This is an optimization exercise on Yosys and OpenROAD, whose aim is small area, a short achievable clock period and few clock cycles per item, not a production implementation. Function was checked by simulation only, so behaviour that the tests miss may differ from the original. The series may have gaps, and a smaller design here may also do less where the tests do not look. Power figures rest on the tool's default switching activity, not on a simulated workload.

### Wires after detailed routing, run 1

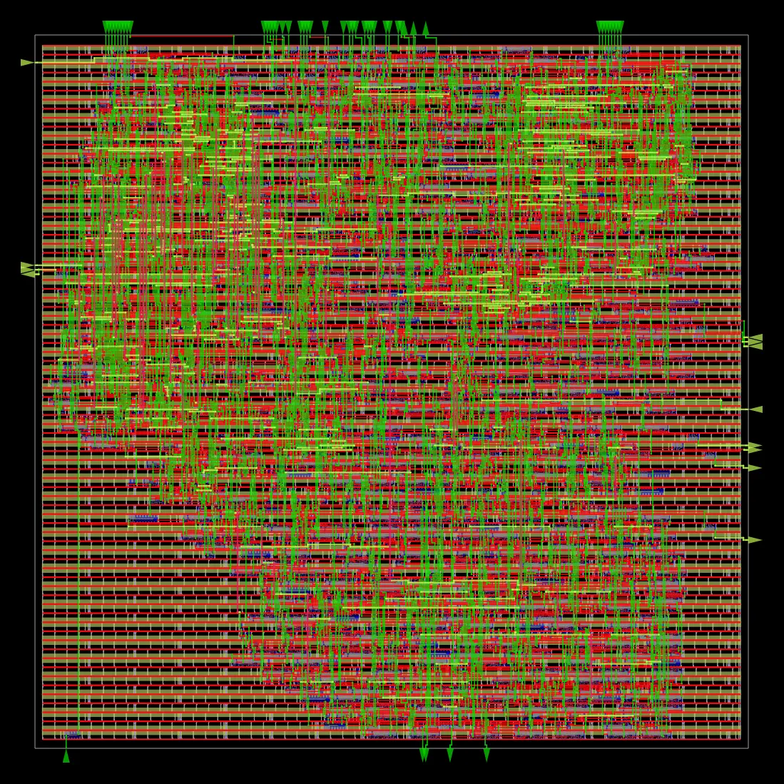
### Clock distribution, run 1

(4 px per um)
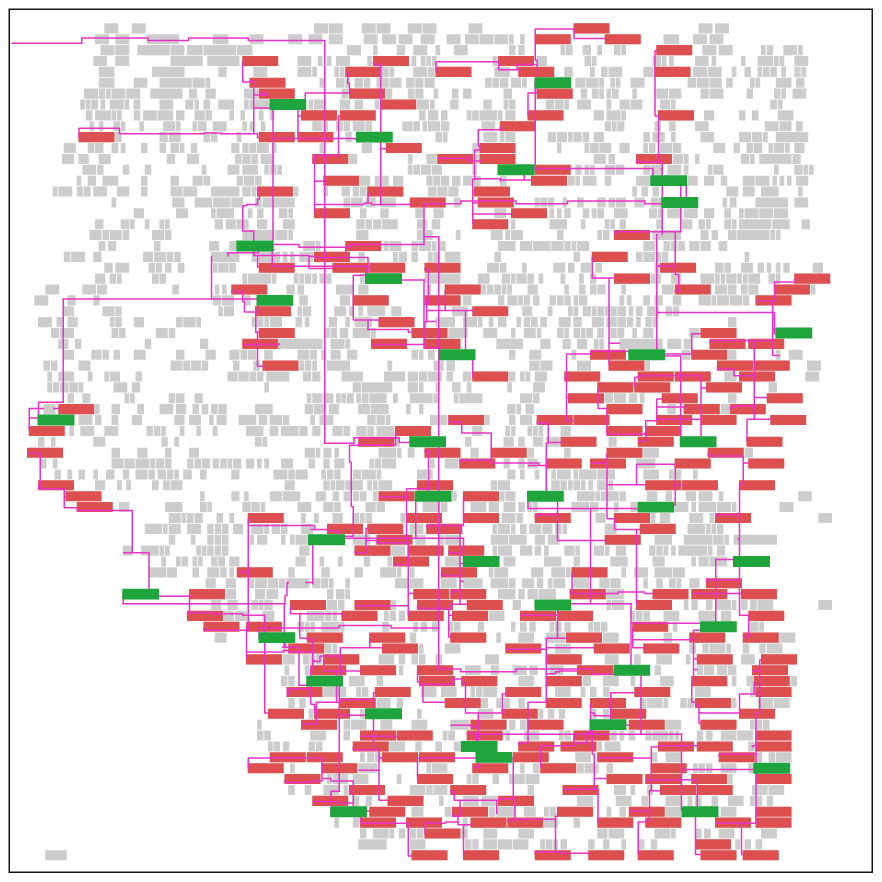
### Cell classes on the final placement, run 1

(1.5 px per um)
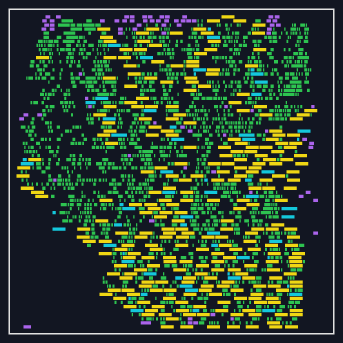
File: flow/config.mk
export PLATFORM = sky130hd
export DESIGN_NAME = ebpc_decoder
export DESIGN_NICKNAME = ebpc_decoder
export VERILOG_FILES = /design/flow/design.v
export SDC_FILE = /design/flow/constraint.sdc
export NUM_CORES = 4
export LEC_CHECK = 0
export CAP_MARGIN = 20
export CORE_MARGIN = 2
export CORE_UTILIZATION = 40
export PLACE_DENSITY = 0.6
export SLEW_MARGIN = 20
File: flow/constraint.sdc
create_clock -name core_clock -period 12.0 [get_ports {clk_i}]
set_input_delay 2.4000 -clock core_clock [delete_from_list [all_inputs] [get_ports {clk_i}]]
set_output_delay 2.4000 -clock core_clock [all_outputs]
set_load 0.01 [all_outputs]
File: flow/design.v
package ebpc_pkg;
  localparam logic [5-1:0] ALL_ONES = 5'b00000;
  localparam logic [5-1:0] DBXZ_DBPNZ = 5'b00001;
  localparam logic [5-1:0] TWO_ONES_PREFIX = 5'b00010;
  localparam logic [5-1:0] SINGLE_ONE_PREFIX = 5'b00011;
  parameter int unsigned   LOG_MAX_WORDS = 24;
  parameter int unsigned   LOG_MAX_ZRLE_LEN = 4;
  parameter int unsigned   MAX_ZRLE_LEN = 2**LOG_MAX_ZRLE_LEN;
  parameter int unsigned   LOG_DATA_W = 3;  
  parameter int unsigned   DATA_W = 2**LOG_DATA_W;
  parameter int unsigned   BLOCK_SIZE = 8;
  parameter int unsigned   MAX_SYMB_LEN = BLOCK_SIZE > 3+$clog2(DATA_W) ? (BLOCK_SIZE > 5+$clog2(BLOCK_SIZE) ? BLOCK_SIZE : 5+$clog2(BLOCK_SIZE)): (3+$clog2(DATA_W)> 5+$clog2(BLOCK_SIZE)? 3+$clog2(DATA_W) : 5+$clog2(BLOCK_SIZE));
  typedef enum             {
                            TWO,
                            THREE_PLUS_LOGM,
                            FIVE,
                            FIVE_PLUS_LOGN,
                            N
                            } symb_len_t;
  typedef struct packed {
    logic [0:DATA_W] [BLOCK_SIZE-2:0] dbp;
    logic [DATA_W-1:0]                base;
  } dbp_block_t;
  typedef struct packed {
    logic [MAX_SYMB_LEN-1:0] symb;
    symb_len_t            len;
    logic                 zero;
  } encoding_t;
endpackage  
module fifo_slice
  #(
    parameter int unsigned W = 1
    )
  (
   input  logic  clk_i,
   input  logic  rst_ni,
   input  logic [W-1:0] din_i,
   input  logic  vld_i,
   output logic  rdy_o,
   output logic [W-1:0] dout_o,
   output logic  vld_o,
   input  logic  rdy_i
   );
  logic [W-1:0] data_d, data_q;
  typedef enum  {empty, full} state_t;
  state_t       state_d, state_q;
  assign dout_o = data_q;
  always_comb begin : fsm
    vld_o   = 1'b0;
    rdy_o = 1'b0;
    data_d  = data_q;
    state_d = state_q;
    case (state_q)
      empty: begin
        rdy_o = 1'b1;
        if (vld_i) begin
          state_d = full;
          data_d  = din_i;
        end
      end
      full: begin
        vld_o = 1'b1;
        if (rdy_i) begin
          rdy_o = 1'b1;
          if (vld_i)
            data_d = din_i;
          else
            state_d = empty;
        end
      end
      endcase  
  end  
  always @(posedge clk_i or negedge rst_ni) begin : sequential
    if (~rst_ni) begin
      state_q <= empty;
      data_q  <= '0;
    end else begin
      state_q <= state_d;
      data_q  <= data_d;
    end
  end
endmodule  
import ebpc_pkg::*;
module zrle_decoder
  (
   input logic              clk_i,
   input logic              rst_ni,
   input logic [DATA_W-1:0] znz_i,
   input logic              vld_i,
   output logic             rdy_o,
   output logic             znz_o,
   output logic             vld_o,
   input logic              flush_i,
   input logic              rdy_i
   );
  logic [2*DATA_W-1:0] stream_reg_d, stream_reg_q;
  logic [LOG_DATA_W:0] fill_state_d, fill_state_q;
  logic [LOG_MAX_ZRLE_LEN-1:0] zero_cnt_d, zero_cnt_q;
  typedef enum                 {empty, filling, full, zeros} state_t;
  state_t                      state_d, state_q;
  always_comb begin : fsm
    stream_reg_d = stream_reg_q;
    fill_state_d = fill_state_q;
    zero_cnt_d   = zero_cnt_q;
    state_d      = state_q;
    vld_o        = 1'b0;
    rdy_o        = 1'b0;
    znz_o        = stream_reg_q[2*DATA_W-1];
    case (state_q)
      empty : begin
        rdy_o = 1'b1;
        if (vld_i) begin
          state_d      = full;
          fill_state_d = DATA_W;
          stream_reg_d = {znz_i, {DATA_W{1'b0}}};
        end
      end
      full : begin
        vld_o = 1'b1;
        if (rdy_i) begin
          if (~stream_reg_q[2*DATA_W-1]) begin
            stream_reg_d = (stream_reg_q << 1+LOG_MAX_ZRLE_LEN);
            fill_state_d = fill_state_q - 1-LOG_MAX_ZRLE_LEN;
            if (stream_reg_q[2*DATA_W-2:2*DATA_W-LOG_MAX_ZRLE_LEN-1] > 'd0) begin
              state_d    = zeros;
              zero_cnt_d = stream_reg_q[2*DATA_W-2:2*DATA_W-LOG_MAX_ZRLE_LEN-1] - 1;
            end
          end else begin
            stream_reg_d = stream_reg_q << 1;
            fill_state_d = fill_state_q - 1;
          end  
          if (fill_state_d < DATA_W) begin
            rdy_o = 1'b1;
            if (vld_i) begin
              stream_reg_d         = stream_reg_d | ({znz_i, {DATA_W{1'b0}}} >> fill_state_d);
              fill_state_d         = fill_state_d + DATA_W;
            end else if (state_d != zeros)
              state_d            = filling;
          end
          if (flush_i) begin
            stream_reg_d = 'd0;
            state_d      = empty;
            fill_state_d = 'd0;
            zero_cnt_d     = 'd0;
            rdy_o = 1'b0;
          end
        end  
      end  
      filling : begin
        rdy_o = 1'b1;
        if (vld_i) begin
          stream_reg_d = stream_reg_q | ({znz_i, {DATA_W{1'b0}}} >> fill_state_q);
          fill_state_d = fill_state_q + DATA_W;
          state_d = full;
        end
        if (stream_reg_q[2*DATA_W-1] || fill_state_q > LOG_MAX_ZRLE_LEN) begin
          vld_o = 1'b1;
          if (rdy_i) begin
            if (flush_i) begin
              rdy_o = 1'b0;
              stream_reg_d = 'd0;
              state_d      = empty;
              fill_state_d = 'd0;
            end else if (stream_reg_q[2*DATA_W-1]) begin
              stream_reg_d     = stream_reg_d << 1;
              fill_state_d     = fill_state_d-1;
              if (fill_state_d == 'd0)
                state_d = empty;
            end else begin
              stream_reg_d = stream_reg_d << (LOG_MAX_ZRLE_LEN + 1);
              fill_state_d = fill_state_d - LOG_MAX_ZRLE_LEN - 1;
              if (stream_reg_q[2*DATA_W-2:2*DATA_W-LOG_MAX_ZRLE_LEN-1] > 'd0) begin
                state_d    = zeros;
                zero_cnt_d = stream_reg_q[2*DATA_W-2:2*DATA_W-LOG_MAX_ZRLE_LEN-1] - 1;
              end else if (fill_state_d == 'd0)
                state_d = empty;
            end
          end
        end
      end  
      zeros : begin
        znz_o = 1'b0;
        vld_o = 1'b1;
        if (rdy_i) begin
          if (flush_i) begin
            zero_cnt_d   = 'd0;
            state_d      = empty;
            stream_reg_d = 'd0;
          end else if (zero_cnt_q == 'd0) begin
            if (fill_state_q < DATA_W)
              state_d = filling;
            else if (fill_state_q == 'd0)
              state_d = empty;
            else
              state_d   = full;
          end else
            zero_cnt_d = zero_cnt_q - 1;
        end  
      end  
    endcase  
  end
  always_ff @(posedge clk_i or negedge rst_ni) begin : sequential
    if (~rst_ni) begin
      state_q      <= empty;
      zero_cnt_q   <= 'd0;
      stream_reg_q <= 'd0;
      fill_state_q <= 'd0;
    end else begin
      state_q      <= state_d;
      zero_cnt_q   <= zero_cnt_d;
      stream_reg_q <= stream_reg_d;
      fill_state_q <= fill_state_d;
    end  
  end
endmodule  
import ebpc_pkg::*;
module unpacker
  (
   input logic                 clk_i,
   input logic                 rst_ni,
   input logic [DATA_W-1:0]    data_i,
   input logic                 vld_i,
   output logic                rdy_o,
   output logic [DATA_W-1:0]   data_o,
   output logic [LOG_DATA_W:0] fill_state_o,
   input logic [LOG_DATA_W:0]  len_i,
   output logic                vld_o,
   input logic                 rdy_i,
   input logic                 clr_i
   );
  logic [2*DATA_W-1:0]       stream_reg_d, stream_reg_q;
  logic [LOG_DATA_W:0]     fill_state_d, fill_state_q;
  typedef enum             {idle, full, filling}                 state_t;
  state_t                      state_d, state_q;
  assign data_o = stream_reg_q[2*DATA_W-1:DATA_W];
  assign fill_state_o = fill_state_q;
  always_comb begin : fsm
    automatic logic [LOG_DATA_W:0] shift;
    shift        = 0;
    stream_reg_d = stream_reg_q;
    fill_state_d = fill_state_q;
    rdy_o        = 1'b0;
    vld_o        = 1'b0;
    state_d = state_q;
    case (state_q)
      idle: begin
        rdy_o     = 1'b1;
        if (vld_i) begin
          fill_state_d = DATA_W;
          stream_reg_d = {data_i, {DATA_W{1'b0}}};
          state_d = full;
        end
      end
      full : begin
        vld_o = 1'b1;
        if (rdy_i) begin
          shift        = len_i;
          stream_reg_d = stream_reg_q << shift;
          fill_state_d = fill_state_q - shift;
          if (fill_state_d < DATA_W) begin
            rdy_o = 1'b1;
            if (vld_i) begin
              stream_reg_d = stream_reg_d | ({data_i, {DATA_W{1'b0}}}>>fill_state_d);
              fill_state_d = fill_state_d+DATA_W;
            end else
              state_d = filling;
          end
        end  
      end  
      filling : begin
        rdy_o          = 1'b1;
        if (vld_i) begin
          state_d      = full;
          stream_reg_d = stream_reg_q | ({data_i, {DATA_W{1'b0}}}>>fill_state_d);
          fill_state_d = fill_state_q + DATA_W;
        end
        if (fill_state_q != 'd0) begin
          vld_o = 1'b1;
          if (rdy_i) begin
            shift        = len_i;
            stream_reg_d = stream_reg_d << shift;
            fill_state_d = fill_state_d - shift;
          end
        end
      end
    endcase  
    if (clr_i) begin
      rdy_o = 1'b0;
      stream_reg_d = 'd0;
      fill_state_d = 'd0;
      state_d      = idle;
    end
  end
  always_ff @(posedge(clk_i) or negedge(rst_ni)) begin : sequential
    if (~rst_ni) begin
      state_q      <= idle;
      stream_reg_q <= 'd0;
      fill_state_q <= 'd0;
    end else begin
      state_q      <= state_d;
      stream_reg_q <= stream_reg_d;
      fill_state_q <= fill_state_d;
    end
  end  
endmodule
import ebpc_pkg::*;
module expander
  (
   input logic [DATA_W-1:0]      data_i,
   output logic [LOG_DATA_W:0] zeros_o,
   output ebpc_pkg::symb_len_t             len_o,
   output logic [BLOCK_SIZE-2:0] dbx_dbp_o,
   output logic                  is_dbp_o
   );
  always_comb begin
    zeros_o   = 'd0;
    is_dbp_o  = 1'b0;
    len_o     = N;
    dbx_dbp_o = 'd0;
    if (data_i[DATA_W-1] == 1'b1) begin
      dbx_dbp_o                                                            = data_i[DATA_W-2 -: BLOCK_SIZE-1];
    end else if (data_i[DATA_W-1:DATA_W-2] == 2'b01) begin
      dbx_dbp_o                                                          = 'd0;
      len_o                                                              = TWO;
    end else if (data_i[DATA_W-1:DATA_W-3] == 3'b001) begin
      dbx_dbp_o                                                        = 'd0;
      len_o                                                            = THREE_PLUS_LOGM;
      zeros_o                                                          = data_i[DATA_W-4 -: LOG_DATA_W] + 1;
    end else if (data_i[DATA_W-1:DATA_W-5] == 5'b00000) begin
      dbx_dbp_o                                                      = {BLOCK_SIZE-1{1'b1}};
             len_o                                                   = FIVE;
           end else if (data_i[DATA_W-1:DATA_W-5] == 5'b00001) begin
             dbx_dbp_o                                             = {BLOCK_SIZE-1{1'b0}};
                    len_o                                          = FIVE;
                    is_dbp_o                                       = 1'b1;
                  end else if (data_i[DATA_W-1:DATA_W-5] == 5'b00010) begin
                    dbx_dbp_o                                    = ({2'b11, {BLOCK_SIZE-3{1'b0}}} >> data_i[DATA_W - 6 -: $clog2(BLOCK_SIZE-1)]);
                    len_o                                        = FIVE_PLUS_LOGN;
                  end else if (data_i[DATA_W-1:DATA_W-5] == 5'b00011) begin
                    dbx_dbp_o                                  = {BLOCK_SIZE-1{1'b0}} | ({1'b1, {BLOCK_SIZE-2{1'b0}}} >> data_i[DATA_W - 6 -: $clog2(BLOCK_SIZE-1)]);
                           len_o                               = FIVE_PLUS_LOGN;
                         end
  end  
endmodule  
import ebpc_pkg::*;
module symbol_decoder
  (
   input logic                          clk_i,
   input logic                          rst_ni,
   input logic [DATA_W-1:0]             data_i,
   input logic [LOG_DATA_W:0]           unpacker_fill_state_i,
   output logic [LOG_DATA_W:0]          len_o,
   input logic                          data_vld_i,
   output logic                         data_rdy_o,
   output logic [DATA_W-1:0]            data_o,
   output logic                         push_o,
   output logic                         vld_o,
   input logic                          rdy_i,
   input logic                          clr_i
   );
  logic [LOG_DATA_W:0]                dbx_cnt_d, dbx_cnt_q;
  logic [LOG_DATA_W-1:0]                  zero_cnt_d, zero_cnt_q;
  logic [BLOCK_SIZE-2:0]                expander_out;
  logic                                 expander_is_dbp;
  logic [LOG_DATA_W:0]                expander_zeros;
  ebpc_pkg::symb_len_t                            expander_len;
  logic [BLOCK_SIZE-2:0]                dbp_reg_d, dbp_reg_q;
  typedef enum                          {idle, dbx_decode, zeros} state_t;
  state_t                               state_d, state_q;
  function logic [$clog2(DATA_W+1)-1:0] get_shift(ebpc_pkg::symb_len_t s);
    if (s == TWO)
      get_shift = 2;
    else if (s == THREE_PLUS_LOGM)
      get_shift = 3 + $clog2(DATA_W);
    else if (s == FIVE)
      get_shift = 5;
    else if (s == FIVE_PLUS_LOGN)
      get_shift = 5 + $clog2(BLOCK_SIZE-1);
    else
      get_shift = BLOCK_SIZE;
  endfunction 
  always_comb begin : fsm
    data_rdy_o = 1'b0;
    vld_o      = 1'b0;
    state_d    = state_q;
    dbx_cnt_d  = dbx_cnt_q;
    zero_cnt_d = zero_cnt_q;
    dbp_reg_d  = dbp_reg_q;
    len_o      = get_shift(expander_len);
    push_o     = 1'b0;
    data_o = {dbp_reg_q ^ expander_out, {DATA_W-BLOCK_SIZE+1{1'b0}}};
    case (state_q)
      idle : begin
        data_o = data_i;
        len_o = DATA_W;
        if (unpacker_fill_state_i >= DATA_W && rdy_i) begin
          data_rdy_o = 1'b1;
          if (data_vld_i) begin
            push_o = 1'b1;
            state_d = dbx_decode;
          end
        end
      end
      dbx_decode : begin
        if (unpacker_fill_state_i >= get_shift(expander_len)) begin
          data_rdy_o = 1'b1;
          if (data_vld_i) begin
            dbx_cnt_d = dbx_cnt_q + 1;
            push_o    = 1'b1;
            if (expander_is_dbp) begin
              dbp_reg_d = expander_out;
              data_o = expander_out;
            end else
              dbp_reg_d   = expander_out ^ dbp_reg_q;
            if (|expander_zeros) begin
              zero_cnt_d  = expander_zeros - 1;
              state_d     = zeros;
              data_rdy_o  = 1'b0;
            end  
            if (dbx_cnt_q == DATA_W) begin
              dbp_reg_d = 'd0;
              state_d   = idle;
              dbx_cnt_d = 'd0;
              vld_o     = 1'b1;
            end
          end  
        end  
      end  
      zeros : begin
        push_o    = 1'b1;
        dbx_cnt_d = dbx_cnt_q + 1;
        if (zero_cnt_q == 'd0) begin
          data_rdy_o    = 1'b1;
          if (dbx_cnt_q == DATA_W) begin
            dbp_reg_d = 'd0;
            state_d   = idle;
            dbx_cnt_d = 'd0;
            vld_o = 1'b1;
          end else
            state_d = dbx_decode;
        end else begin  
          zero_cnt_d = zero_cnt_q-1;
        end  
      end  
    endcase  
    if (clr_i) begin
      dbx_cnt_d   = 'd0;
      zero_cnt_d  = 'd0;
      dbp_reg_d   = 'd0;
      state_d     = idle;
    end
  end  
  expander
    expander_i(
               .data_i(data_i),
               .zeros_o(expander_zeros),
               .len_o(expander_len),
               .dbx_dbp_o(expander_out),
               .is_dbp_o(expander_is_dbp)
               );
  always_ff @(posedge clk_i or negedge rst_ni) begin
    if (~rst_ni) begin
      dbx_cnt_q   <= 'd0;
      zero_cnt_q  <= 'd0;
      dbp_reg_q   <= 'd0;
      state_q     <= idle;
    end else begin
      dbx_cnt_q  <= dbx_cnt_d;
      zero_cnt_q <= zero_cnt_d;
      dbp_reg_q  <= dbp_reg_d;
      state_q    <= state_d;
    end
  end
endmodule  
import ebpc_pkg::*;
module buffer
  (
   input logic clk_i,
   input logic rst_ni,
   input logic [DATA_W-1:0] data_i,
   input logic push_i,
   input logic vld_i,
   output logic rdy_o,
   output ebpc_pkg::dbp_block_t data_o,
   output logic vld_o,
   input logic rdy_i,
   input logic clr_i
   );
  typedef enum {wait_base, filling, full} state_t;
  state_t      state_d, state_q;
  logic [DATA_W-1:0] base_d, base_q;
  logic [DATA_W:0][BLOCK_SIZE-2:0] shift_reg_d, shift_reg_q;
  logic                        vld_to_slice, rdy_from_slice;
  logic                        rdy_to_slice;
  ebpc_pkg::dbp_block_t                  dbp_block_to_fifo;
  always_comb begin : dbp_block_assign
    dbp_block_to_fifo.base = base_q;
    for (int i=0; i<DATA_W+1; i++)
      dbp_block_to_fifo.dbp[i] = shift_reg_q[i];
  end
  always_comb begin : fsm
    rdy_o        = 1'b0;
    shift_reg_d  = shift_reg_q;
    vld_to_slice = 1'b0;
    rdy_to_slice = rdy_i;
    state_d      = state_q;
    base_d       = base_q;
    case (state_q)
      wait_base : begin
        rdy_o = 1'b1;
        if (push_i) begin
          base_d  = data_i;
          state_d = filling;
        end
      end
      filling : begin
        rdy_o = 1'b1;
        if (push_i) begin
          shift_reg_d[DATA_W] = data_i[DATA_W-1:DATA_W-BLOCK_SIZE+1];
          for (int i=DATA_W-1; i>=0; i--)
            shift_reg_d[i] = shift_reg_q[i+1];
        end
        if (vld_i) begin
          state_d = full;
        end
      end  
      full : begin
        vld_to_slice = 1'b1;
        if (rdy_from_slice) begin
          rdy_o = 1'b1;
          if (push_i) begin
            base_d  = data_i;
            state_d = filling;
          end else
            state_d = wait_base;
        end
      end
    endcase  
    if (clr_i) begin
      for (int i=0; i<DATA_W+1; i++)
        shift_reg_d[i] = 'd0;
      base_d           = 'd0;
      state_d          = wait_base;
      rdy_to_slice     = 1'b1;
    end
  end
  always_ff @(posedge clk_i or negedge rst_ni) begin
    if (~rst_ni) begin
      for (int i=0; i<DATA_W+1; i++)
        shift_reg_q[i] <= 'd0;
      base_q           <= 'd0;
      state_q          <= wait_base;
    end else begin
      shift_reg_q <= shift_reg_d;
      base_q      <= base_d;
      state_q <= state_d;
    end
  end  
  fifo_slice #(.W((DATA_W+1)*(BLOCK_SIZE-1)+DATA_W))
    slice_i (
             .clk_i(clk_i),
             .rst_ni(rst_ni),
             .din_i(dbp_block_to_fifo),
             .vld_i(vld_to_slice),
             .rdy_o(rdy_from_slice),
             .dout_o(data_o),
             .vld_o(vld_o),
             .rdy_i(rdy_to_slice)
             );
endmodule  
import ebpc_pkg::*;
module delta_reverse
  (
   input logic                      clk_i,
   input logic                      rst_ni,
   input ebpc_pkg::dbp_block_t                data_i,
   input logic                      vld_i,
   output logic                     rdy_o,
   output logic signed [DATA_W-1:0] data_o,
   output logic                     vld_o,
   input logic                      rdy_i,
   input logic                      clr_i
   );
  logic signed [DATA_W:0]    diffs [0:BLOCK_SIZE-2];
  typedef enum               {base, stream} state_t;
  state_t                    state_d, state_q;
  logic signed [DATA_W-1:0]  acc_reg_d, acc_reg_q;
  logic [$clog2(BLOCK_SIZE-1)-1:0] diff_idx_d, diff_idx_q;
  always_comb begin
    for (int i=0; i<BLOCK_SIZE-1; i++)
      for (int j=0; j<DATA_W+1; j++)
        diffs[i][j] = data_i.dbp[j][BLOCK_SIZE-2-i];
  end
  always_comb begin : fsm
    state_d    = state_q;
    acc_reg_d  = acc_reg_q;
    rdy_o      = 1'b0;
    vld_o      = 1'b0;
    diff_idx_d = diff_idx_q;
    data_o     = acc_reg_q;
    case (state_q)
      base : begin
        diff_idx_d = 'd0;
        data_o    = data_i.base;
        if (vld_i) begin
          acc_reg_d = data_i.base + diffs[diff_idx_q];
          vld_o     = 1'b1;
          if (rdy_i) begin
            state_d    = stream;
            diff_idx_d = diff_idx_q + 'd1;
          end
        end
      end
      stream : begin
        vld_o = 1'b1;
        if (rdy_i) begin
          acc_reg_d      = acc_reg_q + diffs[diff_idx_q];
          if (diff_idx_q == 'd0) begin
            rdy_o = 1'b1;
            state_d      = base;
          end else if (diff_idx_q < BLOCK_SIZE-2)
            diff_idx_d = diff_idx_q + 'd1;
          else
            diff_idx_d = 'd0;
        end
      end  
    endcase  
    if (clr_i) begin
      state_d    = base;
      acc_reg_d  = 'd0;
      diff_idx_d = 'd0;
    end
  end
  always_ff @(posedge clk_i or negedge rst_ni) begin
    if (~rst_ni) begin
      state_q    <= base;
      acc_reg_q  <= 'd0;
      diff_idx_q <= 'd0;
    end else begin
      state_q    <= state_d;
      acc_reg_q  <= acc_reg_d;
      diff_idx_q <= diff_idx_d;
    end
  end  
endmodule  
import ebpc_pkg::*;
module bpc_decoder
  (
   input logic                          clk_i,
   input logic                          rst_ni,
   input logic [DATA_W-1:0]             bpc_i,
   input logic                          bpc_vld_i,
   output logic                         bpc_rdy_o,
   output logic [DATA_W-1:0]            data_o,
   output logic                         vld_o,
   input logic                          rdy_i,
   input logic                          clr_i
   );
  logic [DATA_W-1:0]                    data_unpacker_to_decoder;
  logic [LOG_DATA_W:0]                  fill_state_unpacker_to_decoder;
  logic [LOG_DATA_W:0]                  len_decoder_to_unpacker;
  logic                                 vld_unpacker_to_decoder, rdy_decoder_to_unpacker;
  logic [DATA_W-1:0]                    data_decoder_to_buffer;
  logic                                 push_decoder_to_buffer;
  logic                                 vld_decoder_to_buffer, rdy_buffer_to_decoder;
  ebpc_pkg::dbp_block_t                           data_buffer_to_dr;
  logic                                 vld_buffer_to_dr, rdy_dr_to_buffer;
  unpacker
    unpacker_i (
                .clk_i(clk_i),
                .rst_ni(rst_ni),
                .data_i(bpc_i),
                .vld_i(bpc_vld_i),
                .rdy_o(bpc_rdy_o),
                .data_o(data_unpacker_to_decoder),
                .fill_state_o(fill_state_unpacker_to_decoder),
                .len_i(len_decoder_to_unpacker),
                .vld_o(vld_unpacker_to_decoder),
                .rdy_i(rdy_decoder_to_unpacker),
                .clr_i(clr_i)
                );
  symbol_decoder
    decoder_i(
              .clk_i(clk_i),
              .rst_ni(rst_ni),
              .data_i(data_unpacker_to_decoder),
              .unpacker_fill_state_i(fill_state_unpacker_to_decoder),
              .len_o(len_decoder_to_unpacker),
              .data_vld_i(vld_unpacker_to_decoder),
              .data_rdy_o(rdy_decoder_to_unpacker),
              .data_o(data_decoder_to_buffer),
              .push_o(push_decoder_to_buffer),
              .vld_o(vld_decoder_to_buffer),
              .rdy_i(rdy_buffer_to_decoder),
              .clr_i(clr_i)
              );
  buffer
    buffer_i(
             .clk_i(clk_i),
             .rst_ni(rst_ni),
             .data_i(data_decoder_to_buffer),
             .push_i(push_decoder_to_buffer),
             .vld_i(vld_decoder_to_buffer),
             .rdy_o(rdy_buffer_to_decoder),
             .data_o(data_buffer_to_dr),
             .vld_o(vld_buffer_to_dr),
             .rdy_i(rdy_dr_to_buffer),
             .clr_i(clr_i)
             );
  delta_reverse
    dr_i(
         .clk_i(clk_i),
         .rst_ni(rst_ni),
         .data_i(data_buffer_to_dr),
         .vld_i(vld_buffer_to_dr),
         .rdy_o(rdy_dr_to_buffer),
         .data_o(data_o),
         .vld_o(vld_o),
         .rdy_i(rdy_i),
         .clr_i(clr_i)
         );
endmodule  
import ebpc_pkg::*;
module ebpc_decoder
  (
   input logic                     clk_i,
   input logic                     rst_ni,
   input logic [DATA_W-1:0]        bpc_i,
   input logic                     bpc_last_i,
   input logic                     bpc_vld_i,
   output logic                    bpc_rdy_o,
   input logic [DATA_W-1:0]        znz_i,
   input logic                     znz_last_i,
   input logic                     znz_vld_i,
   output logic                    znz_rdy_o,
   input logic [LOG_MAX_WORDS-1:0] num_words_i,
   input logic                     num_words_vld_i,
   output logic                    num_words_rdy_o,
   output logic [DATA_W-1:0]       data_o,
   output logic                    last_o,
   output logic                    vld_o,
   input logic                     rdy_i
   );
  logic [LOG_MAX_WORDS-1:0]             word_cnt_d, word_cnt_q;
  logic                                 vld_to_bpc, rdy_from_bpc;
  logic                                 block_bpc_inp_d, block_bpc_inp_q;
  assign bpc_rdy_o = (block_bpc_inp_q) ? 1'b0 : rdy_from_bpc;
  assign vld_to_bpc = (block_bpc_inp_q) ? 1'b0 : bpc_vld_i;
  logic                                 vld_to_zrld, rdy_from_zrld;
  logic                                 znz;
  logic                                 flush_to_zrld;
  logic                                 vld_from_zrld, rdy_to_zrld;
  logic                                 block_znz_inp_d, block_znz_inp_q;
  assign znz_rdy_o = (block_znz_inp_q) ? 1'b0 : rdy_from_zrld;
  assign vld_to_zrld = (block_znz_inp_q) ? 1'b0 : znz_vld_i;
  logic [DATA_W-1:0]                    data_from_bpc;
  logic                                 clr_to_bpc;
  logic                                 vld_from_bpc, rdy_to_bpc;
  typedef enum                          {idle, running, flush} state_t;
  state_t                               state_d, state_q;
  always_comb begin : fsm
    num_words_rdy_o = 1'b0;
    vld_o           = 1'b0;
    last_o          = 1'b0;
    word_cnt_d      = word_cnt_q;
    state_d         = state_q;
    flush_to_zrld   = 1'b0;
    clr_to_bpc      = 1'b0;
    data_o          = 'd0;
    rdy_to_bpc      = 1'b0;
    rdy_to_zrld     = 1'b0;
    block_bpc_inp_d = block_bpc_inp_q;
    block_znz_inp_d = block_znz_inp_q;
    case (state_q)
      idle : begin
        num_words_rdy_o = 1'b1;
        if (num_words_vld_i) begin
          word_cnt_d      = num_words_i;
          state_d         = running;
        end
      end
      running : begin
        if (vld_from_zrld) begin
          if (word_cnt_q == 'd0)
            last_o = 1'b1;
          if (znz) begin
            vld_o       = vld_from_bpc;
            data_o      = data_from_bpc;
            rdy_to_zrld = vld_from_bpc && rdy_i;
            rdy_to_bpc  = vld_from_bpc && rdy_i;
            if (vld_from_bpc && rdy_i) begin
              if (word_cnt_q == 'd0) begin
                flush_to_zrld   = 1'b1;
                clr_to_bpc      = 1'b1;
                state_d         = idle;
                block_znz_inp_d = 1'b0;
                block_bpc_inp_d = 1'b0;
              end else
                word_cnt_d = word_cnt_q-1;
            end
          end else begin
            vld_o       = 1'b1;
            rdy_to_zrld = rdy_i;
            data_o = 'd0;
            if (rdy_i) begin
              if (word_cnt_q == 'd0) begin
                flush_to_zrld = 1'b1;
                clr_to_bpc    = 1'b1;
                state_d       = idle;
                block_znz_inp_d = 1'b0;
                block_bpc_inp_d = 1'b0;
              end else
                word_cnt_d = word_cnt_q - 1;
            end
          end  
        end  
      end  
    endcase
    if (bpc_vld_i & bpc_last_i & bpc_rdy_o)
      block_bpc_inp_d = 1'b1;
    if (znz_vld_i & znz_last_i & znz_rdy_o)
      block_znz_inp_d = 1'b1;
  end  
  always_ff @(posedge clk_i or negedge rst_ni) begin : sequential
    if (~rst_ni) begin
      state_q         <= idle;
      word_cnt_q      <= 'd0;
      block_znz_inp_q <= 1'b0;
      block_bpc_inp_q <= 1'b0;
    end else begin
      state_q         <= state_d;
      word_cnt_q      <= word_cnt_d;
      block_znz_inp_q <= block_znz_inp_d;
      block_bpc_inp_q <= block_bpc_inp_d;
    end
  end
  zrle_decoder
    zrld_i (
            .clk_i(clk_i),
            .rst_ni(rst_ni),
            .znz_i(znz_i),
            .vld_i(vld_to_zrld),
            .rdy_o(rdy_from_zrld),
            .znz_o(znz),
            .vld_o(vld_from_zrld),
            .rdy_i(rdy_to_zrld),
            .flush_i(flush_to_zrld)
            );
  bpc_decoder
    bpcd_i (
            .clk_i(clk_i),
            .rst_ni(rst_ni),
            .bpc_i(bpc_i),
            .bpc_vld_i(vld_to_bpc),
            .bpc_rdy_o(rdy_from_bpc),
            .data_o(data_from_bpc),
            .vld_o(vld_from_bpc),
            .rdy_i(rdy_to_bpc),
            .clr_i(clr_to_bpc)
            );
endmodule  
File: flow/run.sh
#!/bin/bash
# synth_recipe.tcl (not shown) runs the flow's synth.tcl, then flattens the netlist and writes it again
# the make line also repeats each setting of config.mk as NAME=value (left out here)
make -C /OpenROAD-flow-scripts/flow DESIGN_CONFIG=/design/flow/config.mk WORK_HOME=/design/flow/orfs CLKGATE_MAP_FILE= SYNTH_SCRIPT=/design/flow/synth_recipe.tcl finish
==> results.toml, run 1 <==
[detailed_routing]
avgViaCountPerCell = 6.00
drtIter0Drc = 1660
drt_pass1_iterations = 7
num_vias = 15700
drc_errors = 0
ant_nets = 0

[flow_run]
max_cap_viol_count = 0

[sta]
fmax_ghz = 0.117
slew_headroom_pct = 26.0
finalSetupViolCount = 0
max_slew.worst_pin.slew_ns = 1.10
tns_ns = 0
finalHoldViolCount = 0
holdWs_ns = 0.375
post-route-min-period_ns = 8.57
finalMaxSlewViolations = 0
min_period_over_period_pct = 71.5
rsz0062_at_grt = "no"
worst_clock_skew_ns = 0.0186
worst_slack_ns = 3.43

[placement]
gp_congestion = 0.963
dp_cells = 2554
placed_area_sq_mm = 0.0187
dp_slack_ns = 3.61
port_buffers = 60
hpwl_um = 36700

[critical_path]
endpoint_kind = "primary output"
path_common_cell = "clkdlybuf4s50_1"
crit_required_ns = 9.60
cp.buffers_inverters = 2
critPathMaxFanout = 20
critical-path-slowest-cell = "nor2_4"
arrival_ns = 6.17
crit_family = "simple AND/OR/NAND/NOR gates"
cp-start-kind = "primary input"
crit_path_max_incr_delay_ns = 0.74
critPathKind = "primary input to primary output"
crit_chain = "clkdlybuf4s50_1 -> nand2_1 -> a21oi_1 -> o2111ai_1 -> nor2_4 -> o21a_4 -> o211a_1 -> nor3_1 -> nor4_1 -> clkdlybuf4s50_1"

[finish]
area_growth_pct = 11.1
fin_util_pct = 45.0
fin_area_sq_mm = 0.0199
layout-drive-gt1-share_pct = 10.5
mostFrequentLayoutCell = "dfrtp_1"
stdcell_count = 2615
nNetsFinal = 2097
layout_common_cells = "271 x dfrtp_1, 225 x nand2_1, 163 x nor2_1"

[yosys]
synth_seq_cells = 271
synth-simple-area-share_pct = 18.5
syn_area_sq_mm = 0.0179
synthCells = 2060
yosysWarnings = 9
synth_fa_ha_area_share_pct = 3.75
ys_seq_area_share_pct = 37.9
synth_cell_type_count = 93
synth_compound_area_share_pct = 22.6
syn-num-nets = 2159
synth.top_cell.area_share_pct = 37.9
synth_area_leaders = "dfrtp_1 38%, mux2_2 5.3%, nand2_1 4.7%"
postSynthAreaPerCell_sq_um = 8.68
synthFlopType = "dfrtp_1"
synth_top_family_by_area = "compound AO/OA/AOI/OAI gates"
synth.most_common_cell = "dfrtp_1"
ys_top_cells_by_count = "271 x dfrtp_1, 225 x nand2_1, 164 x nor2_1"
synth_mux_area_share_pct = 9.90
synthXorXnorAreaFrac_pct = 1.92
synth_edf_count = 0
synth_area_leader_cell = "dfrtp_1"
async_reset_ff_share_pct = 100

[global_routing]
grt_usage_pct = 22.7
antenna_found_initial = 1
grt_pass1_vias = 14900
grt_max_degree = 179
overflow = 0
grt_first_pass_wirelength_um = 84700

[clock_tree]
post_cts_buffers = 0
clock-sinks = 271
cts_resized = 0
cts.clk_slew.worst_paths_ns = 0.06
cts_tree = "done"
cts-htree-levels = 2
hold_buffers = 0
clk_root_buffer_cell = "clkbuf_16"
numCtsBuffers = 34
clk_path_buf_depth = 3
clk_latency_ns = 0.56

[power_and_ir_drop]
p_leak_nw = 8.39
cellPowerDensity_mw_per_mm2 = 257
peakVddDrop_uv = 175
power_mw = 5.11

[outcome]
status = "no timing/DRC/antenna violations"

[floorplanning]
rows = 77
initial_utilization_pct = 40.5
fp.dieH_um = 215
core_area_sq_mm = 0.0441
pin_count = 61
die_width_um = 215
die_area_sq_mm = 0.0464

[hold_path]
hp-class = "flip-flop to flip-flop"
Testbench counts for the RTL of run 1, summed over its fixed seeds: cycles 32,367, words 28,155.
## Picture notes: 'Wires after detailed routing'
final WL: 53400 um
met2 WL: 24700 um
Routed wire per std cell: 20.4 um
highest metal used: met4
met3 WL post-DR: 3120 um

## Picture notes: 'Clock distribution'
cells driving clock nets -> green  # count 34
flip-flops -> red  # count 271
clock wires -> magenta  # length 4100 um
routed clock nets = 35

## Picture notes: 'Cell classes on the final placement'
flops -> yellow  # cells 271, share of their area 35%
all other logic -> green  # cells 1615, share of their area 55%
other buffers and delay cells -> purple  # cells 76, share of their area 3.9%
clock drivers and dummy loads -> cyan  # cells 60, share of their area 6.1%

==> run 1: routing by layer <==
| layer | track usage (%) | share of wire [%] | vias up |
|---|---|---|---|
| met5 | 0 | 0 | - |
| met4 | 8.14 | 3.4 | 0 |
| met3 | 3.47 | 5.8 | 119 |
| met2 | 36.2 | 46 | 545 |
| met1 | 31.3 | 45 | 7638 |
| li1 | - | - | 7388 |
==> run 1: sequential cells by signal, summed over array words and instances, names as in the netlist, 3 cells and up <==
name,flops
word_cnt_q,24
zrld_i.fill_state_q,4
bpcd_i.dr_i.acc_reg_q,8
bpcd_i.decoder_i.dbp_reg_q,7
bpcd_i.decoder_i.dbx_cnt_q,4
zrld_i.zero_cnt_q,4
bpcd_i.buffer_i.shift_reg_q,63
bpcd_i.unpacker_i.stream_reg_q,16
bpcd_i.unpacker_i.fill_state_q,4
bpcd_i.dr_i.diff_idx_q,3
zrld_i.state_q,32
bpcd_i.decoder_i.zero_cnt_q,3
zrld_i.stream_reg_q,16
bpcd_i.buffer_i.base_q,8
bpcd_i.buffer_i.slice_i.data_q,64
==> run 1: cell type report <==
cell class,instances,area (sq um)
clock inverter,16,215
sequential,271,6780
multi-input combinational,1547,10200
clock buffer,44,958
tap,592,741
fill,4334,24300
antenna,1,2.50
timing repair buffer,76,742
inverter,68,255
==> run 1: final timing paths <==
kind / start / to / slack [ns] / cells past startpoint
worst max-delay path: rdy_i / bpc_rdy_o / 3.43 / 10
worst min register to register: zrld_i.state_q[26]$_DFFE_PN0P_ / zrld_i.state_q[26]$_DFFE_PN0P_ / 0.38 / 0
max in group asynchronous: rst_ni / zrld_i.fill_state_q[3]$_DFFE_PN0P_ / 8.67 / 2
min in group asynchronous: rst_ni / bpcd_i.unpacker_i.stream_reg_q[4]$_DFFE_PN0P_ / 1.85 / 1
worst min-delay path: zrld_i.state_q[26]$_DFFE_PN0P_ / zrld_i.state_q[26]$_DFFE_PN0P_ / 0.38 / 0
worst max register to register: bpcd_i.unpacker_i.stream_reg_q[14]$_DFFE_PN0P_ / bpcd_i.unpacker_i.stream_reg_q[9]$_DFFE_PN0P_ / 6.71 / 13
==> run 1: report_power, final <==
part	internal, mW	total [mW]	switching [mW]
sequential	1.12	1.41	0.295
clock	0.639	1.07	0.428
combinational	0.932	2.63	1.70
==> run 2: a larger rewrite; changed files in full <==
==> flow/design.v <==
package ebpc_pkg;
  localparam logic [5-1:0] ALL_ONES = 5'b00000;
  localparam logic [5-1:0] DBXZ_DBPNZ = 5'b00001;
  localparam logic [5-1:0] TWO_ONES_PREFIX = 5'b00010;
  localparam logic [5-1:0] SINGLE_ONE_PREFIX = 5'b00011;
  parameter int unsigned   LOG_MAX_WORDS = 24;
  parameter int unsigned   LOG_MAX_ZRLE_LEN = 4;
  parameter int unsigned   MAX_ZRLE_LEN = 2**LOG_MAX_ZRLE_LEN;
  parameter int unsigned   LOG_DATA_W = 3;  
  parameter int unsigned   DATA_W = 2**LOG_DATA_W;
  parameter int unsigned   BLOCK_SIZE = 8;
  parameter int unsigned   MAX_SYMB_LEN = BLOCK_SIZE > 3+$clog2(DATA_W) ? (BLOCK_SIZE > 5+$clog2(BLOCK_SIZE) ? BLOCK_SIZE : 5+$clog2(BLOCK_SIZE)): (3+$clog2(DATA_W)> 5+$clog2(BLOCK_SIZE)? 3+$clog2(DATA_W) : 5+$clog2(BLOCK_SIZE));
  typedef enum             {
                            TWO,
                            THREE_PLUS_LOGM,
                            FIVE,
                            FIVE_PLUS_LOGN,
                            N
                            } symb_len_t;
  typedef struct packed {
    logic [0:DATA_W] [BLOCK_SIZE-2:0] dbp;
    logic [DATA_W-1:0]                base;
  } dbp_block_t;
  typedef struct packed {
    logic [MAX_SYMB_LEN-1:0] symb;
    symb_len_t            len;
    logic                 zero;
  } encoding_t;
endpackage  
import ebpc_pkg::*;
module ebpc_decoder
  (
   input logic                     clk_i,
   input logic                     rst_ni,
   input logic [DATA_W-1:0]        bpc_i,
   input logic                     bpc_last_i,
   input logic                     bpc_vld_i,
   output logic                    bpc_rdy_o,
   input logic [DATA_W-1:0]        znz_i,
   input logic                     znz_last_i,
   input logic                     znz_vld_i,
   output logic                    znz_rdy_o,
   input logic [LOG_MAX_WORDS-1:0] num_words_i,
   input logic                     num_words_vld_i,
   output logic                    num_words_rdy_o,
   output logic [DATA_W-1:0]       data_o,
   output logic                    last_o,
   output logic                    vld_o,
   input logic                     rdy_i
   );
  logic [23:0] cnt_q;
  logic        act_q, fin_q, nxt_q;
  logic [7:0]  dout_q;
  logic        last_q, vld_q;
  logic [7:0]  z0_q, z1_q;
  logic        zv0_q, zv1_q;
  logic        zl0_q, zl1_q;
  logic [2:0]  zp_q;
  logic [3:0]  zc_q;
  logic [7:0]  b0_q, b1_q, b2_q;
  logic        bv0_q, bv1_q, bv2_q;
  logic        bl0_q, bl1_q, bl2_q;
  logic [2:0]  bp_q;
  logic        inbase_q;       
  logic [3:0]  k_q;            
  logic [6:0]  pv_q;           
  logic [6:0]  pl_q [8];       
  logic [7:0]  base_q;
  logic        dfull_q;        
  logic [7:0]  acc_q;
  logic [7:0]  row_q [7];
  logic [2:0]  om_q;
  logic        ov_q;
  assign data_o = dout_q;
  assign last_o = last_q;
  assign vld_o  = vld_q;
  logic [15:0] zsh;
  logic        zbit, zrun, zsym_ok;
  logic [3:0]  zcnt;
  assign zsh     = {z0_q, z1_q} << zp_q;
  assign zbit    = zsh[15];
  assign zcnt    = zsh[14:11];
  assign zrun    = (zc_q != 4'd0);
  assign zsym_ok = zv0_q && (zbit || !zp_q[2] || zv1_q);
  logic out_free, can_emit, emit, emit_nz, blk_end;
  logic adv, odone, ld_out;
  assign out_free = !vld_q || rdy_i;
  assign can_emit = act_q && (zrun || (zsym_ok && (!zbit || ov_q)));
  assign emit     = can_emit && out_free;
  assign emit_nz  = emit && !zrun && zbit;
  assign blk_end  = emit && fin_q;
  assign num_words_rdy_o = !act_q || (fin_q && !nxt_q);
  logic nw_take;
  assign nw_take = num_words_vld_i && num_words_rdy_o;
  always_ff @(posedge clk_i or negedge rst_ni) begin
    if (!rst_ni) begin
      cnt_q  <= '0;
      act_q  <= 1'b0;
      fin_q  <= 1'b0;
      nxt_q  <= 1'b0;
      last_q <= 1'b0;
      vld_q  <= 1'b0;
    end else begin
      if (emit) begin
        vld_q  <= 1'b1;
        last_q <= fin_q;
      end else if (rdy_i)
        vld_q <= 1'b0;
      if (!act_q) begin
        if (nw_take) begin
          cnt_q <= num_words_i;
          fin_q <= (num_words_i == '0);
          act_q <= 1'b1;
        end
      end else if (!fin_q) begin
        if (emit) begin
          cnt_q <= cnt_q - 24'd1;
          fin_q <= (cnt_q == 24'd1);
        end
      end else begin
        if (emit) begin
          if (nxt_q) begin
            fin_q <= (cnt_q == '0);
            nxt_q <= 1'b0;
          end else if (nw_take) begin
            cnt_q <= num_words_i;
            fin_q <= (num_words_i == '0);
          end else begin
            act_q <= 1'b0;
            fin_q <= 1'b0;
          end
        end else if (nw_take) begin
          cnt_q <= num_words_i;
          nxt_q <= 1'b1;
        end
      end
    end
  end
  always_ff @(posedge clk_i) begin
    if (emit)
      dout_q <= emit_nz ? acc_q : 8'd0;
  end
  assign znz_rdy_o = !zv1_q;
  always_ff @(posedge clk_i or negedge rst_ni) begin
    if (!rst_ni) begin
      zv0_q <= 1'b0;
      zv1_q <= 1'b0;
      zl0_q <= 1'b0;
      zl1_q <= 1'b0;
      zp_q  <= '0;
      zc_q  <= '0;
    end else begin
      logic [3:0] pn;
      logic [1:0] npop;
      logic       v0, v1, l0, l1;
      pn   = {1'b0, zp_q};
      if (emit) begin
        if (zrun)
          zc_q <= zc_q - 4'd1;
        else begin
          pn = {1'b0, zp_q} + (zbit ? 4'd1 : 4'd5);
          if (!zbit)
            zc_q <= zcnt;
        end
      end
      npop = {1'b0, pn[3]};
      if (blk_end) begin
        zc_q <= '0;
        if (pn[2:0] != 3'd0)
          npop = npop + 2'd1;
        pn = 4'd0;
      end
      zp_q <= pn[2:0];
      {v0, v1} = {zv0_q, zv1_q};
      {l0, l1} = {zl0_q, zl1_q};
      if (npop == 2'd1) begin
        {v0, v1} = {zv1_q, 1'b0};
        {l0, l1} = {zl1_q, 1'b0};
      end else if (npop == 2'd2) begin
        {v0, v1} = 2'b00;
        {l0, l1} = 2'b00;
      end
      if (znz_vld_i && !zv1_q) begin
        if (!v0) begin
          v0 = 1'b1; l0 = znz_last_i;
        end else begin
          v1 = 1'b1; l1 = znz_last_i;
        end
      end
      {zv0_q, zv1_q} <= {v0, v1};
      {zl0_q, zl1_q} <= {l0, l1};
    end
  end
  always_ff @(posedge clk_i) begin
    logic [1:0] npop;
    logic [3:0] pn;
    logic       v0;
    pn = {1'b0, zp_q};
    if (emit && !zrun)
      pn = {1'b0, zp_q} + (zbit ? 4'd1 : 4'd5);
    npop = {1'b0, pn[3]};
    if (blk_end && pn[2:0] != 3'd0)
      npop = npop + 2'd1;
    v0 = zv0_q;
    if (npop == 2'd1) begin
      z0_q <= z1_q;
      v0 = zv1_q;
    end else if (npop == 2'd2)
      v0 = 1'b0;
    if (znz_vld_i && !zv1_q) begin
      if (!v0) z0_q <= znz_i;
      else     z1_q <= znz_i;
    end
  end
  logic [15:0] bsh;
  logic [7:0]  win;
  assign bsh = {b0_q, b1_q} << bp_q;
  assign win = bsh[15:8];
  logic [3:0] slen;        
  logic [6:0] sdbx;        
  logic       sdbp, srun;
  always_comb begin
    slen = 4'd8;
    sdbx = win[6:0];
    sdbp = 1'b0;
    srun = 1'b0;
    if (win[7]) begin
      slen = 4'd8;
      sdbx = win[6:0];
    end else if (win[6]) begin
      slen = 4'd2;
      sdbx = 7'd0;
    end else if (win[5]) begin
      slen = 4'd6;
      sdbx = 7'd0;
      srun = 1'b1;
    end else if (win[4:3] == 2'b00) begin
      slen = 4'd5;
      sdbx = 7'h7f;
    end else if (win[4:3] == 2'b01) begin
      slen = 4'd5;
      sdbx = 7'd0;
      sdbp = 1'b1;
    end else if (win[4:3] == 2'b10) begin
      slen = 4'd8;
      sdbx = 7'b1100000 >> win[2:0];
    end else begin
      slen = 4'd8;
      sdbx = 7'b1000000 >> win[2:0];
    end
  end
  logic [3:0] bpn;         
  logic       bfit;        
  assign bpn  = {1'b0, bp_q} + slen;
  assign bfit = bv0_q && (bv1_q || bl0_q);
  logic       base_ok;
  assign base_ok = bfit;
  logic       go, d_base, d_sym, d_end;
  logic [6:0] newpl;
  logic [3:0] kn;          
  logic [7:0] wen;         
  assign go = !dfull_q || !ov_q;
  always_comb begin
    d_base = 1'b0;
    d_sym  = 1'b0;
    if (go) begin
      if (inbase_q)
        d_base = base_ok;
      else
        d_sym  = bfit;
    end
    newpl = sdbp ? 7'd0 : (sdbx ^ pv_q);
    kn    = k_q + (srun ? {1'b0, win[4:2]} + 4'd2 : 4'd1);
    for (int i = 0; i < 8; i++)
      wen[i] = d_sym && (k_q <= 4'(i)) && (4'(i) < kn);
  end
  assign d_end = d_sym && (k_q == 4'd8 || kn == 4'd9);
  logic [3:0] bpa;         
  logic [1:0] bnpop;
  logic       bl0_after;
  always_comb begin
    bpa   = {1'b0, bp_q};
    if (d_sym)
      bpa = bpn;
    bnpop = {1'b0, bpa[3] || d_base};
    bl0_after = bpa[3] ? bl1_q : bl0_q;
    if (d_end && bpa[2:0] != 3'd0 && bl0_after) begin
      bnpop = bnpop + 2'd1;
      bpa   = 4'd0;
    end
  end
  assign bpc_rdy_o = !bv2_q;
  logic btake;
  assign btake = bpc_vld_i && !bv2_q;
  always_ff @(posedge clk_i or negedge rst_ni) begin
    if (!rst_ni) begin
      bv0_q    <= 1'b0;
      bv1_q    <= 1'b0;
      bv2_q    <= 1'b0;
      bl0_q    <= 1'b0;
      bl1_q    <= 1'b0;
      bl2_q    <= 1'b0;
      bp_q     <= '0;
      inbase_q <= 1'b1;
      k_q      <= '0;
      pv_q     <= '0;
      dfull_q  <= 1'b0;
    end else begin
      logic v0, v1, v2, l0, l1, l2;
      {v0, v1, v2} = {bv0_q, bv1_q, bv2_q};
      {l0, l1, l2} = {bl0_q, bl1_q, bl2_q};
      if (bnpop == 2'd1) begin
        {v0, v1, v2} = {bv1_q, bv2_q, 1'b0};
        {l0, l1, l2} = {bl1_q, bl2_q, 1'b0};
      end else if (bnpop == 2'd2) begin
        {v0, v1, v2} = {bv2_q, 1'b0, 1'b0};
        {l0, l1, l2} = {bl2_q, 1'b0, 1'b0};
      end
      if (btake) begin
        if (!v0) begin
          v0 = 1'b1; l0 = bpc_last_i;
        end else if (!v1) begin
          v1 = 1'b1; l1 = bpc_last_i;
        end else begin
          v2 = 1'b1; l2 = bpc_last_i;
        end
      end
      {bv0_q, bv1_q, bv2_q} <= {v0, v1, v2};
      {bl0_q, bl1_q, bl2_q} <= {l0, l1, l2};
      bp_q <= bpa[2:0];
      if (d_base) begin
        inbase_q <= 1'b0;
        k_q      <= 4'd0;
        pv_q     <= '0;
      end
      if (d_sym) begin
        k_q  <= kn;
        pv_q <= newpl;
      end
      if (d_end) begin
        inbase_q <= 1'b1;
        dfull_q  <= 1'b1;
      end else if (ld_out)
        dfull_q  <= 1'b0;
    end
  end
  always_ff @(posedge clk_i) begin
    logic [7:0] s0, s1, s2;
    logic       v0, v1;
    {s0, s1, s2} = {b0_q, b1_q, b2_q};
    v0 = bv0_q;
    v1 = bv1_q;
    if (bnpop == 2'd1) begin
      {s0, s1} = {b1_q, b2_q};
      {v0, v1} = {bv1_q, bv2_q};
    end else if (bnpop == 2'd2) begin
      s0 = b2_q;
      {v0, v1} = {bv2_q, 1'b0};
    end
    if (btake) begin
      if (!v0)      s0 = bpc_i;
      else if (!v1) s1 = bpc_i;
      else          s2 = bpc_i;
    end
    {b0_q, b1_q, b2_q} <= {s0, s1, s2};
    if (d_base)
      base_q <= win;
    for (int i = 0; i < 8; i++)
      if (wen[i])
        pl_q[i] <= newpl;
  end
  assign adv    = emit_nz;
  assign odone  = (adv && (om_q == 3'd7 || fin_q)) || (blk_end && om_q != 3'd0);
  assign ld_out = dfull_q && (!ov_q || odone);
  always_ff @(posedge clk_i or negedge rst_ni) begin
    if (!rst_ni) begin
      om_q <= '0;
      ov_q <= 1'b0;
    end else begin
      if (ld_out) begin
        om_q <= '0;
        ov_q <= 1'b1;
      end else if (odone) begin
        om_q <= '0;
        ov_q <= 1'b0;
      end else if (adv)
        om_q <= om_q + 3'd1;
    end
  end
  always_ff @(posedge clk_i) begin
    if (ld_out) begin
      acc_q <= base_q;
      for (int j = 0; j < 7; j++)
        for (int b = 0; b < 8; b++)
          row_q[j][b] <= pl_q[b][6-j];
    end else if (adv) begin
      acc_q <= acc_q + row_q[0];
      for (int j = 0; j < 6; j++)
        row_q[j] <= row_q[j+1];
    end
  end
endmodule  
==> results.toml, run 2 <==
[critical_path]
worst-path-stages = 18
critical-path-slowest-cell = "dfrtp_1"
critPathKind = "flip-flop to flip-flop"
cp-start-kind = "flip-flop"
timing.rr.start = "bp_q[0]$_DFF_PN0_"
timing.rr.end = "b2_q[6]$_DFFE_PP_"
path_common_cell = "nand2_1"
arrival_ns = 6.77
crit_path_max_incr_delay_ns = 0.94
crit_chain = "mux4_1 -> or4b_1 -> nand2_1 -> nand2_1 -> inv_1 -> ha_1 -> a21o_1 -> a21oi_1 -> xor2_1 -> xnor2_4 -> o32a_2 -> a211oi_2 -> and2_1 -> ha_2 -> nand2_1 -> a21boi_0 -> or3_1 -> inv_1"
crit_end = "b2_q[6]$_DFFE_PP_"
crit_required_ns = 12.20
crit_family = "simple AND/OR/NAND/NOR gates"
r2r_slack_ns = 5.42
cp-startpoint = "bp_q[0]$_DFF_PN0_"
rr_worst_depth = 18
critPathMaxFanout = 34
endpoint_kind = "flip-flop"
cp.buffers_inverters = 2

[floorplanning]
pin_count = 61
core_area_sq_mm = 0.0306
die_area_sq_mm = 0.0324
fp.dieH_um = 180
die_width_um = 180
rows = 64
initial_utilization_pct = 40.5

[finish]
area_growth_pct = 14.6
mostFrequentLayoutCell = "edfxtp_1"
n_antenna_cell = 0
fin_area_sq_mm = 0.0142
top_regs = "pl_q x56, row_q x56, cnt_q x24"
layout_common_cells = "152 x edfxtp_1, 92 x nand2_1, 81 x nor2_1"
nNetsFinal = 1183
layout-drive-gt1-share_pct = 13.0

[placement]
gp_congestion = 0.843
hpwl_um = 17300
placed_area_sq_mm = 0.0133
port_buffers = 59

[global_routing]
grt_first_pass_wirelength_um = 42600
overflow = 0
grt_pass1_vias = 8160
antenna_found_initial = 0
grt_max_degree = 67

[yosys]
ys_seq_area_share_pct = 53.6
synth_area_leaders = "edfxtp_1 37%, dfrtp_1 13%, dfxtp_1 3.9%"
postSynthAreaPerCell_sq_um = 11.7
synth.top_cell.area_share_pct = 36.8
synth_cell_type_count = 82
synth.most_common_cell = "edfxtp_1"
synthCells = 1056
async_reset_ff_share_pct = 26.7
ys_top_cells_by_count = "152 x edfxtp_1, 93 x nand2_1, 82 x nor2_1"
synth_area_leader_cell = "edfxtp_1"
synth_seq_cells = 240
synthFlopType = "edfxtp_1"
yosysWarnings = 3
syn-num-nets = 1134
syn_area_sq_mm = 0.0124
synth_edf_count = 152

[clock_tree]
cts.clk_slew.worst_paths_ns = 0.06
clock-sinks = 240
clk_path_buf_depth = 3
numCtsBuffers = 28
post_cts_buffers = 0
clk_root_buffer_cell = "clkbuf_16"
cts_resized = 0
hold_buffers = 0
cts_tree = "done"
clk_latency_ns = 0.54
cts-htree-levels = 1

[outcome]
status = "no timing/DRC/antenna violations"

[sta]
post-route-min-period_ns = 6.58
worst_clock_skew_ns = 0.00927
slew_headroom_pct = 33.1
finalHoldViolCount = 0
finalMaxSlewViolations = 0
finalSetupViolCount = 0
tns_ns = 0
min_period_over_period_pct = 54.8
max_slew.worst_pin.slew_ns = 1.00
rsz0062_at_grt = "no"
fmax_ghz = 0.152

[flow_run]
max_cap_viol_count = 0

[detailed_routing]
num_vias = 8424
ant_nets = 0
drc_errors = 0
drt_pass1_iterations = 4
drtIter0Drc = 630
avgViaCountPerCell = 5.53
wire_per_inst_um = 17.0

[hold_path]
min-delay-start = "pl_q[3][0]$_DFFE_PP_"
hp-class = "flip-flop to flip-flop"

[power_and_ir_drop]
cellPowerDensity_mw_per_mm2 = 236
p_leak_nw = 5.21
peakVddDrop_uv = 116
Testbench counts for the RTL of run 2, summed over its fixed seeds: cycles 29,085, words 28,155.
[run 2: cell families after synthesis]
kind of cell | count (synthesis) | synth area share, %
simple gates | 322 | 12.7
compound gates | 239 | 12.6
xor+xnor | 27 | 2.06
buf+inv | 82 | 3.05
fa+ha+maj | 30 | 3.21
flops | 240 | 53.6
mux | 116 | 12.7
[run 2: worst min-delay path by stage]
stage | endpoint | cells past startpoint | slack (ns)
2_1_floorplan | row_q[6][0]$_DFFE_PP_ | 0 | 0.40
3_3_place_gp | row_q[6][2]$_DFFE_PP_ | 0 | 0.40
3_5_place_dp | row_q[6][3]$_DFFE_PP_ | 0 | 0.40
4_1_cts | row_q[6][3]$_DFFE_PP_ | 0 | 0.42
5_1_grt | row_q[6][4]$_DFFE_PP_ | 0 | 0.42
6_report | row_q[6][3]$_DFFE_PP_ | 0 | 0.42
[run 2: layout make-up]
class | instances | area [sq um]
Fill cell | 2815 | 16400
Sequential cell | 240 | 6650
Clock inverter | 15 | 125
Clock buffer | 37 | 756
Multi-Input combinational cell | 734 | 5400
Inverter | 32 | 120
Tap cell | 396 | 495
Timing Repair Buffer | 69 | 661
[run 2: metal layers]
| layer | GRT usage, % | share of wire, % |
|---|---|---|
| met1 | 22.3 | 48 |
| met2 | 25.1 | 46 |
| met3 | 2.63 | 4.8 |
| met4 | 4.16 | 1.7 |
| met5 | 0 | 0 |
[run 2: power by group]
group	internal (mW)	leakage [nW]	switching, mW	total, mW
Clock	0.468	0.425	0.341	0.809
Sequential	1.16	2.33	0.173	1.33
Combinational	0.497	2.45	0.714	1.21
[run 2: through the flow]
| step | power (mW) | util (%) | hold WS [ns] | instances | setup WS, ns |
|---|---|---|---|---|---|
| after floorplan | 2.22 | - | 0.400 | 1056 | 6.68 |
| after global placement | 2.53 | 43.5 | 0.401 | 1471 | 5.13 |
| after detailed placement | 2.55 | 43.5 | 0.405 | 1471 | 5.04 |
| after CTS | 3.37 | 46.4 | 0.420 | 1523 | 5.02 |
| after global routing | 3.58 | 46.4 | 0.424 | 1523 | 4.90 |
| final | 3.35 | 46.4 | 0.420 | 1523 | 5.42 |
### Wires after detailed routing, run 2

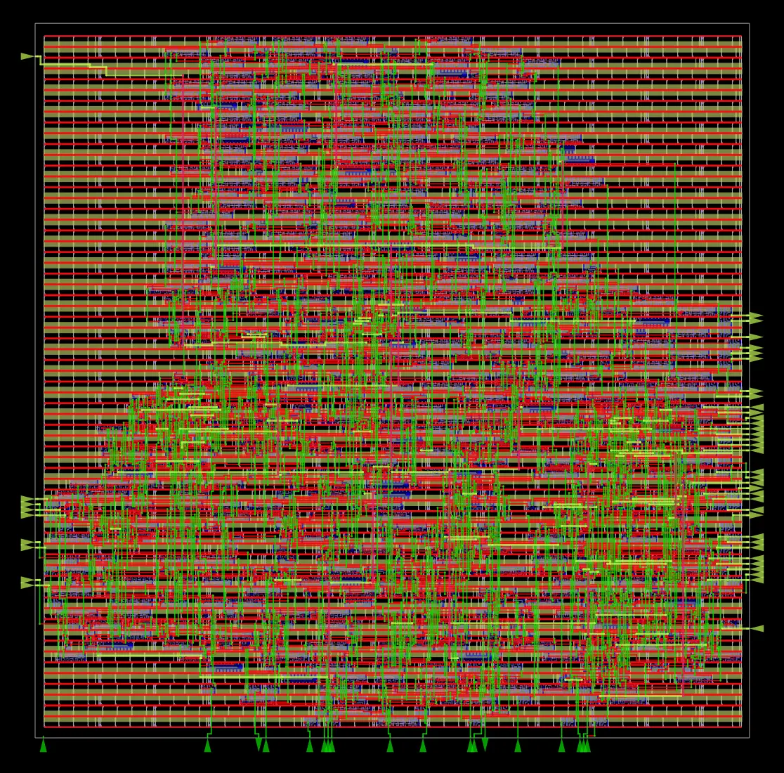
total track usage: 15.7%
final WL: 25800 um

### Clock distribution, run 2

(4 px per um)
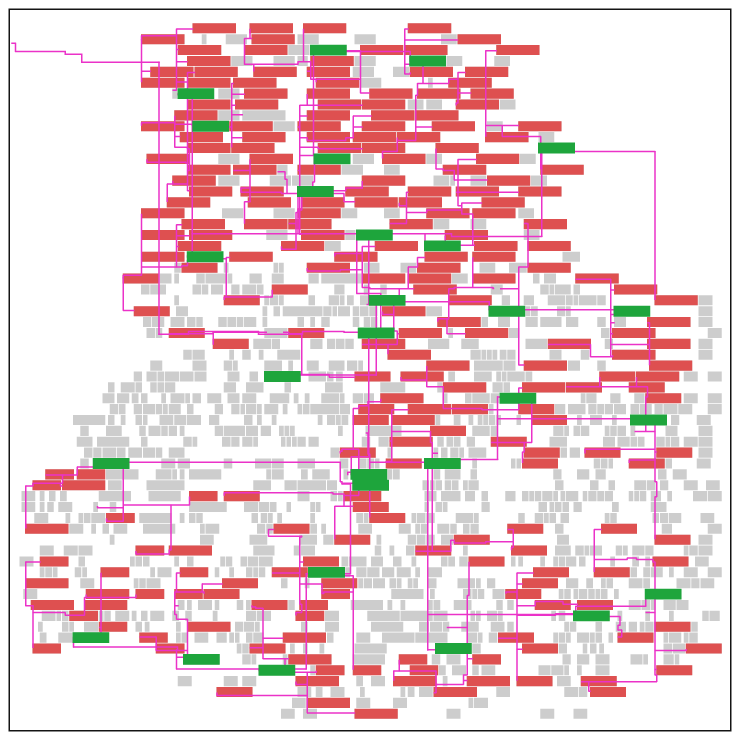
flip-flops -> red  # count 240
clock wires -> magenta  # length 3240 um
cells driving clock nets -> green  # count 28
routed clock nets = 29
flops lie = spread over the die

### Power grid, run 2

(2 px per um) Pins as bars on the die edge. Tap cells in gray.
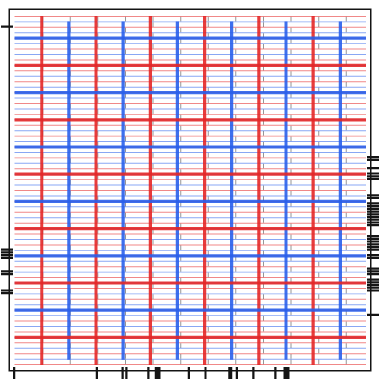
VSS -> red
VDD -> blue
tap cells = 396
met5 straps = 12

## Run 3: files that changed since run 2, shown whole
==> flow/design.v <==
package ebpc_pkg;
  localparam logic [5-1:0] ALL_ONES = 5'b00000;
  localparam logic [5-1:0] DBXZ_DBPNZ = 5'b00001;
  localparam logic [5-1:0] TWO_ONES_PREFIX = 5'b00010;
  localparam logic [5-1:0] SINGLE_ONE_PREFIX = 5'b00011;
  parameter int unsigned   LOG_MAX_WORDS = 24;
  parameter int unsigned   LOG_MAX_ZRLE_LEN = 4;
  parameter int unsigned   MAX_ZRLE_LEN = 2**LOG_MAX_ZRLE_LEN;
  parameter int unsigned   LOG_DATA_W = 3;  
  parameter int unsigned   DATA_W = 2**LOG_DATA_W;
  parameter int unsigned   BLOCK_SIZE = 8;
  parameter int unsigned   MAX_SYMB_LEN = BLOCK_SIZE > 3+$clog2(DATA_W) ? (BLOCK_SIZE > 5+$clog2(BLOCK_SIZE) ? BLOCK_SIZE : 5+$clog2(BLOCK_SIZE)): (3+$clog2(DATA_W)> 5+$clog2(BLOCK_SIZE)? 3+$clog2(DATA_W) : 5+$clog2(BLOCK_SIZE));
  typedef enum             {
                            TWO,
                            THREE_PLUS_LOGM,
                            FIVE,
                            FIVE_PLUS_LOGN,
                            N
                            } symb_len_t;
  typedef struct packed {
    logic [0:DATA_W] [BLOCK_SIZE-2:0] dbp;
    logic [DATA_W-1:0]                base;
  } dbp_block_t;
  typedef struct packed {
    logic [MAX_SYMB_LEN-1:0] symb;
    symb_len_t            len;
    logic                 zero;
  } encoding_t;
endpackage  
import ebpc_pkg::*;
module ebpc_decoder
  (
   input logic                     clk_i,
   input logic                     rst_ni,
   input logic [DATA_W-1:0]        bpc_i,
   input logic                     bpc_last_i,
   input logic                     bpc_vld_i,
   output logic                    bpc_rdy_o,
   input logic [DATA_W-1:0]        znz_i,
   input logic                     znz_last_i,
   input logic                     znz_vld_i,
   output logic                    znz_rdy_o,
   input logic [LOG_MAX_WORDS-1:0] num_words_i,
   input logic                     num_words_vld_i,
   output logic                    num_words_rdy_o,
   output logic [DATA_W-1:0]       data_o,
   output logic                    last_o,
   output logic                    vld_o,
   input logic                     rdy_i
   );
  logic [23:0] cnt_q;
  logic        act_q, fin_q, nxt_q;
  logic [7:0]  z0_q, z1_q, z2_q;
  logic        zv0_q, zv1_q, zv2_q;
  logic        zl0_q, zl1_q, zl2_q;
  logic [2:0]  zp_q;
  logic [3:0]  zc_q;
  logic        fv0_q, fv1_q, fn0_q, fn1_q, fe0_q, fe1_q;
  logic [7:0]  od0_q, od1_q;
  logic        ov0_q, ov1_q, ol0_q, ol1_q;
  logic [7:0]  b0_q, b1_q, b2_q;
  logic        bv0_q, bv1_q, bv2_q;
  logic        bl0_q, bl1_q, bl2_q;
  logic [2:0]  bp_q;
  logic        inbase_q;       
  logic [3:0]  k_q;            
  logic [6:0]  pv_q;           
  logic [6:0]  pl_q [8];       
  logic [7:0]  base_q;
  logic        dfull_q;        
  logic [7:0]  acc_q;
  logic [7:0]  row_q [7];
  logic [2:0]  om_q;
  logic        ov_q;
  logic        adv, odone, ld_out;
  logic [15:0] zsh;
  logic        zbit, zrun, zsym_ok, zadv;
  logic [3:0]  zcnt;
  assign zsh     = {z0_q, z1_q} << zp_q;
  assign zbit    = zsh[15];
  assign zcnt    = zsh[14:11];
  assign zrun    = (zc_q != 4'd0);
  assign zsym_ok = zv0_q && (zv1_q || zl0_q);
  assign zadv    = act_q && !fv1_q && (zrun || zsym_ok);
  assign num_words_rdy_o = !act_q || (fin_q && !nxt_q);
  logic nw_take;
  assign nw_take = num_words_vld_i && num_words_rdy_o;
  always_ff @(posedge clk_i or negedge rst_ni) begin
    if (!rst_ni) begin
      cnt_q  <= '0;
      act_q  <= 1'b0;
      fin_q  <= 1'b0;
      nxt_q  <= 1'b0;
    end else begin
      if (!act_q) begin
        if (nw_take) begin
          cnt_q <= num_words_i;
          fin_q <= (num_words_i == '0);
          act_q <= 1'b1;
        end
      end else if (!fin_q) begin
        if (zadv) begin
          cnt_q <= cnt_q - 24'd1;
          fin_q <= (cnt_q == 24'd1);
        end
      end else begin
        if (zadv) begin
          if (nxt_q) begin
            fin_q <= (cnt_q == '0);
            nxt_q <= 1'b0;
          end else if (nw_take) begin
            cnt_q <= num_words_i;
            fin_q <= (num_words_i == '0);
          end else begin
            act_q <= 1'b0;
            fin_q <= 1'b0;
          end
        end else if (nw_take) begin
          cnt_q <= num_words_i;
          nxt_q <= 1'b1;
        end
      end
    end
  end
  logic [3:0] zpn;
  logic [1:0] znpop;
  always_comb begin
    zpn = {1'b0, zp_q};
    if (zadv && !zrun)
      zpn = {1'b0, zp_q} + (zbit ? 4'd1 : 4'd5);
    znpop = {1'b0, zpn[3]};
    if (zadv && fin_q) begin
      if (zpn[2:0] != 3'd0)
        znpop = znpop + 2'd1;
      zpn = 4'd0;
    end
  end
  assign znz_rdy_o = !zv2_q;
  logic ztake;
  assign ztake = znz_vld_i && !zv2_q;
  always_ff @(posedge clk_i or negedge rst_ni) begin
    if (!rst_ni) begin
      {zv0_q, zv1_q, zv2_q} <= '0;
      {zl0_q, zl1_q, zl2_q} <= '0;
      zp_q <= '0;
      zc_q <= '0;
    end else begin
      logic v0, v1, v2, l0, l1, l2;
      {v0, v1, v2} = {zv0_q, zv1_q, zv2_q};
      {l0, l1, l2} = {zl0_q, zl1_q, zl2_q};
      if (znpop == 2'd1) begin
        {v0, v1, v2} = {zv1_q, zv2_q, 1'b0};
        {l0, l1, l2} = {zl1_q, zl2_q, 1'b0};
      end else if (znpop == 2'd2) begin
        {v0, v1, v2} = {zv2_q, 1'b0, 1'b0};
        {l0, l1, l2} = {zl2_q, 1'b0, 1'b0};
      end
      if (ztake) begin
        if (!v0) begin
          v0 = 1'b1; l0 = znz_last_i;
        end else if (!v1) begin
          v1 = 1'b1; l1 = znz_last_i;
        end else begin
          v2 = 1'b1; l2 = znz_last_i;
        end
      end
      {zv0_q, zv1_q, zv2_q} <= {v0, v1, v2};
      {zl0_q, zl1_q, zl2_q} <= {l0, l1, l2};
      zp_q <= zpn[2:0];
      if (zadv) begin
        if (fin_q)
          zc_q <= '0;
        else if (zrun)
          zc_q <= zc_q - 4'd1;
        else if (!zbit)
          zc_q <= zcnt;
      end
    end
  end
  always_ff @(posedge clk_i) begin
    logic [7:0] s0, s1, s2;
    logic       v0, v1;
    {s0, s1, s2} = {z0_q, z1_q, z2_q};
    {v0, v1} = {zv0_q, zv1_q};
    if (znpop == 2'd1) begin
      {s0, s1} = {z1_q, z2_q};
      {v0, v1} = {zv1_q, zv2_q};
    end else if (znpop == 2'd2) begin
      s0 = z2_q;
      {v0, v1} = {zv2_q, 1'b0};
    end
    if (ztake) begin
      if (!v0)      s0 = znz_i;
      else if (!v1) s1 = znz_i;
      else          s2 = znz_i;
    end
    {z0_q, z1_q, z2_q} <= {s0, s1, s2};
  end
  logic emit, emit_nz, blk_end, opop;
  assign emit    = fv0_q && (!fn0_q || ov_q) && !ov1_q;
  assign emit_nz = emit && fn0_q;
  assign blk_end = emit && fe0_q;
  assign opop    = ov0_q && rdy_i;
  assign data_o = od0_q;
  assign last_o = ol0_q;
  assign vld_o  = ov0_q;
  always_ff @(posedge clk_i or negedge rst_ni) begin
    if (!rst_ni) begin
      {fv0_q, fv1_q, fn0_q, fn1_q, fe0_q, fe1_q} <= '0;
      {ov0_q, ov1_q, ol0_q, ol1_q} <= '0;
    end else begin
      logic v0, v1;
      {v0, v1} = {fv0_q, fv1_q};
      if (emit) begin
        {fn0_q, fe0_q} <= {fn1_q, fe1_q};
        {v0, v1} = {fv1_q, 1'b0};
      end
      if (zadv) begin
        if (!v0) begin
          {fn0_q, fe0_q} <= {!zrun && zbit, fin_q};
          v0 = 1'b1;
        end else begin
          {fn1_q, fe1_q} <= {!zrun && zbit, fin_q};
          v1 = 1'b1;
        end
      end
      {fv0_q, fv1_q} <= {v0, v1};
      {v0, v1} = {ov0_q, ov1_q};
      if (opop) begin
        ol0_q <= ol1_q;
        {v0, v1} = {ov1_q, 1'b0};
      end
      if (emit) begin
        if (!v0) begin
          ol0_q <= fe0_q;
          v0 = 1'b1;
        end else begin
          ol1_q <= fe0_q;
          v1 = 1'b1;
        end
      end
      {ov0_q, ov1_q} <= {v0, v1};
    end
  end
  always_ff @(posedge clk_i) begin
    logic v0;
    v0 = ov0_q;
    if (opop) begin
      od0_q <= od1_q;
      v0 = ov1_q;
    end
    if (emit) begin
      if (!v0) od0_q <= fn0_q ? acc_q : 8'd0;
      else     od1_q <= fn0_q ? acc_q : 8'd0;
    end
  end
  logic [15:0] bsh;
  logic [7:0]  win;
  assign bsh = {b0_q, b1_q} << bp_q;
  assign win = bsh[15:8];
  logic [3:0] slen;        
  logic [6:0] sdbx;        
  logic       sdbp, srun;
  always_comb begin
    slen = 4'd8;
    sdbx = win[6:0];
    sdbp = 1'b0;
    srun = 1'b0;
    if (win[7]) begin
      slen = 4'd8;
      sdbx = win[6:0];
    end else if (win[6]) begin
      slen = 4'd2;
      sdbx = 7'd0;
    end else if (win[5]) begin
      slen = 4'd6;
      sdbx = 7'd0;
      srun = 1'b1;
    end else if (win[4:3] == 2'b00) begin
      slen = 4'd5;
      sdbx = 7'h7f;
    end else if (win[4:3] == 2'b01) begin
      slen = 4'd5;
      sdbx = 7'd0;
      sdbp = 1'b1;
    end else if (win[4:3] == 2'b10) begin
      slen = 4'd8;
      sdbx = 7'b1100000 >> win[2:0];
    end else begin
      slen = 4'd8;
      sdbx = 7'b1000000 >> win[2:0];
    end
  end
  logic [3:0] bpn;         
  logic       bfit;        
  assign bpn  = {1'b0, bp_q} + slen;
  assign bfit = bv0_q && (bv1_q || bl0_q);
  logic       base_ok, bdrop;
  logic [7:0] bbase;
  assign bdrop   = (bp_q != 3'd0) && bl0_q;
  assign base_ok = bv1_q || (bv0_q && bp_q == 3'd0);
  assign bbase   = bdrop ? b1_q : win;
  logic       go, d_base, d_sym, d_end;
  logic [6:0] newpl;
  logic [3:0] kn;          
  logic [7:0] wen;         
  assign go = !dfull_q || !ov_q;
  always_comb begin
    d_base = 1'b0;
    d_sym  = 1'b0;
    if (go) begin
      if (inbase_q)
        d_base = base_ok;
      else
        d_sym  = bfit;
    end
    newpl = sdbp ? 7'd0 : (sdbx ^ pv_q);
    kn    = k_q + (srun ? {1'b0, win[4:2]} + 4'd2 : 4'd1);
    for (int i = 0; i < 8; i++)
      wen[i] = d_sym && (k_q <= 4'(i)) && (4'(i) < kn);
  end
  assign d_end = d_sym && (k_q == 4'd8 || kn == 4'd9);
  logic [3:0] bpa;         
  logic [1:0] bnpop;
  always_comb begin
    bpa   = {1'b0, bp_q};
    bnpop = 2'd0;
    if (d_sym) begin
      bpa   = bpn;
      bnpop = {1'b0, bpn[3]};
    end else if (d_base) begin
      bnpop = bdrop ? 2'd2 : 2'd1;
      if (bdrop)
        bpa = 4'd0;
    end
  end
  assign bpc_rdy_o = !bv2_q;
  logic btake;
  assign btake = bpc_vld_i && !bv2_q;
  always_ff @(posedge clk_i or negedge rst_ni) begin
    if (!rst_ni) begin
      bv0_q    <= 1'b0;
      bv1_q    <= 1'b0;
      bv2_q    <= 1'b0;
      bl0_q    <= 1'b0;
      bl1_q    <= 1'b0;
      bl2_q    <= 1'b0;
      bp_q     <= '0;
      inbase_q <= 1'b1;
      k_q      <= '0;
      pv_q     <= '0;
      dfull_q  <= 1'b0;
    end else begin
      logic v0, v1, v2, l0, l1, l2;
      {v0, v1, v2} = {bv0_q, bv1_q, bv2_q};
      {l0, l1, l2} = {bl0_q, bl1_q, bl2_q};
      if (bnpop == 2'd1) begin
        {v0, v1, v2} = {bv1_q, bv2_q, 1'b0};
        {l0, l1, l2} = {bl1_q, bl2_q, 1'b0};
      end else if (bnpop == 2'd2) begin
        {v0, v1, v2} = {bv2_q, 1'b0, 1'b0};
        {l0, l1, l2} = {bl2_q, 1'b0, 1'b0};
      end
      if (btake) begin
        if (!v0) begin
          v0 = 1'b1; l0 = bpc_last_i;
        end else if (!v1) begin
          v1 = 1'b1; l1 = bpc_last_i;
        end else begin
          v2 = 1'b1; l2 = bpc_last_i;
        end
      end
      {bv0_q, bv1_q, bv2_q} <= {v0, v1, v2};
      {bl0_q, bl1_q, bl2_q} <= {l0, l1, l2};
      bp_q <= bpa[2:0];
      if (d_base) begin
        inbase_q <= 1'b0;
        k_q      <= 4'd0;
        pv_q     <= '0;
      end
      if (d_sym) begin
        k_q  <= kn;
        pv_q <= newpl;
      end
      if (d_end) begin
        inbase_q <= 1'b1;
        dfull_q  <= 1'b1;
      end else if (ld_out)
        dfull_q  <= 1'b0;
    end
  end
  always_ff @(posedge clk_i) begin
    logic [7:0] s0, s1, s2;
    logic       v0, v1;
    {s0, s1, s2} = {b0_q, b1_q, b2_q};
    v0 = bv0_q;
    v1 = bv1_q;
    if (bnpop == 2'd1) begin
      {s0, s1} = {b1_q, b2_q};
      {v0, v1} = {bv1_q, bv2_q};
    end else if (bnpop == 2'd2) begin
      s0 = b2_q;
      {v0, v1} = {bv2_q, 1'b0};
    end
    if (btake) begin
      if (!v0)      s0 = bpc_i;
      else if (!v1) s1 = bpc_i;
      else          s2 = bpc_i;
    end
    {b0_q, b1_q, b2_q} <= {s0, s1, s2};
    if (d_base)
      base_q <= bbase;
    for (int i = 0; i < 8; i++)
      if (wen[i])
        pl_q[i] <= newpl;
  end
  assign adv    = emit_nz;
  assign odone  = (adv && (om_q == 3'd7 || fe0_q)) || (blk_end && om_q != 3'd0);
  assign ld_out = dfull_q && (!ov_q || odone);
  always_ff @(posedge clk_i or negedge rst_ni) begin
    if (!rst_ni) begin
      om_q <= '0;
      ov_q <= 1'b0;
    end else begin
      if (ld_out) begin
        om_q <= '0;
        ov_q <= 1'b1;
      end else if (odone) begin
        om_q <= '0;
        ov_q <= 1'b0;
      end else if (adv)
        om_q <= om_q + 3'd1;
    end
  end
  always_ff @(posedge clk_i) begin
    if (ld_out) begin
      acc_q <= base_q;
      for (int j = 0; j < 7; j++)
        for (int b = 0; b < 8; b++)
          row_q[j][b] <= pl_q[b][6-j];
    end else if (adv) begin
      acc_q <= acc_q + row_q[0];
      for (int j = 0; j < 6; j++)
        row_q[j] <= row_q[j+1];
    end
  end
endmodule  
==> results.toml, run 3 <==
[outcome]
status = "no timing/DRC/antenna violations"

[sta]
tns_ns = 0
finalMaxSlewViolations = 0
finalHoldViolCount = 0
max_slew.worst_pin.slew_ns = 1.07
finalSetupViolCount = 0
rsz0062_at_grt = "no"
holdWs_ns = 0.423
fmax_ghz = 0.184
worst_clock_skew_ns = 0.0150
worst_slack_ns = 6.57

[clock_tree]
cts.clk_slew.worst_paths_ns = 0.06
numCtsBuffers = 30
clk_path_buf_depth = 3
post_cts_buffers = 0
clk_latency_ns = 0.55
hold_buffers = 0

[finish]
top_regs = "pl_q x56, row_q x56, cnt_q x24"
area_growth_pct = 15.3
fin_area_sq_mm = 0.0154
stdcell_count = 1755
layout-drive-gt1-share_pct = 11.8
n_antenna_cell = 0

[floorplanning]
fp.dieH_um = 187
core_area_sq_mm = 0.0327
rows = 66
die_width_um = 187
initial_utilization_pct = 40.9

[power_and_ir_drop]
p_leak_nw = 6.02
p_clk_share_pct = 25.6
comb_power_share_pct = 36.4
seqPwrFrac_pct = 38.0
power.switching_mw = 1.35
swShare_pct = 35.5

[placement]
dp_slack_ns = 6.61
gp_congestion = 0.855
hpwl_um = 19200

[critical_path]
critPathMaxFanout = 20
crit_required_ns = 12.43
critPathKind = "flip-flop to flip-flop"
cp-start-kind = "flip-flop"
arrival_ns = 5.87

[yosys]
synth.top_cell.area_share_pct = 34.2
synth.most_common_cell = "nand2_1"
synth_edf_count = 152
yosysWarnings = 3
async_reset_ff_share_pct = 28.4
syn-num-nets = 1321
ys_top_cells_by_count = "249 x nand2_1, 152 x edfxtp_1, 105 x nor2_1"
postSynthAreaPerCell_sq_um = 10.8
synthCells = 1243

[detailed_routing]
drc_errors = 0
avgViaCountPerCell = 5.41
ant_nets = 0
num_vias = 9487
drt_pass1_iterations = 5
wl_um = 29300
drtIter0Drc = 731

[flow_run]
max_cap_viol_count = 0

[global_routing]
antenna_found_initial = 0
grt_max_degree = 70
grt_first_pass_wirelength_um = 48700
grt_usage_pct = 16.7
grt_pass1_vias = 9392
overflow = 0
Testbench counts for the RTL of run 3, summed over its fixed seeds: cycles 29,214, words 28,155.
## run 3: cell count changes in the layout (fill, tap and decap cells not counted), sizes merged, moves of 8 or more
cell / before / now
a311oi: 10 / 2
a31oi: 19 / 32
and3: 16 / 5
dfrtp: 63 / 75
dfxtp: 24 / 40
mux2i: 40 / 31
nand2: 93 / 250
nand2b: 23 / 7
nor2: 82 / 105
o21ai: 52 / 69
## run 3: final timing paths
check,depth (start not counted),slack (ns),end,startpoint
max in group asynchronous,2,9.18,k_q[0]$_DFFE_PN0P_,rst_ni
hold reg to reg,0,0.42,row_q[6][5]$_DFFE_PP_,pl_q[5][0]$_DFFE_PP_
setup reg to reg,13,6.57,b1_q[4]$_DFF_P_,bp_q[0]$_DFFE_PN0P_
min in group asynchronous,1,1.72,zl2_q$_DFF_PN0_,rst_ni
hold / removal,0,0.42,row_q[6][5]$_DFFE_PP_,pl_q[5][0]$_DFFE_PP_
setup / recovery,13,6.57,b1_q[4]$_DFF_P_,bp_q[0]$_DFFE_PN0P_
## run 3: area by class of cell
cell class | count | area, sq um
multi-input cells | 877 | 5680
flip-flops and latches | 268 | 7270
fillers | 3040 | 17300
well taps | 442 | 553
clock buffers | 37 | 798
inverters | 39 | 146
clock inverters | 19 | 263
repair buffers | 73 | 691
## run 3: critical path, stage by stage (launching register included)
cell and delay (ns):
dfrtp_1 0.88, mux4_1 0.66, mux2i_1 0.43, inv_1 0.23, ha_1 0.25, nor2_1 0.25
a21oi_1 0.12, ha_1 0.33, a21oi_1 0.33, nor4_1 0.09, a31oi_1 0.24, nand3_2 0.53
a32o_1 0.62, mux2_2 0.33
## run 3: power groups by stage
stage / Clock, mW / Sequential, mW / Combinational [mW]
after floorplan: 0 / 1.39 / 1.07
after CTS: 0.998 / 1.45 / 1.38
after global routing: 1.04 / 1.47 / 1.53
final: 0.974 / 1.45 / 1.39
after global placement: 0 / 1.46 / 1.35
after detailed placement: 0 / 1.46 / 1.38
## run 3: cells by family after synthesis
group	Yosys count	share of synthesized area (%)
AOI/OAI and AO/OA	254	11.7
xor gates and xnor gates	20	1.37
adders and majority gates	30	2.98
buffers and inverters	98	3.20
DFF	268	54.4
muxes	106	11.0
and+or+nand+nor	467	15.3
## run 3: layer usage
layer	GRT usage [%]	part of all wire [%]	vias to the layer above
met5	0	0	-
met4	4.12	2.0	0
met3	2.86	5.3	48
met2	26.2	45	266
met1	24.2	48	4571
li1	-	-	4602
### Wiring by layer, run 3

(3 px per um) Two of the layers only.
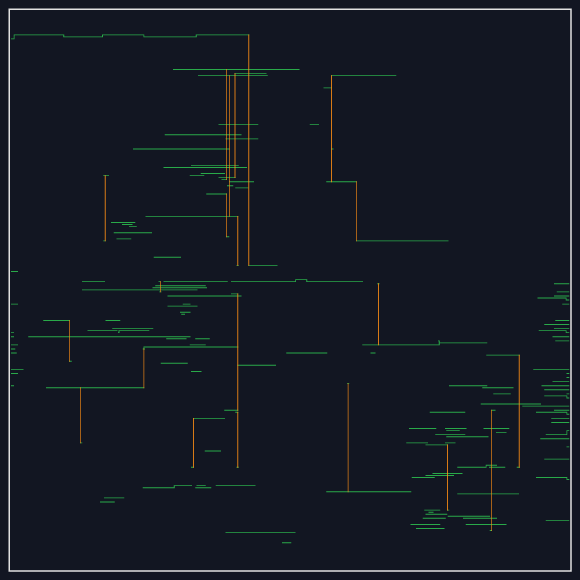
met3 -> green  # wire length 1550 um
met4 -> orange  # wire length 580 um

### Cell classes on the final placement, run 3

(2 px per um)
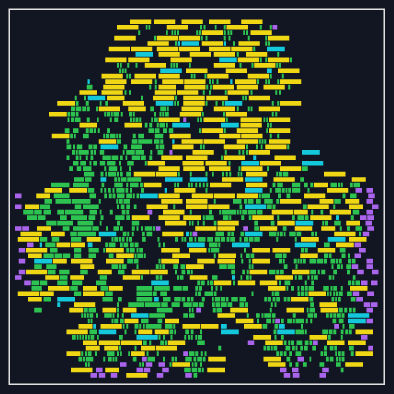
clock drivers and dummy loads -> cyan  # cells 56, share of their area 7.1%
all other logic -> green  # cells 916, share of their area 39%
other buffers and delay cells -> purple  # cells 73, share of their area 4.7%
flops -> yellow  # cells 268, share of their area 49%

### Power grid, run 3

(2 px per um) Pins as bars on the die edge. Tap cells in gray.
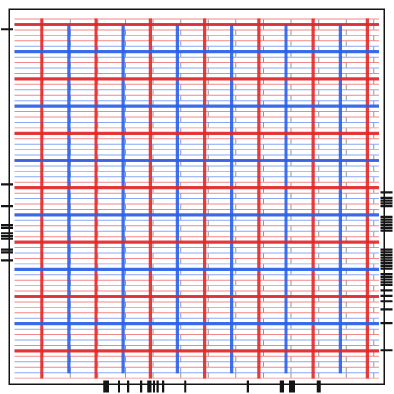
VDD -> blue
VSS -> red
tap cells = 442
met5 straps = 13
rows = 66
signal pins = 61

==> run 4: a larger rewrite; changed files in full <==
==> flow/design.v <==
package ebpc_pkg;
  localparam logic [5-1:0] ALL_ONES = 5'b00000;
  localparam logic [5-1:0] DBXZ_DBPNZ = 5'b00001;
  localparam logic [5-1:0] TWO_ONES_PREFIX = 5'b00010;
  localparam logic [5-1:0] SINGLE_ONE_PREFIX = 5'b00011;
  parameter int unsigned   LOG_MAX_WORDS = 24;
  parameter int unsigned   LOG_MAX_ZRLE_LEN = 4;
  parameter int unsigned   MAX_ZRLE_LEN = 2**LOG_MAX_ZRLE_LEN;
  parameter int unsigned   LOG_DATA_W = 3;  
  parameter int unsigned   DATA_W = 2**LOG_DATA_W;
  parameter int unsigned   BLOCK_SIZE = 8;
  parameter int unsigned   MAX_SYMB_LEN = BLOCK_SIZE > 3+$clog2(DATA_W) ? (BLOCK_SIZE > 5+$clog2(BLOCK_SIZE) ? BLOCK_SIZE : 5+$clog2(BLOCK_SIZE)): (3+$clog2(DATA_W)> 5+$clog2(BLOCK_SIZE)? 3+$clog2(DATA_W) : 5+$clog2(BLOCK_SIZE));
  typedef enum             {
                            TWO,
                            THREE_PLUS_LOGM,
                            FIVE,
                            FIVE_PLUS_LOGN,
                            N
                            } symb_len_t;
  typedef struct packed {
    logic [0:DATA_W] [BLOCK_SIZE-2:0] dbp;
    logic [DATA_W-1:0]                base;
  } dbp_block_t;
  typedef struct packed {
    logic [MAX_SYMB_LEN-1:0] symb;
    symb_len_t            len;
    logic                 zero;
  } encoding_t;
endpackage  
import ebpc_pkg::*;
module ebpc_decoder
  (
   input logic                     clk_i,
   input logic                     rst_ni,
   input logic [DATA_W-1:0]        bpc_i,
   input logic                     bpc_last_i,
   input logic                     bpc_vld_i,
   output logic                    bpc_rdy_o,
   input logic [DATA_W-1:0]        znz_i,
   input logic                     znz_last_i,
   input logic                     znz_vld_i,
   output logic                    znz_rdy_o,
   input logic [LOG_MAX_WORDS-1:0] num_words_i,
   input logic                     num_words_vld_i,
   output logic                    num_words_rdy_o,
   output logic [DATA_W-1:0]       data_o,
   output logic                    last_o,
   output logic                    vld_o,
   input logic                     rdy_i
   );
  logic [23:0] cnt_q;
  logic        act_q, fin_q, nxt_q;
  logic [7:0]  z0_q, z1_q, z2_q;
  logic        zv0_q, zv1_q, zv2_q;
  logic        zl0_q, zl1_q, zl2_q;
  logic [7:0]  zp_q;
  logic [3:0]  zc_q;
  logic        fv0_q, fv1_q, fn0_q, fn1_q, fe0_q, fe1_q;
  logic [7:0]  od0_q, od1_q;
  logic        ov0_q, ov1_q, ol0_q, ol1_q;
  logic [7:0]  b0_q, b1_q, b2_q;
  logic        bv0_q, bv1_q, bv2_q;
  logic        bl0_q, bl1_q, bl2_q;
  logic [7:0]  bp_q;
  logic        inbase_q;       
  logic [3:0]  k_q;            
  logic [6:0]  pv_q;           
  logic [6:0]  pl_q [8];       
  logic [7:0]  base_q;
  logic        dfull_q;        
  logic [7:0]  acc_q;
  logic [7:0]  row_q [7];
  logic [2:0]  om_q;
  logic        ov_q;
  logic        adv, odone, ld_out;
  function automatic logic [7:0] window8(input logic [7:0] s0, input logic [7:0] s1,
                                         input logic [7:0] p);
    logic [15:0] c;
    c = {s0, s1};
    window8 = '0;
    for (int j = 0; j < 8; j++)
      for (int i = 0; i < 8; i++)
        window8[7-j] = window8[7-j] | (p[i] & c[15-i-j]);
  endfunction
  logic [7:0]  zwin;
  logic        zbit, zrun, zsym_ok, zadv;
  logic [3:0]  zcnt;
  assign zwin    = window8(z0_q, z1_q, zp_q);
  assign zbit    = zwin[7];
  assign zcnt    = zwin[6:3];
  assign zrun    = (zc_q != 4'd0);
  assign zsym_ok = zv0_q && (zv1_q || zl0_q);
  assign zadv    = act_q && !fv1_q && (zrun || zsym_ok);
  assign num_words_rdy_o = !act_q || (fin_q && !nxt_q);
  logic nw_take;
  assign nw_take = num_words_vld_i && num_words_rdy_o;
  always_ff @(posedge clk_i or negedge rst_ni) begin
    if (!rst_ni) begin
      act_q  <= 1'b0;
      fin_q  <= 1'b0;
      nxt_q  <= 1'b0;
    end else begin
      if (!act_q) begin
        if (nw_take) begin
          fin_q <= (num_words_i == '0);
          act_q <= 1'b1;
        end
      end else if (!fin_q) begin
        if (zadv)
          fin_q <= (cnt_q == 24'd1);
      end else begin
        if (zadv) begin
          if (nxt_q) begin
            fin_q <= (cnt_q == '0);
            nxt_q <= 1'b0;
          end else if (nw_take)
            fin_q <= (num_words_i == '0);
          else begin
            act_q <= 1'b0;
            fin_q <= 1'b0;
          end
        end else if (nw_take)
          nxt_q <= 1'b1;
      end
    end
  end
  always_ff @(posedge clk_i) begin
    if (nw_take)
      cnt_q <= num_words_i;
    else if (zadv && !fin_q)
      cnt_q <= cnt_q - 24'd1;
  end
  logic [7:0] zpn;
  logic [1:0] znpop;
  always_comb begin
    logic wrap, rest;
    zpn  = zp_q;
    wrap = 1'b0;
    rest = !zp_q[0];
    if (zadv && !zrun) begin
      if (zbit) begin
        zpn  = {zp_q[6:0], zp_q[7]};
        wrap = zp_q[7];
        rest = !zp_q[7];
      end else begin
        zpn  = {zp_q[2:0], zp_q[7:3]};
        wrap = |zp_q[7:3];
        rest = !zp_q[3];
      end
    end
    znpop = {1'b0, wrap};
    if (zadv && fin_q) begin
      if (rest)
        znpop = znpop + 2'd1;
      zpn = 8'd1;
    end
  end
  assign znz_rdy_o = !zv2_q;
  logic ztake;
  assign ztake = znz_vld_i && !zv2_q;
  always_ff @(posedge clk_i or negedge rst_ni) begin
    if (!rst_ni) begin
      {zv0_q, zv1_q, zv2_q} <= '0;
      {zl0_q, zl1_q, zl2_q} <= '0;
      zp_q <= 8'd1;
      zc_q <= '0;
    end else begin
      logic v0, v1, v2, l0, l1, l2;
      {v0, v1, v2} = {zv0_q, zv1_q, zv2_q};
      {l0, l1, l2} = {zl0_q, zl1_q, zl2_q};
      if (znpop == 2'd1) begin
        {v0, v1, v2} = {zv1_q, zv2_q, 1'b0};
        {l0, l1, l2} = {zl1_q, zl2_q, 1'b0};
      end else if (znpop == 2'd2) begin
        {v0, v1, v2} = {zv2_q, 1'b0, 1'b0};
        {l0, l1, l2} = {zl2_q, 1'b0, 1'b0};
      end
      if (ztake) begin
        if (!v0) begin
          v0 = 1'b1; l0 = znz_last_i;
        end else if (!v1) begin
          v1 = 1'b1; l1 = znz_last_i;
        end else begin
          v2 = 1'b1; l2 = znz_last_i;
        end
      end
      {zv0_q, zv1_q, zv2_q} <= {v0, v1, v2};
      {zl0_q, zl1_q, zl2_q} <= {l0, l1, l2};
      zp_q <= zpn;
      if (zadv) begin
        if (fin_q)
          zc_q <= '0;
        else if (zrun)
          zc_q <= zc_q - 4'd1;
        else if (!zbit)
          zc_q <= zcnt;
      end
    end
  end
  always_ff @(posedge clk_i) begin
    logic [7:0] s0, s1, s2;
    logic       v0, v1;
    {s0, s1, s2} = {z0_q, z1_q, z2_q};
    {v0, v1} = {zv0_q, zv1_q};
    if (znpop == 2'd1) begin
      {s0, s1} = {z1_q, z2_q};
      {v0, v1} = {zv1_q, zv2_q};
    end else if (znpop == 2'd2) begin
      s0 = z2_q;
      {v0, v1} = {zv2_q, 1'b0};
    end
    if (ztake) begin
      if (!v0)      s0 = znz_i;
      else if (!v1) s1 = znz_i;
      else          s2 = znz_i;
    end
    {z0_q, z1_q, z2_q} <= {s0, s1, s2};
  end
  logic emit, emit_nz, blk_end, opop;
  assign emit    = fv0_q && (!fn0_q || ov_q) && !ov1_q;
  assign emit_nz = emit && fn0_q;
  assign blk_end = emit && fe0_q;
  assign opop    = ov0_q && rdy_i;
  assign data_o = od0_q;
  assign last_o = ol0_q;
  assign vld_o  = ov0_q;
  always_ff @(posedge clk_i or negedge rst_ni) begin
    if (!rst_ni) begin
      {fv0_q, fv1_q} <= '0;
      {ov0_q, ov1_q} <= '0;
    end else begin
      logic v0, v1;
      {v0, v1} = {fv0_q, fv1_q};
      if (emit)
        {v0, v1} = {fv1_q, 1'b0};
      if (zadv) begin
        if (!v0) v0 = 1'b1;
        else     v1 = 1'b1;
      end
      {fv0_q, fv1_q} <= {v0, v1};
      {v0, v1} = {ov0_q, ov1_q};
      if (opop)
        {v0, v1} = {ov1_q, 1'b0};
      if (emit) begin
        if (!v0) v0 = 1'b1;
        else     v1 = 1'b1;
      end
      {ov0_q, ov1_q} <= {v0, v1};
    end
  end
  always_ff @(posedge clk_i) begin
    logic v0;
    v0 = fv0_q;
    if (emit) begin
      {fn0_q, fe0_q} <= {fn1_q, fe1_q};
      v0 = fv1_q;
    end
    if (zadv) begin
      if (!v0) {fn0_q, fe0_q} <= {!zrun && zbit, fin_q};
      else     {fn1_q, fe1_q} <= {!zrun && zbit, fin_q};
    end
    v0 = ov0_q;
    if (opop) begin
      {ol0_q, od0_q} <= {ol1_q, od1_q};
      v0 = ov1_q;
    end
    if (emit) begin
      if (!v0) {ol0_q, od0_q} <= {fe0_q, fn0_q ? acc_q : 8'd0};
      else     {ol1_q, od1_q} <= {fe0_q, fn0_q ? acc_q : 8'd0};
    end
  end
  logic [7:0]  win;
  assign win = window8(b0_q, b1_q, bp_q);
  logic c_raw, c_zero, c_run, c_ones, c_dbp, c_two, c_one;
  assign c_raw  = win[7];
  assign c_zero = win[7:6] == 2'b01;
  assign c_run  = win[7:5] == 3'b001;
  assign c_ones = win[7:3] == 5'b00000;
  assign c_dbp  = win[7:3] == 5'b00001;
  assign c_two  = win[7:3] == 5'b00010;
  assign c_one  = win[7:3] == 5'b00011;
  logic l2, l5, l6, l8;    
  assign l2 = c_zero;
  assign l5 = c_ones || c_dbp;
  assign l6 = c_run;
  assign l8 = c_raw || c_two || c_one;
  logic [6:0] sdbx;        
  always_comb begin
    sdbx = '0;
    if (c_raw)  sdbx = win[6:0];
    if (c_ones) sdbx = 7'h7f;
    if (c_two)  sdbx = 7'b1100000 >> win[2:0];
    if (c_one)  sdbx = 7'b1000000 >> win[2:0];
  end
  logic bfit;
  assign bfit = bv0_q && (bv1_q || bl0_q);
  logic       base_ok, bdrop;
  logic [7:0] bbase;
  assign bdrop   = !bp_q[0] && bl0_q;
  assign base_ok = bv1_q || (bv0_q && bp_q[0]);
  assign bbase   = bdrop ? b1_q : win;
  logic       go, d_base, d_sym, d_end;
  logic [6:0] newpl;
  logic [3:0] kn;          
  assign go     = !dfull_q || !ov_q;
  assign d_base = go && inbase_q && base_ok;
  assign d_sym  = go && !inbase_q && bfit;
  assign newpl  = c_dbp ? 7'd0 : (sdbx ^ pv_q);
  assign kn     = k_q + (c_run ? {1'b0, win[4:2]} + 4'd2 : 4'd1);
  assign d_end  = d_sym && (k_q == 4'd8 || kn == 4'd9);
  logic [7:0] bpn;
  logic [1:0] bnpop;
  always_comb begin
    logic wrap;
    bpn  = bp_q;
    wrap = 1'b0;
    if (l2) begin
      bpn  = {bp_q[5:0], bp_q[7:6]};
      wrap = |bp_q[7:6];
    end
    if (l5) begin
      bpn  = {bp_q[2:0], bp_q[7:3]};
      wrap = |bp_q[7:3];
    end
    if (l6) begin
      bpn  = {bp_q[1:0], bp_q[7:2]};
      wrap = |bp_q[7:2];
    end
    if (l8)
      wrap = 1'b1;
    bnpop = 2'd0;
    if (d_sym)
      bnpop = {1'b0, wrap};
    else begin
      bpn = bp_q;
      if (d_base) begin
        bnpop = bdrop ? 2'd2 : 2'd1;
        if (bdrop)
          bpn = 8'd1;
      end
    end
  end
  assign bpc_rdy_o = !bv2_q;
  logic btake;
  assign btake = bpc_vld_i && !bv2_q;
  always_ff @(posedge clk_i or negedge rst_ni) begin
    if (!rst_ni) begin
      {bv0_q, bv1_q, bv2_q} <= '0;
      {bl0_q, bl1_q, bl2_q} <= '0;
      bp_q     <= 8'd1;
      inbase_q <= 1'b1;
      dfull_q  <= 1'b0;
    end else begin
      logic v0, v1, v2, l0, l1, l2;
      {v0, v1, v2} = {bv0_q, bv1_q, bv2_q};
      {l0, l1, l2} = {bl0_q, bl1_q, bl2_q};
      if (bnpop == 2'd1) begin
        {v0, v1, v2} = {bv1_q, bv2_q, 1'b0};
        {l0, l1, l2} = {bl1_q, bl2_q, 1'b0};
      end else if (bnpop == 2'd2) begin
        {v0, v1, v2} = {bv2_q, 1'b0, 1'b0};
        {l0, l1, l2} = {bl2_q, 1'b0, 1'b0};
      end
      if (btake) begin
        if (!v0) begin
          v0 = 1'b1; l0 = bpc_last_i;
        end else if (!v1) begin
          v1 = 1'b1; l1 = bpc_last_i;
        end else begin
          v2 = 1'b1; l2 = bpc_last_i;
        end
      end
      {bv0_q, bv1_q, bv2_q} <= {v0, v1, v2};
      {bl0_q, bl1_q, bl2_q} <= {l0, l1, l2};
      bp_q <= bpn;
      if (d_base)
        inbase_q <= 1'b0;
      if (d_end) begin
        inbase_q <= 1'b1;
        dfull_q  <= 1'b1;
      end else if (ld_out)
        dfull_q  <= 1'b0;
    end
  end
  always_ff @(posedge clk_i) begin
    logic [7:0] s0, s1, s2;
    logic       v0, v1;
    {s0, s1, s2} = {b0_q, b1_q, b2_q};
    {v0, v1} = {bv0_q, bv1_q};
    if (bnpop == 2'd1) begin
      {s0, s1} = {b1_q, b2_q};
      {v0, v1} = {bv1_q, bv2_q};
    end else if (bnpop == 2'd2) begin
      s0 = b2_q;
      {v0, v1} = {bv2_q, 1'b0};
    end
    if (btake) begin
      if (!v0)      s0 = bpc_i;
      else if (!v1) s1 = bpc_i;
      else          s2 = bpc_i;
    end
    {b0_q, b1_q, b2_q} <= {s0, s1, s2};
    if (d_base) begin
      base_q <= bbase;
      k_q    <= 4'd0;
      pv_q   <= '0;
    end
    if (d_sym) begin
      k_q  <= kn;
      pv_q <= newpl;
    end
    for (int i = 0; i < 8; i++)
      if (d_sym && k_q <= 4'(i))
        pl_q[i] <= newpl;
  end
  assign adv    = emit_nz;
  assign odone  = (adv && (om_q == 3'd7 || fe0_q)) || (blk_end && ov_q && om_q != 3'd0);
  assign ld_out = dfull_q && (!ov_q || odone);
  always_ff @(posedge clk_i or negedge rst_ni) begin
    if (!rst_ni)
      ov_q <= 1'b0;
    else if (ld_out)
      ov_q <= 1'b1;
    else if (odone)
      ov_q <= 1'b0;
  end
  always_ff @(posedge clk_i) begin
    if (ld_out || odone)
      om_q <= '0;
    else if (adv)
      om_q <= om_q + 3'd1;
    if (ld_out) begin
      acc_q <= base_q;
      for (int j = 0; j < 7; j++)
        for (int b = 0; b < 8; b++)
          row_q[j][b] <= pl_q[b][6-j];
    end else if (adv) begin
      acc_q <= acc_q + row_q[0];
      for (int j = 0; j < 6; j++)
        row_q[j] <= row_q[j+1];
    end
  end
endmodule  
==> results.toml, run 4 <==
[outcome]
status = "no timing/DRC/antenna violations"

[sta]
rsz0062_at_grt = "no"
max_slew.worst_pin.slew_ns = 1.01
finalSetupViolCount = 0
fmax_ghz = 0.221
finalMaxSlewViolations = 0
min_period_over_period_pct = 37.6
tns_ns = 0
worst_clock_skew_ns = 0.0157
finalHoldViolCount = 0

[critical_path]
critPathKind = "flip-flop to primary output"
crit_required_ns = 9.60
critPathMaxFanout = 21
critical-path-slowest-cell = "dfrtp_1"
cp-start-kind = "flip-flop"
crit_path_max_incr_delay_ns = 0.76
arrival_ns = 2.12

[placement]
hpwl_um = 18700
gp_congestion = 0.825

[yosys]
synth_edf_count = 190
syn-num-nets = 1316
synth.top_cell.area_share_pct = 41.8
postSynthAreaPerCell_sq_um = 11.0
async_reset_ff_share_pct = 15.1
ys_top_cells_by_count = "228 x nand2_1, 190 x edfxtp_1, 108 x nor2_1"

[finish]
n_antenna_cell = 0
stdcell_count = 1744
top_regs = "pl_q x56, row_q x56, cnt_q x24"
fillers = 3102
layout-drive-gt1-share_pct = 10.3
area_growth_pct = 13.4
register_area_sq_mm = 0.00768
multiInputGateArea_sq_mm = 0.00549

[detailed_routing]
routed.top_layer = "met4"
drtIter0Drc = 919
wl_um = 27800
drt_pass1_iterations = 6
avgViaCountPerCell = 5.27
ant_nets = 0

[global_routing]
grt_pass1_vias = 9052
grt_first_pass_wirelength_um = 46200
grt_busiest_layer = "met2"
overflow = 0
grt_max_degree = 70
grtUsageMet3_pct = 2.25
antenna_found_initial = 0
met2_usage_pct = 25.2
met1_usage_pct = 22.0

[clock_tree]
post_cts_buffers = 0
numCtsBuffers = 31
clk_path_buf_depth = 3
hold_buffers = 0
cts.clk_slew.worst_paths_ns = 0.06

[power_and_ir_drop]
p_leak_nw = 5.94

[flow_run]
max_cap_viol_count = 0

[floorplanning]
fp.dieH_um = 189
core_area_sq_mm = 0.0335
initial_utilization_pct = 40.7
rows = 67
Testbench counts for the RTL of run 4, summed over its fixed seeds: cycles 29,214, words 28,155.
[run 4: cell types whose count changed in the layout (fill, tap and decap cells not counted), moves of 9 or more]
cell      previous run  this run
nand2_1            247       226
a22oi_1              8        44
mux2i_1             28        47
mux2_2              40        18
xnor2_1              9        18
mux4_2              14         0
o21ai_0             65        43
a31oi_1             32         9
xor2_1              10        19
edfxtp_1           152       190
nor3_1              19        10
nand4_1              3        13
dfrtp_1             75        39
mux2_4              16        25
[run 4: where the power goes]
group | switching, mW | internal [mW]
Clock | 0.377 | 0.513
Combinational | 1.21 | 0.824
Sequential | 0.319 | 1.75
[run 4: cell families (layout without fill, tap and decap cells)]
logic type      count (synthesis)  count (layout)  share of synthesized area [%]
simple gates                  445             445                           14.5
flops                         278             278                           56.3
compound gates                247             247                           11.8
buf+inv                       105             161                           3.69
mux                           100             100                           8.67
xor+xnor                       37              37                           2.37
fa+ha+maj                      28              28                           2.68
[run 4: area by class of cell]
class | count | share of cell area, %
repair buffers | 67 | 4.19
clock buffers | 35 | 5.31
multi-input cells | 857 | 35.5
inverters | 37 | 0.897
well taps | 448 | 3.62
flip-flops and latches | 278 | 49.6
clock inverters | 22 | 0.937
[run 4: path summary, 6_finish.rpt]
| kind | start | end | slack [ns] | cells after the start |
|---|---|---|---|---|
| hold / removal | pl_q[3][0]$_DFFE_PP_ | row_q[6][3]$_DFFE_PP_ | 0.42 | 0 |
| hold reg to reg | pl_q[3][0]$_DFFE_PP_ | row_q[6][3]$_DFFE_PP_ | 0.42 | 0 |
| setup / recovery | fin_q$_DFFE_PN0P_ | num_words_rdy_o | 7.48 | 3 |
| setup reg to reg | zc_q[0]$_DFFE_PN0P_ | z0_q[7]$_DFF_P_ | 7.92 | 12 |
| max in group asynchronous | rst_ni | zl1_q$_DFF_PN0_ | 9.65 | 2 |
| min in group asynchronous | rst_ni | bv0_q$_DFF_PN0_ | 1.92 | 2 |
[run 4: worst max-delay path, delay by kind of cell, from the launching register on]
kind | cells | cell delay [ns]
flip-flops | 1 | 0.76
buffers and inverters | 1 | 0.54
AND/OR/NAND/NOR | 2 | 0.27
[run 4: metrics by stage]
step                power [mW]  hold slack [ns]  cell area [sq um]  setup slack (ns)
CTS                       5.03            0.419              15500              7.43
floorplan                 3.60            0.400              13700              7.57
detailed placement        4.12            0.405              14500              7.58
global placement          4.06            0.400              14500              7.64
finish                    4.99            0.417              15500              7.48
global route              5.36            0.422              15500              7.31
### Wires after detailed routing, run 4

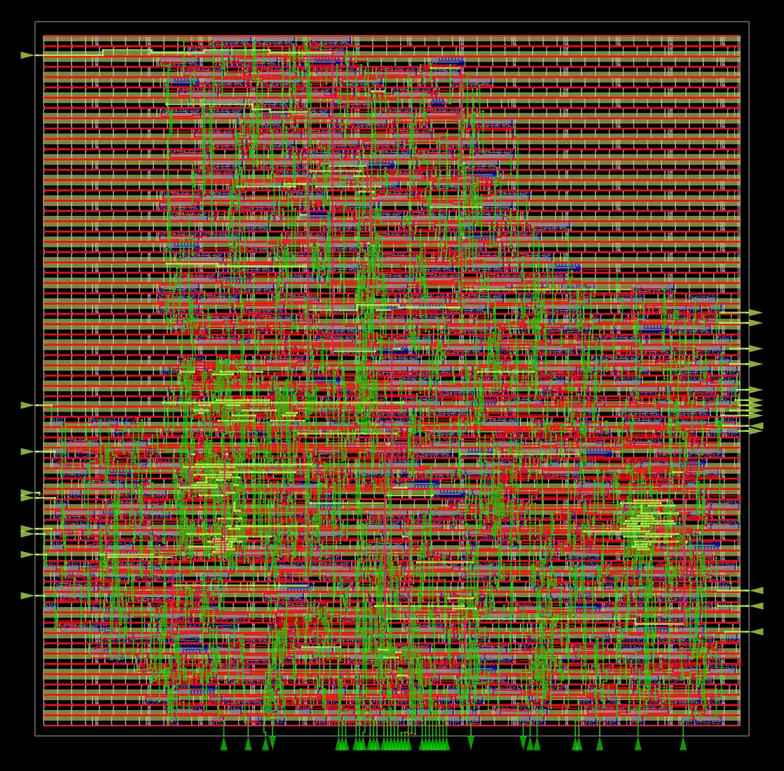
DR vias: 9189
met2 WL: 12700 um
total track usage: 15.6%
met3 WL post-DR: 1290 um
DRT met1 WL: 13300 um

### Clock distribution, run 4

(4 px per um)
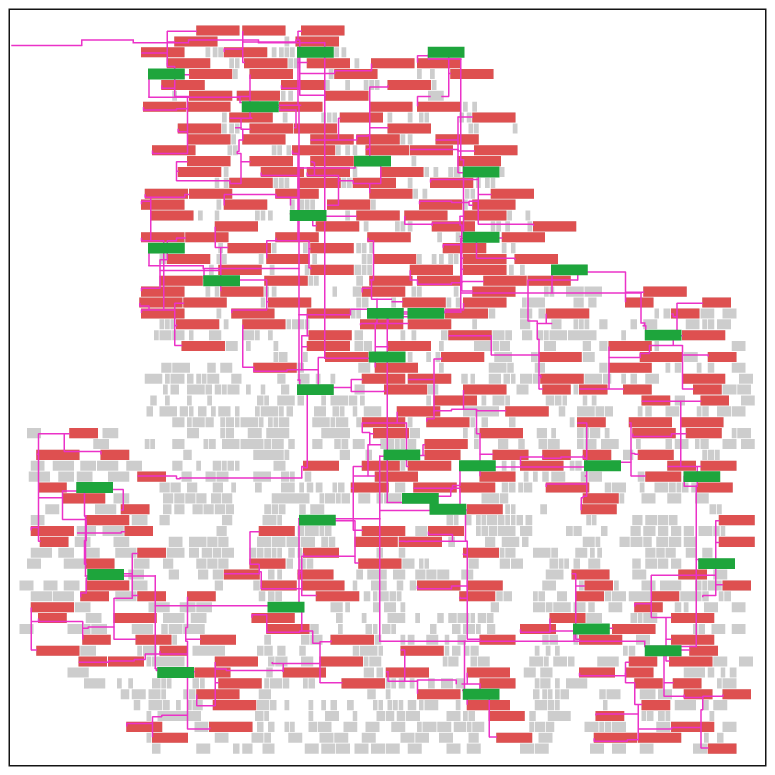
clock wires -> magenta  # length 3440 um
cells driving clock nets -> green  # count 31
flip-flops -> red  # count 278
routed clock nets = 32

### Wiring by layer, run 4

(3 px per um) Two of the layers only.
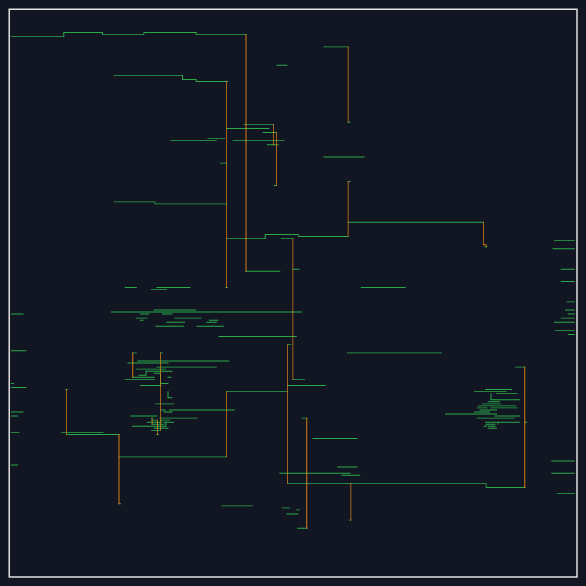
met3 -> green  # wire length 1290 um
met4 -> orange  # wire length 508 um

==> inputs of run 5 (changes only) <==
--- a/flow/design.v
+++ b/flow/design.v
@@ -55,6 +55,7 @@
   logic        zl0_q, zl1_q, zl2_q;
   logic [7:0]  zp_q;
   logic [3:0]  zc_q;
+  logic        zrun_q;         
   logic        fv0_q, fv1_q, fn0_q, fn1_q, fe0_q, fe1_q;
   logic [7:0]  od0_q, od1_q;
   logic        ov0_q, ov1_q, ol0_q, ol1_q;
@@ -64,7 +65,6 @@
   logic [7:0]  bp_q;
   logic        inbase_q;       
   logic [3:0]  k_q;            
-  logic [6:0]  pv_q;           
   logic [6:0]  pl_q [8];       
   logic [7:0]  base_q;
   logic        dfull_q;        
@@ -88,40 +88,46 @@
   assign zwin    = window8(z0_q, z1_q, zp_q);
   assign zbit    = zwin[7];
   assign zcnt    = zwin[6:3];
-  assign zrun    = (zc_q != 4'd0);
+  assign zrun    = zrun_q;
   assign zsym_ok = zv0_q && (zv1_q || zl0_q);
   assign zadv    = act_q && !fv1_q && (zrun || zsym_ok);
-  assign num_words_rdy_o = !act_q || (fin_q && !nxt_q);
+  logic nwr_q;
+  assign num_words_rdy_o = nwr_q;
   logic nw_take;
-  assign nw_take = num_words_vld_i && num_words_rdy_o;
+  assign nw_take = num_words_vld_i && nwr_q;
   always_ff @(posedge clk_i or negedge rst_ni) begin
     if (!rst_ni) begin
       act_q  <= 1'b0;
       fin_q  <= 1'b0;
       nxt_q  <= 1'b0;
+      nwr_q  <= 1'b1;
     end else begin
+      logic a, f, n;
+      {a, f, n} = {act_q, fin_q, nxt_q};
       if (!act_q) begin
         if (nw_take) begin
-          fin_q <= (num_words_i == '0);
-          act_q <= 1'b1;
+          f = (num_words_i == '0);
+          a = 1'b1;
         end
       end else if (!fin_q) begin
         if (zadv)
-          fin_q <= (cnt_q == 24'd1);
+          f = (cnt_q == 24'd1);
       end else begin
         if (zadv) begin
           if (nxt_q) begin
-            fin_q <= (cnt_q == '0);
-            nxt_q <= 1'b0;
+            f = (cnt_q == '0);
+            n = 1'b0;
           end else if (nw_take)
-            fin_q <= (num_words_i == '0);
+            f = (num_words_i == '0);
           else begin
-            act_q <= 1'b0;
-            fin_q <= 1'b0;
+            a = 1'b0;
+            f = 1'b0;
           end
         end else if (nw_take)
-          nxt_q <= 1'b1;
+          n = 1'b1;
       end
+      {act_q, fin_q, nxt_q} <= {a, f, n};
+      nwr_q <= !a || (f && !n);
     end
   end
   always_ff @(posedge clk_i) begin
@@ -133,7 +139,7 @@
   logic [7:0] zpn;
   logic [1:0] znpop;
   always_comb begin
-    logic wrap, rest;
+    logic wrap, rest, drop;
     zpn  = zp_q;
     wrap = 1'b0;
     rest = !zp_q[0];
@@ -148,22 +154,23 @@
         rest = !zp_q[3];
       end
     end
-    znpop = {1'b0, wrap};
-    if (zadv && fin_q) begin
-      if (rest)
-        znpop = znpop + 2'd1;
+    drop = zadv && fin_q && rest;
+    znpop = {wrap && drop, wrap ^ drop};
+    if (zadv && fin_q)
       zpn = 8'd1;
-    end
   end
-  assign znz_rdy_o = !zv2_q;
+  logic zrdy_q;
+  assign znz_rdy_o = zrdy_q;
   logic ztake;
-  assign ztake = znz_vld_i && !zv2_q;
+  assign ztake = znz_vld_i && zrdy_q;
   always_ff @(posedge clk_i or negedge rst_ni) begin
     if (!rst_ni) begin
       {zv0_q, zv1_q, zv2_q} <= '0;
       {zl0_q, zl1_q, zl2_q} <= '0;
       zp_q <= 8'd1;
       zc_q <= '0;
+      zrun_q <= 1'b0;
+      zrdy_q <= 1'b1;
     end else begin
       logic v0, v1, v2, l0, l1, l2;
       {v0, v1, v2} = {zv0_q, zv1_q, zv2_q};
@@ -185,15 +192,20 @@
         end
       end
       {zv0_q, zv1_q, zv2_q} <= {v0, v1, v2};
+      zrdy_q <= !v2;
       {zl0_q, zl1_q, zl2_q} <= {l0, l1, l2};
       zp_q <= zpn;
       if (zadv) begin
-        if (fin_q)
-          zc_q <= '0;
-        else if (zrun)
-          zc_q <= zc_q - 4'd1;
-        else if (!zbit)
-          zc_q <= zcnt;
+        if (fin_q) begin
+          zc_q   <= '0;
+          zrun_q <= 1'b0;
+        end else if (zrun) begin
+          zc_q   <= zc_q - 4'd1;
+          zrun_q <= (zc_q != 4'd1);
+        end else if (!zbit) begin
+          zc_q   <= zcnt;
+          zrun_q <= (zcnt != 4'd0);
+        end
       end
     end
   end
@@ -305,7 +317,9 @@
   assign go     = !dfull_q || !ov_q;
   assign d_base = go && inbase_q && base_ok;
   assign d_sym  = go && !inbase_q && bfit;
-  assign newpl  = c_dbp ? 7'd0 : (sdbx ^ pv_q);
+  logic [6:0] prev;
+  assign prev   = (k_q == 4'd0) ? 7'd0 : pl_q[7];
+  assign newpl  = c_dbp ? 7'd0 : (sdbx ^ prev);
   assign kn     = k_q + (c_run ? {1'b0, win[4:2]} + 4'd2 : 4'd1);
   assign d_end  = d_sym && (k_q == 4'd8 || kn == 4'd9);
   logic [7:0] bpn;
@@ -340,14 +354,16 @@
       end
     end
   end
-  assign bpc_rdy_o = !bv2_q;
+  logic brdy_q;
+  assign bpc_rdy_o = brdy_q;
   logic btake;
-  assign btake = bpc_vld_i && !bv2_q;
+  assign btake = bpc_vld_i && brdy_q;
   always_ff @(posedge clk_i or negedge rst_ni) begin
     if (!rst_ni) begin
       {bv0_q, bv1_q, bv2_q} <= '0;
       {bl0_q, bl1_q, bl2_q} <= '0;
       bp_q     <= 8'd1;
+      brdy_q   <= 1'b1;
       inbase_q <= 1'b1;
       dfull_q  <= 1'b0;
     end else begin
@@ -371,6 +387,7 @@
         end
       end
       {bv0_q, bv1_q, bv2_q} <= {v0, v1, v2};
+      brdy_q <= !v2;
       {bl0_q, bl1_q, bl2_q} <= {l0, l1, l2};
       bp_q <= bpn;
       if (d_base)
@@ -403,11 +420,9 @@
     if (d_base) begin
       base_q <= bbase;
       k_q    <= 4'd0;
-      pv_q   <= '0;
     end
     if (d_sym) begin
       k_q  <= kn;
-      pv_q <= newpl;
     end
     for (int i = 0; i < 8; i++)
       if (d_sym && k_q <= 4'(i))
--- a/flow/config.mk
+++ b/flow/config.mk
@@ -8,5 +8,6 @@
 export CAP_MARGIN = 20
 export CORE_MARGIN = 2
 export CORE_UTILIZATION = 40
+export CTS_BUF_LIST = sky130_fd_sc_hd__clkbuf_4 sky130_fd_sc_hd__clkbuf_8
 export PLACE_DENSITY = 0.6
 export SLEW_MARGIN = 20
==> results.toml, run 5 <==
[outcome]
status = "no timing/DRC/antenna violations"

[sta]
finalMaxSlewViolations = 0
finalSetupViolCount = 0
finalHoldViolCount = 0
rsz0062_at_grt = "no"
worst_clock_skew_ns = 0.0326
fmax_ghz = 0.236
min_period_over_period_pct = 35.4
tns_ns = 0
max_slew.worst_pin.slew_ns = 0.965

[critical_path]
critPathMaxFanout = 27
critical-path-slowest-cell = "a22oi_4"
cp.buffers_inverters = 1
cp-start-kind = "flip-flop"
crit_required_ns = 12.18
arrival_ns = 4.43
crit_chain = "a22oi_1 -> and4_1 -> inv_1 -> ha_1 -> nor2_1 -> and3_1 -> o311ai_2 -> a22oi_4 -> mux2i_1 -> nor2_1"
path_common_cell = "nor2_1"
crit_family = "simple AND/OR/NAND/NOR gates"
critPathKind = "flip-flop to flip-flop"
crit_path_max_incr_delay_ns = 0.80

[floorplanning]
fp.dieH_um = 187
initial_utilization_pct = 40.8
rows = 66
core_area_sq_mm = 0.0327

[global_routing]
grt_pass1_vias = 9337
antenna_found_initial = 0
grt_max_degree = 70
overflow = 0
grt_first_pass_wirelength_um = 47500

[finish]
nNetsFinal = 1393
top_regs = "pl_q x56, row_q x56, cnt_q x24"
register_area_sq_mm = 0.00757
multiInputGateArea_sq_mm = 0.00537
fillers = 3054
layout-drive-gt1-share_pct = 11.3
n_antenna_cell = 0
fin_area_sq_mm = 0.0153
area_growth_pct = 14.6

[flow_run]
max_cap_viol_count = 0

[yosys]
synth-simple-area-share_pct = 15.8
synth_seq_cells = 275
synthXorXnorAreaFrac_pct = 2.23
synth_top_family_by_area = "simple AND/OR/NAND/NOR gates"
postSynthAreaPerCell_sq_um = 10.5
synthFlopType = "edfxtp_1"
synth_fa_ha_area_share_pct = 2.74
ys_top_cells_by_count = "279 x nand2_1, 183 x edfxtp_1, 83 x nor2_1, 83 x o21ai_0, 56 x clkbuf_1"
synth_compound_area_share_pct = 12.6
synth_edf_count = 183
synth.top_cell.area_share_pct = 41.2
async_reset_ff_share_pct = 16.7
yosysWarnings = 3
synth_cell_type_count = 67
syn-num-nets = 1344
synth_mux_area_share_pct = 6.82
synth.most_common_cell = "nand2_1"

[detailed_routing]
drtIter0Drc = 827
drc_errors = 0
num_vias = 9488
avgViaCountPerCell = 5.29
ant_nets = 0
drt_pass1_iterations = 5

[power_and_ir_drop]
power_mw = 5.00
p_leak_nw = 5.81
cellPowerDensity_mw_per_mm2 = 327

[clock_tree]
clk_path_buf_depth = 3
cts.clk_slew.worst_paths_ns = 0.06
cts-htree-levels = 2
numCtsBuffers = 48
hold_buffers = 0
post_cts_buffers = 0

[placement]
placed_area_sq_mm = 0.0143
gp_congestion = 0.830
hpwl_um = 18500

[hold_path]
hp-class = "flip-flop to flip-flop"
Testbench counts for the RTL of run 5, summed over its fixed seeds: cycles 29,214, words 28,155.
## run 5: cell types whose count changed in the layout (fill, tap and decap cells not counted), sizes merged, moves of 11 or more
cell | before | now
a21oi | 87 | 53
clkbuf | 35 | 75
nor2 | 108 | 83
nand2 | 228 | 279
nor3 | 12 | 23
o21ai | 49 | 85
## run 5: per-stage QoR
stage / hold slack (ns) / setup slack [ns] / util (%) / std cells
4_1_cts: 0.419 / 7.77 / 46.7 / 1795
3_5_place_dp: 0.406 / 7.61 / 43.7 / 1709
6_report: 0.417 / 7.76 / 46.7 / 1795
3_3_place_gp: 0.401 / 7.63 / 43.7 / 1708
5_1_grt: 0.428 / 7.42 / 46.7 / 1795
2_1_floorplan: 0.400 / 7.88 / - / 1268
## run 5: kinds of logic after synthesis
group                      after synthesis
adders and majority gates               28
and+or+nand+nor                        480
buffers and inverters                  104
xor gates and xnor gates                34
muxes                                   85
DFF                                    275
AOI/OAI and AO/OA                      262
## run 5: power breakdown
group | internal, mW | switching (mW)
clock | 0.504 | 0.370
sequential | 1.74 | 0.339
combinational | 0.821 | 1.23
total | 3.06 | 1.94
## run 5: area by class of cell
class	instances	share of cell area (%)
Sequential cell	275	49.6
Multi-Input combinational cell	889	35.1
Clock buffer	75	5.98
Timing Repair Buffer	70	4.37
Tap cell	442	3.62
Inverter	33	0.811
Clock inverter	11	0.532
## run 5: final timing paths
kind / startpoint / end / slack [ns] / depth (start not counted)
max in group asynchronous: rst_ni / ov1_q$_DFF_PN0_ / 9.57 / 2
worst max-delay path: bp_q[6]$_DFFE_PN0P_ / b2_q[0]$_DFFE_PP_ / 7.76 / 10
worst min-delay path: pl_q[3][0]$_DFFE_PP_ / row_q[6][3]$_DFFE_PP_ / 0.42 / 0
min in group asynchronous: rst_ni / bl1_q$_DFF_PN0_ / 1.94 / 2
worst max register to register: bp_q[6]$_DFFE_PN0P_ / b2_q[0]$_DFFE_PP_ / 7.76 / 10
worst min register to register: pl_q[3][0]$_DFFE_PP_ / row_q[6][3]$_DFFE_PP_ / 0.42 / 0
## run 5: routing by layer
| metal | routed length, um | vias to the layer above | track usage, % |
|---|---|---|---|
| met3 | 1440 | 65 | 3.16 |
| met5 | 0 | - | 0 |
| met4 | 719 | 0 | 5.59 |
| met1 | 13600 | 4493 | 22.6 |
| li1 | - | 4687 | - |
| met2 | 12400 | 243 | 25.5 |
### Wires after detailed routing, run 5

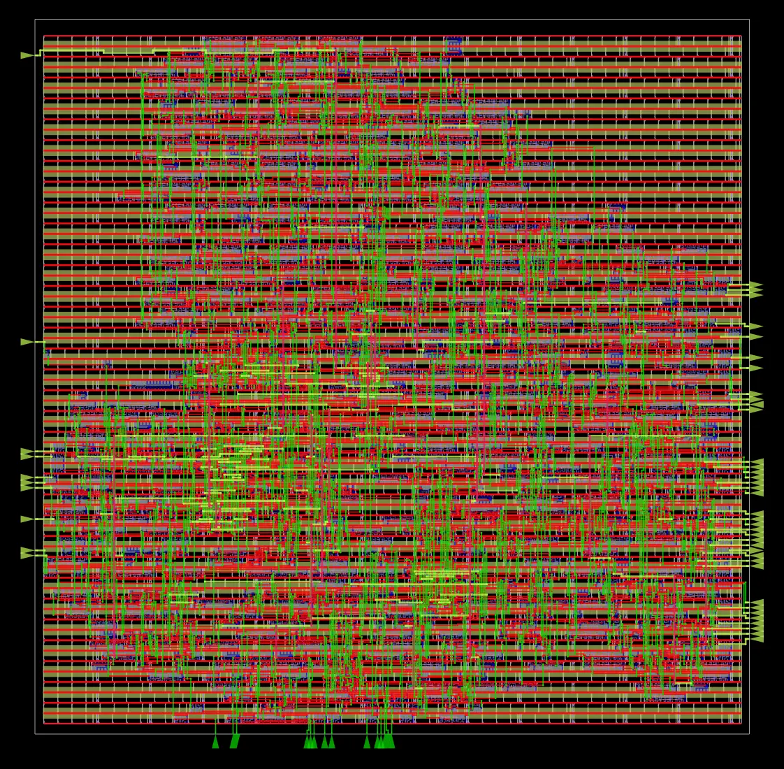
total track usage: 16.3%
final WL: 28200 um
met2 WL: 12400 um
DRT met1 WL: 13600 um
met3 WL post-DR: 1440 um

### Wiring by layer, run 5

(3 px per um) Two of the layers only.
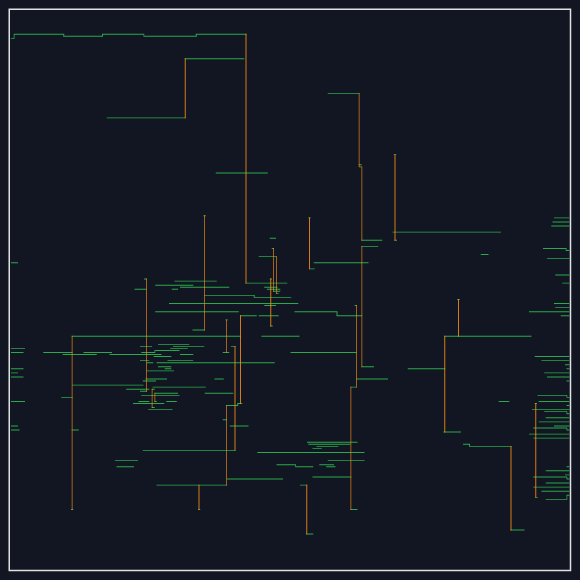
met3 -> green  # wire length 1440 um
met4 -> orange  # wire length 720 um

### Cell classes on the final placement, run 5

(2 px per um)
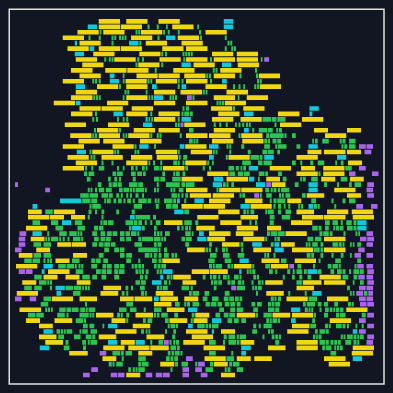
clock drivers and dummy loads -> cyan  # cells 86, share of their area 6.8%
other buffers and delay cells -> purple  # cells 70, share of their area 4.5%
all other logic -> green  # cells 922, share of their area 37%
flops -> yellow  # cells 275, share of their area 51%


==> gallery <==
Power grid.
(2 px per um) Pins as bars on the die edge. Tap cells in gray.
image #1
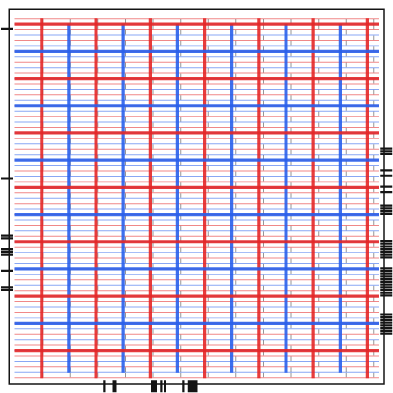
image #2
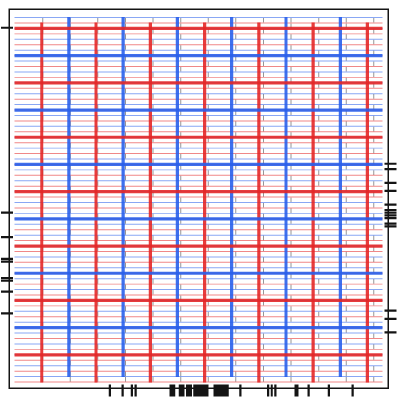
image #3
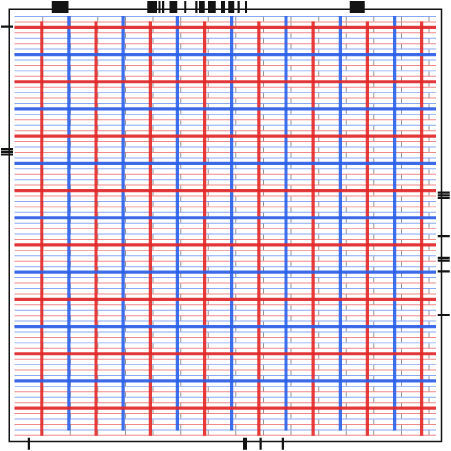
image #2 -> run 4
image #3 -> run 1
image #1 -> run 5
Of these, largest die: image #3

Key to image #2:
VDD -> blue
VSS -> red
met1 rails = 68
signal pins = 61

static timing again, ports no longer ideal:
How much do the figures lean on ideal ports? The routed layouts below were timed once more, with nothing changed but the port constraints. Step 1 (the two cells are an assumption about what drives the block):
set clk [get_ports {clk_i}]
set_driving_cell -lib_cell sky130_fd_sc_hd__clkbuf_16 $clk
set_driving_cell -lib_cell sky130_fd_sc_hd__buf_2 [delete_from_list [all_inputs] $clk]
Step 2 adds t to the input delays and takes it off the output delays; t is the mean of the earliest and latest rising clock arrival at the registers after step 1. Input paths then give back, and output paths get back, about the clock's delay inside the block. a / b / c = ideal ports / drivers / drivers and shift; a / b = the first two.
run | shift t [ns] | slack for setup (ns) | hold WS [ns] | slew at the worst register clock pin (ns) | worst data-port slew with drivers (ns)
run 1 | 0.607 | 3.426 / 3.340 / 3.340 | 0.375 / 0.375 / 0.375 | 0.06 / 0.06 | 0.08
run 2 | 0.581 | 5.423 / 5.423 / 5.423 | 0.420 / 0.420 / 0.420 | 0.07 / 0.07 | 0.04
run 3 | 0.589 | 6.569 / 6.569 / 6.569 | 0.423 / 0.423 / 0.423 | 0.06 / 0.06 | 0.04
run 4 | 0.587 | 7.485 / 7.436 / 7.601 | 0.417 / 0.417 / 0.417 | 0.07 / 0.07 | 0.05
run 5 | 0.599 | 7.756 / 7.756 / 7.587 | 0.417 / 0.417 / 0.417 | 0.06 / 0.06 | 0.04
After both steps setup and hold are still met in every run listed. For run 5, which loses most, drivers alone change the setup slack by 0.000 ns; drivers and shift together by -0.169 ns.
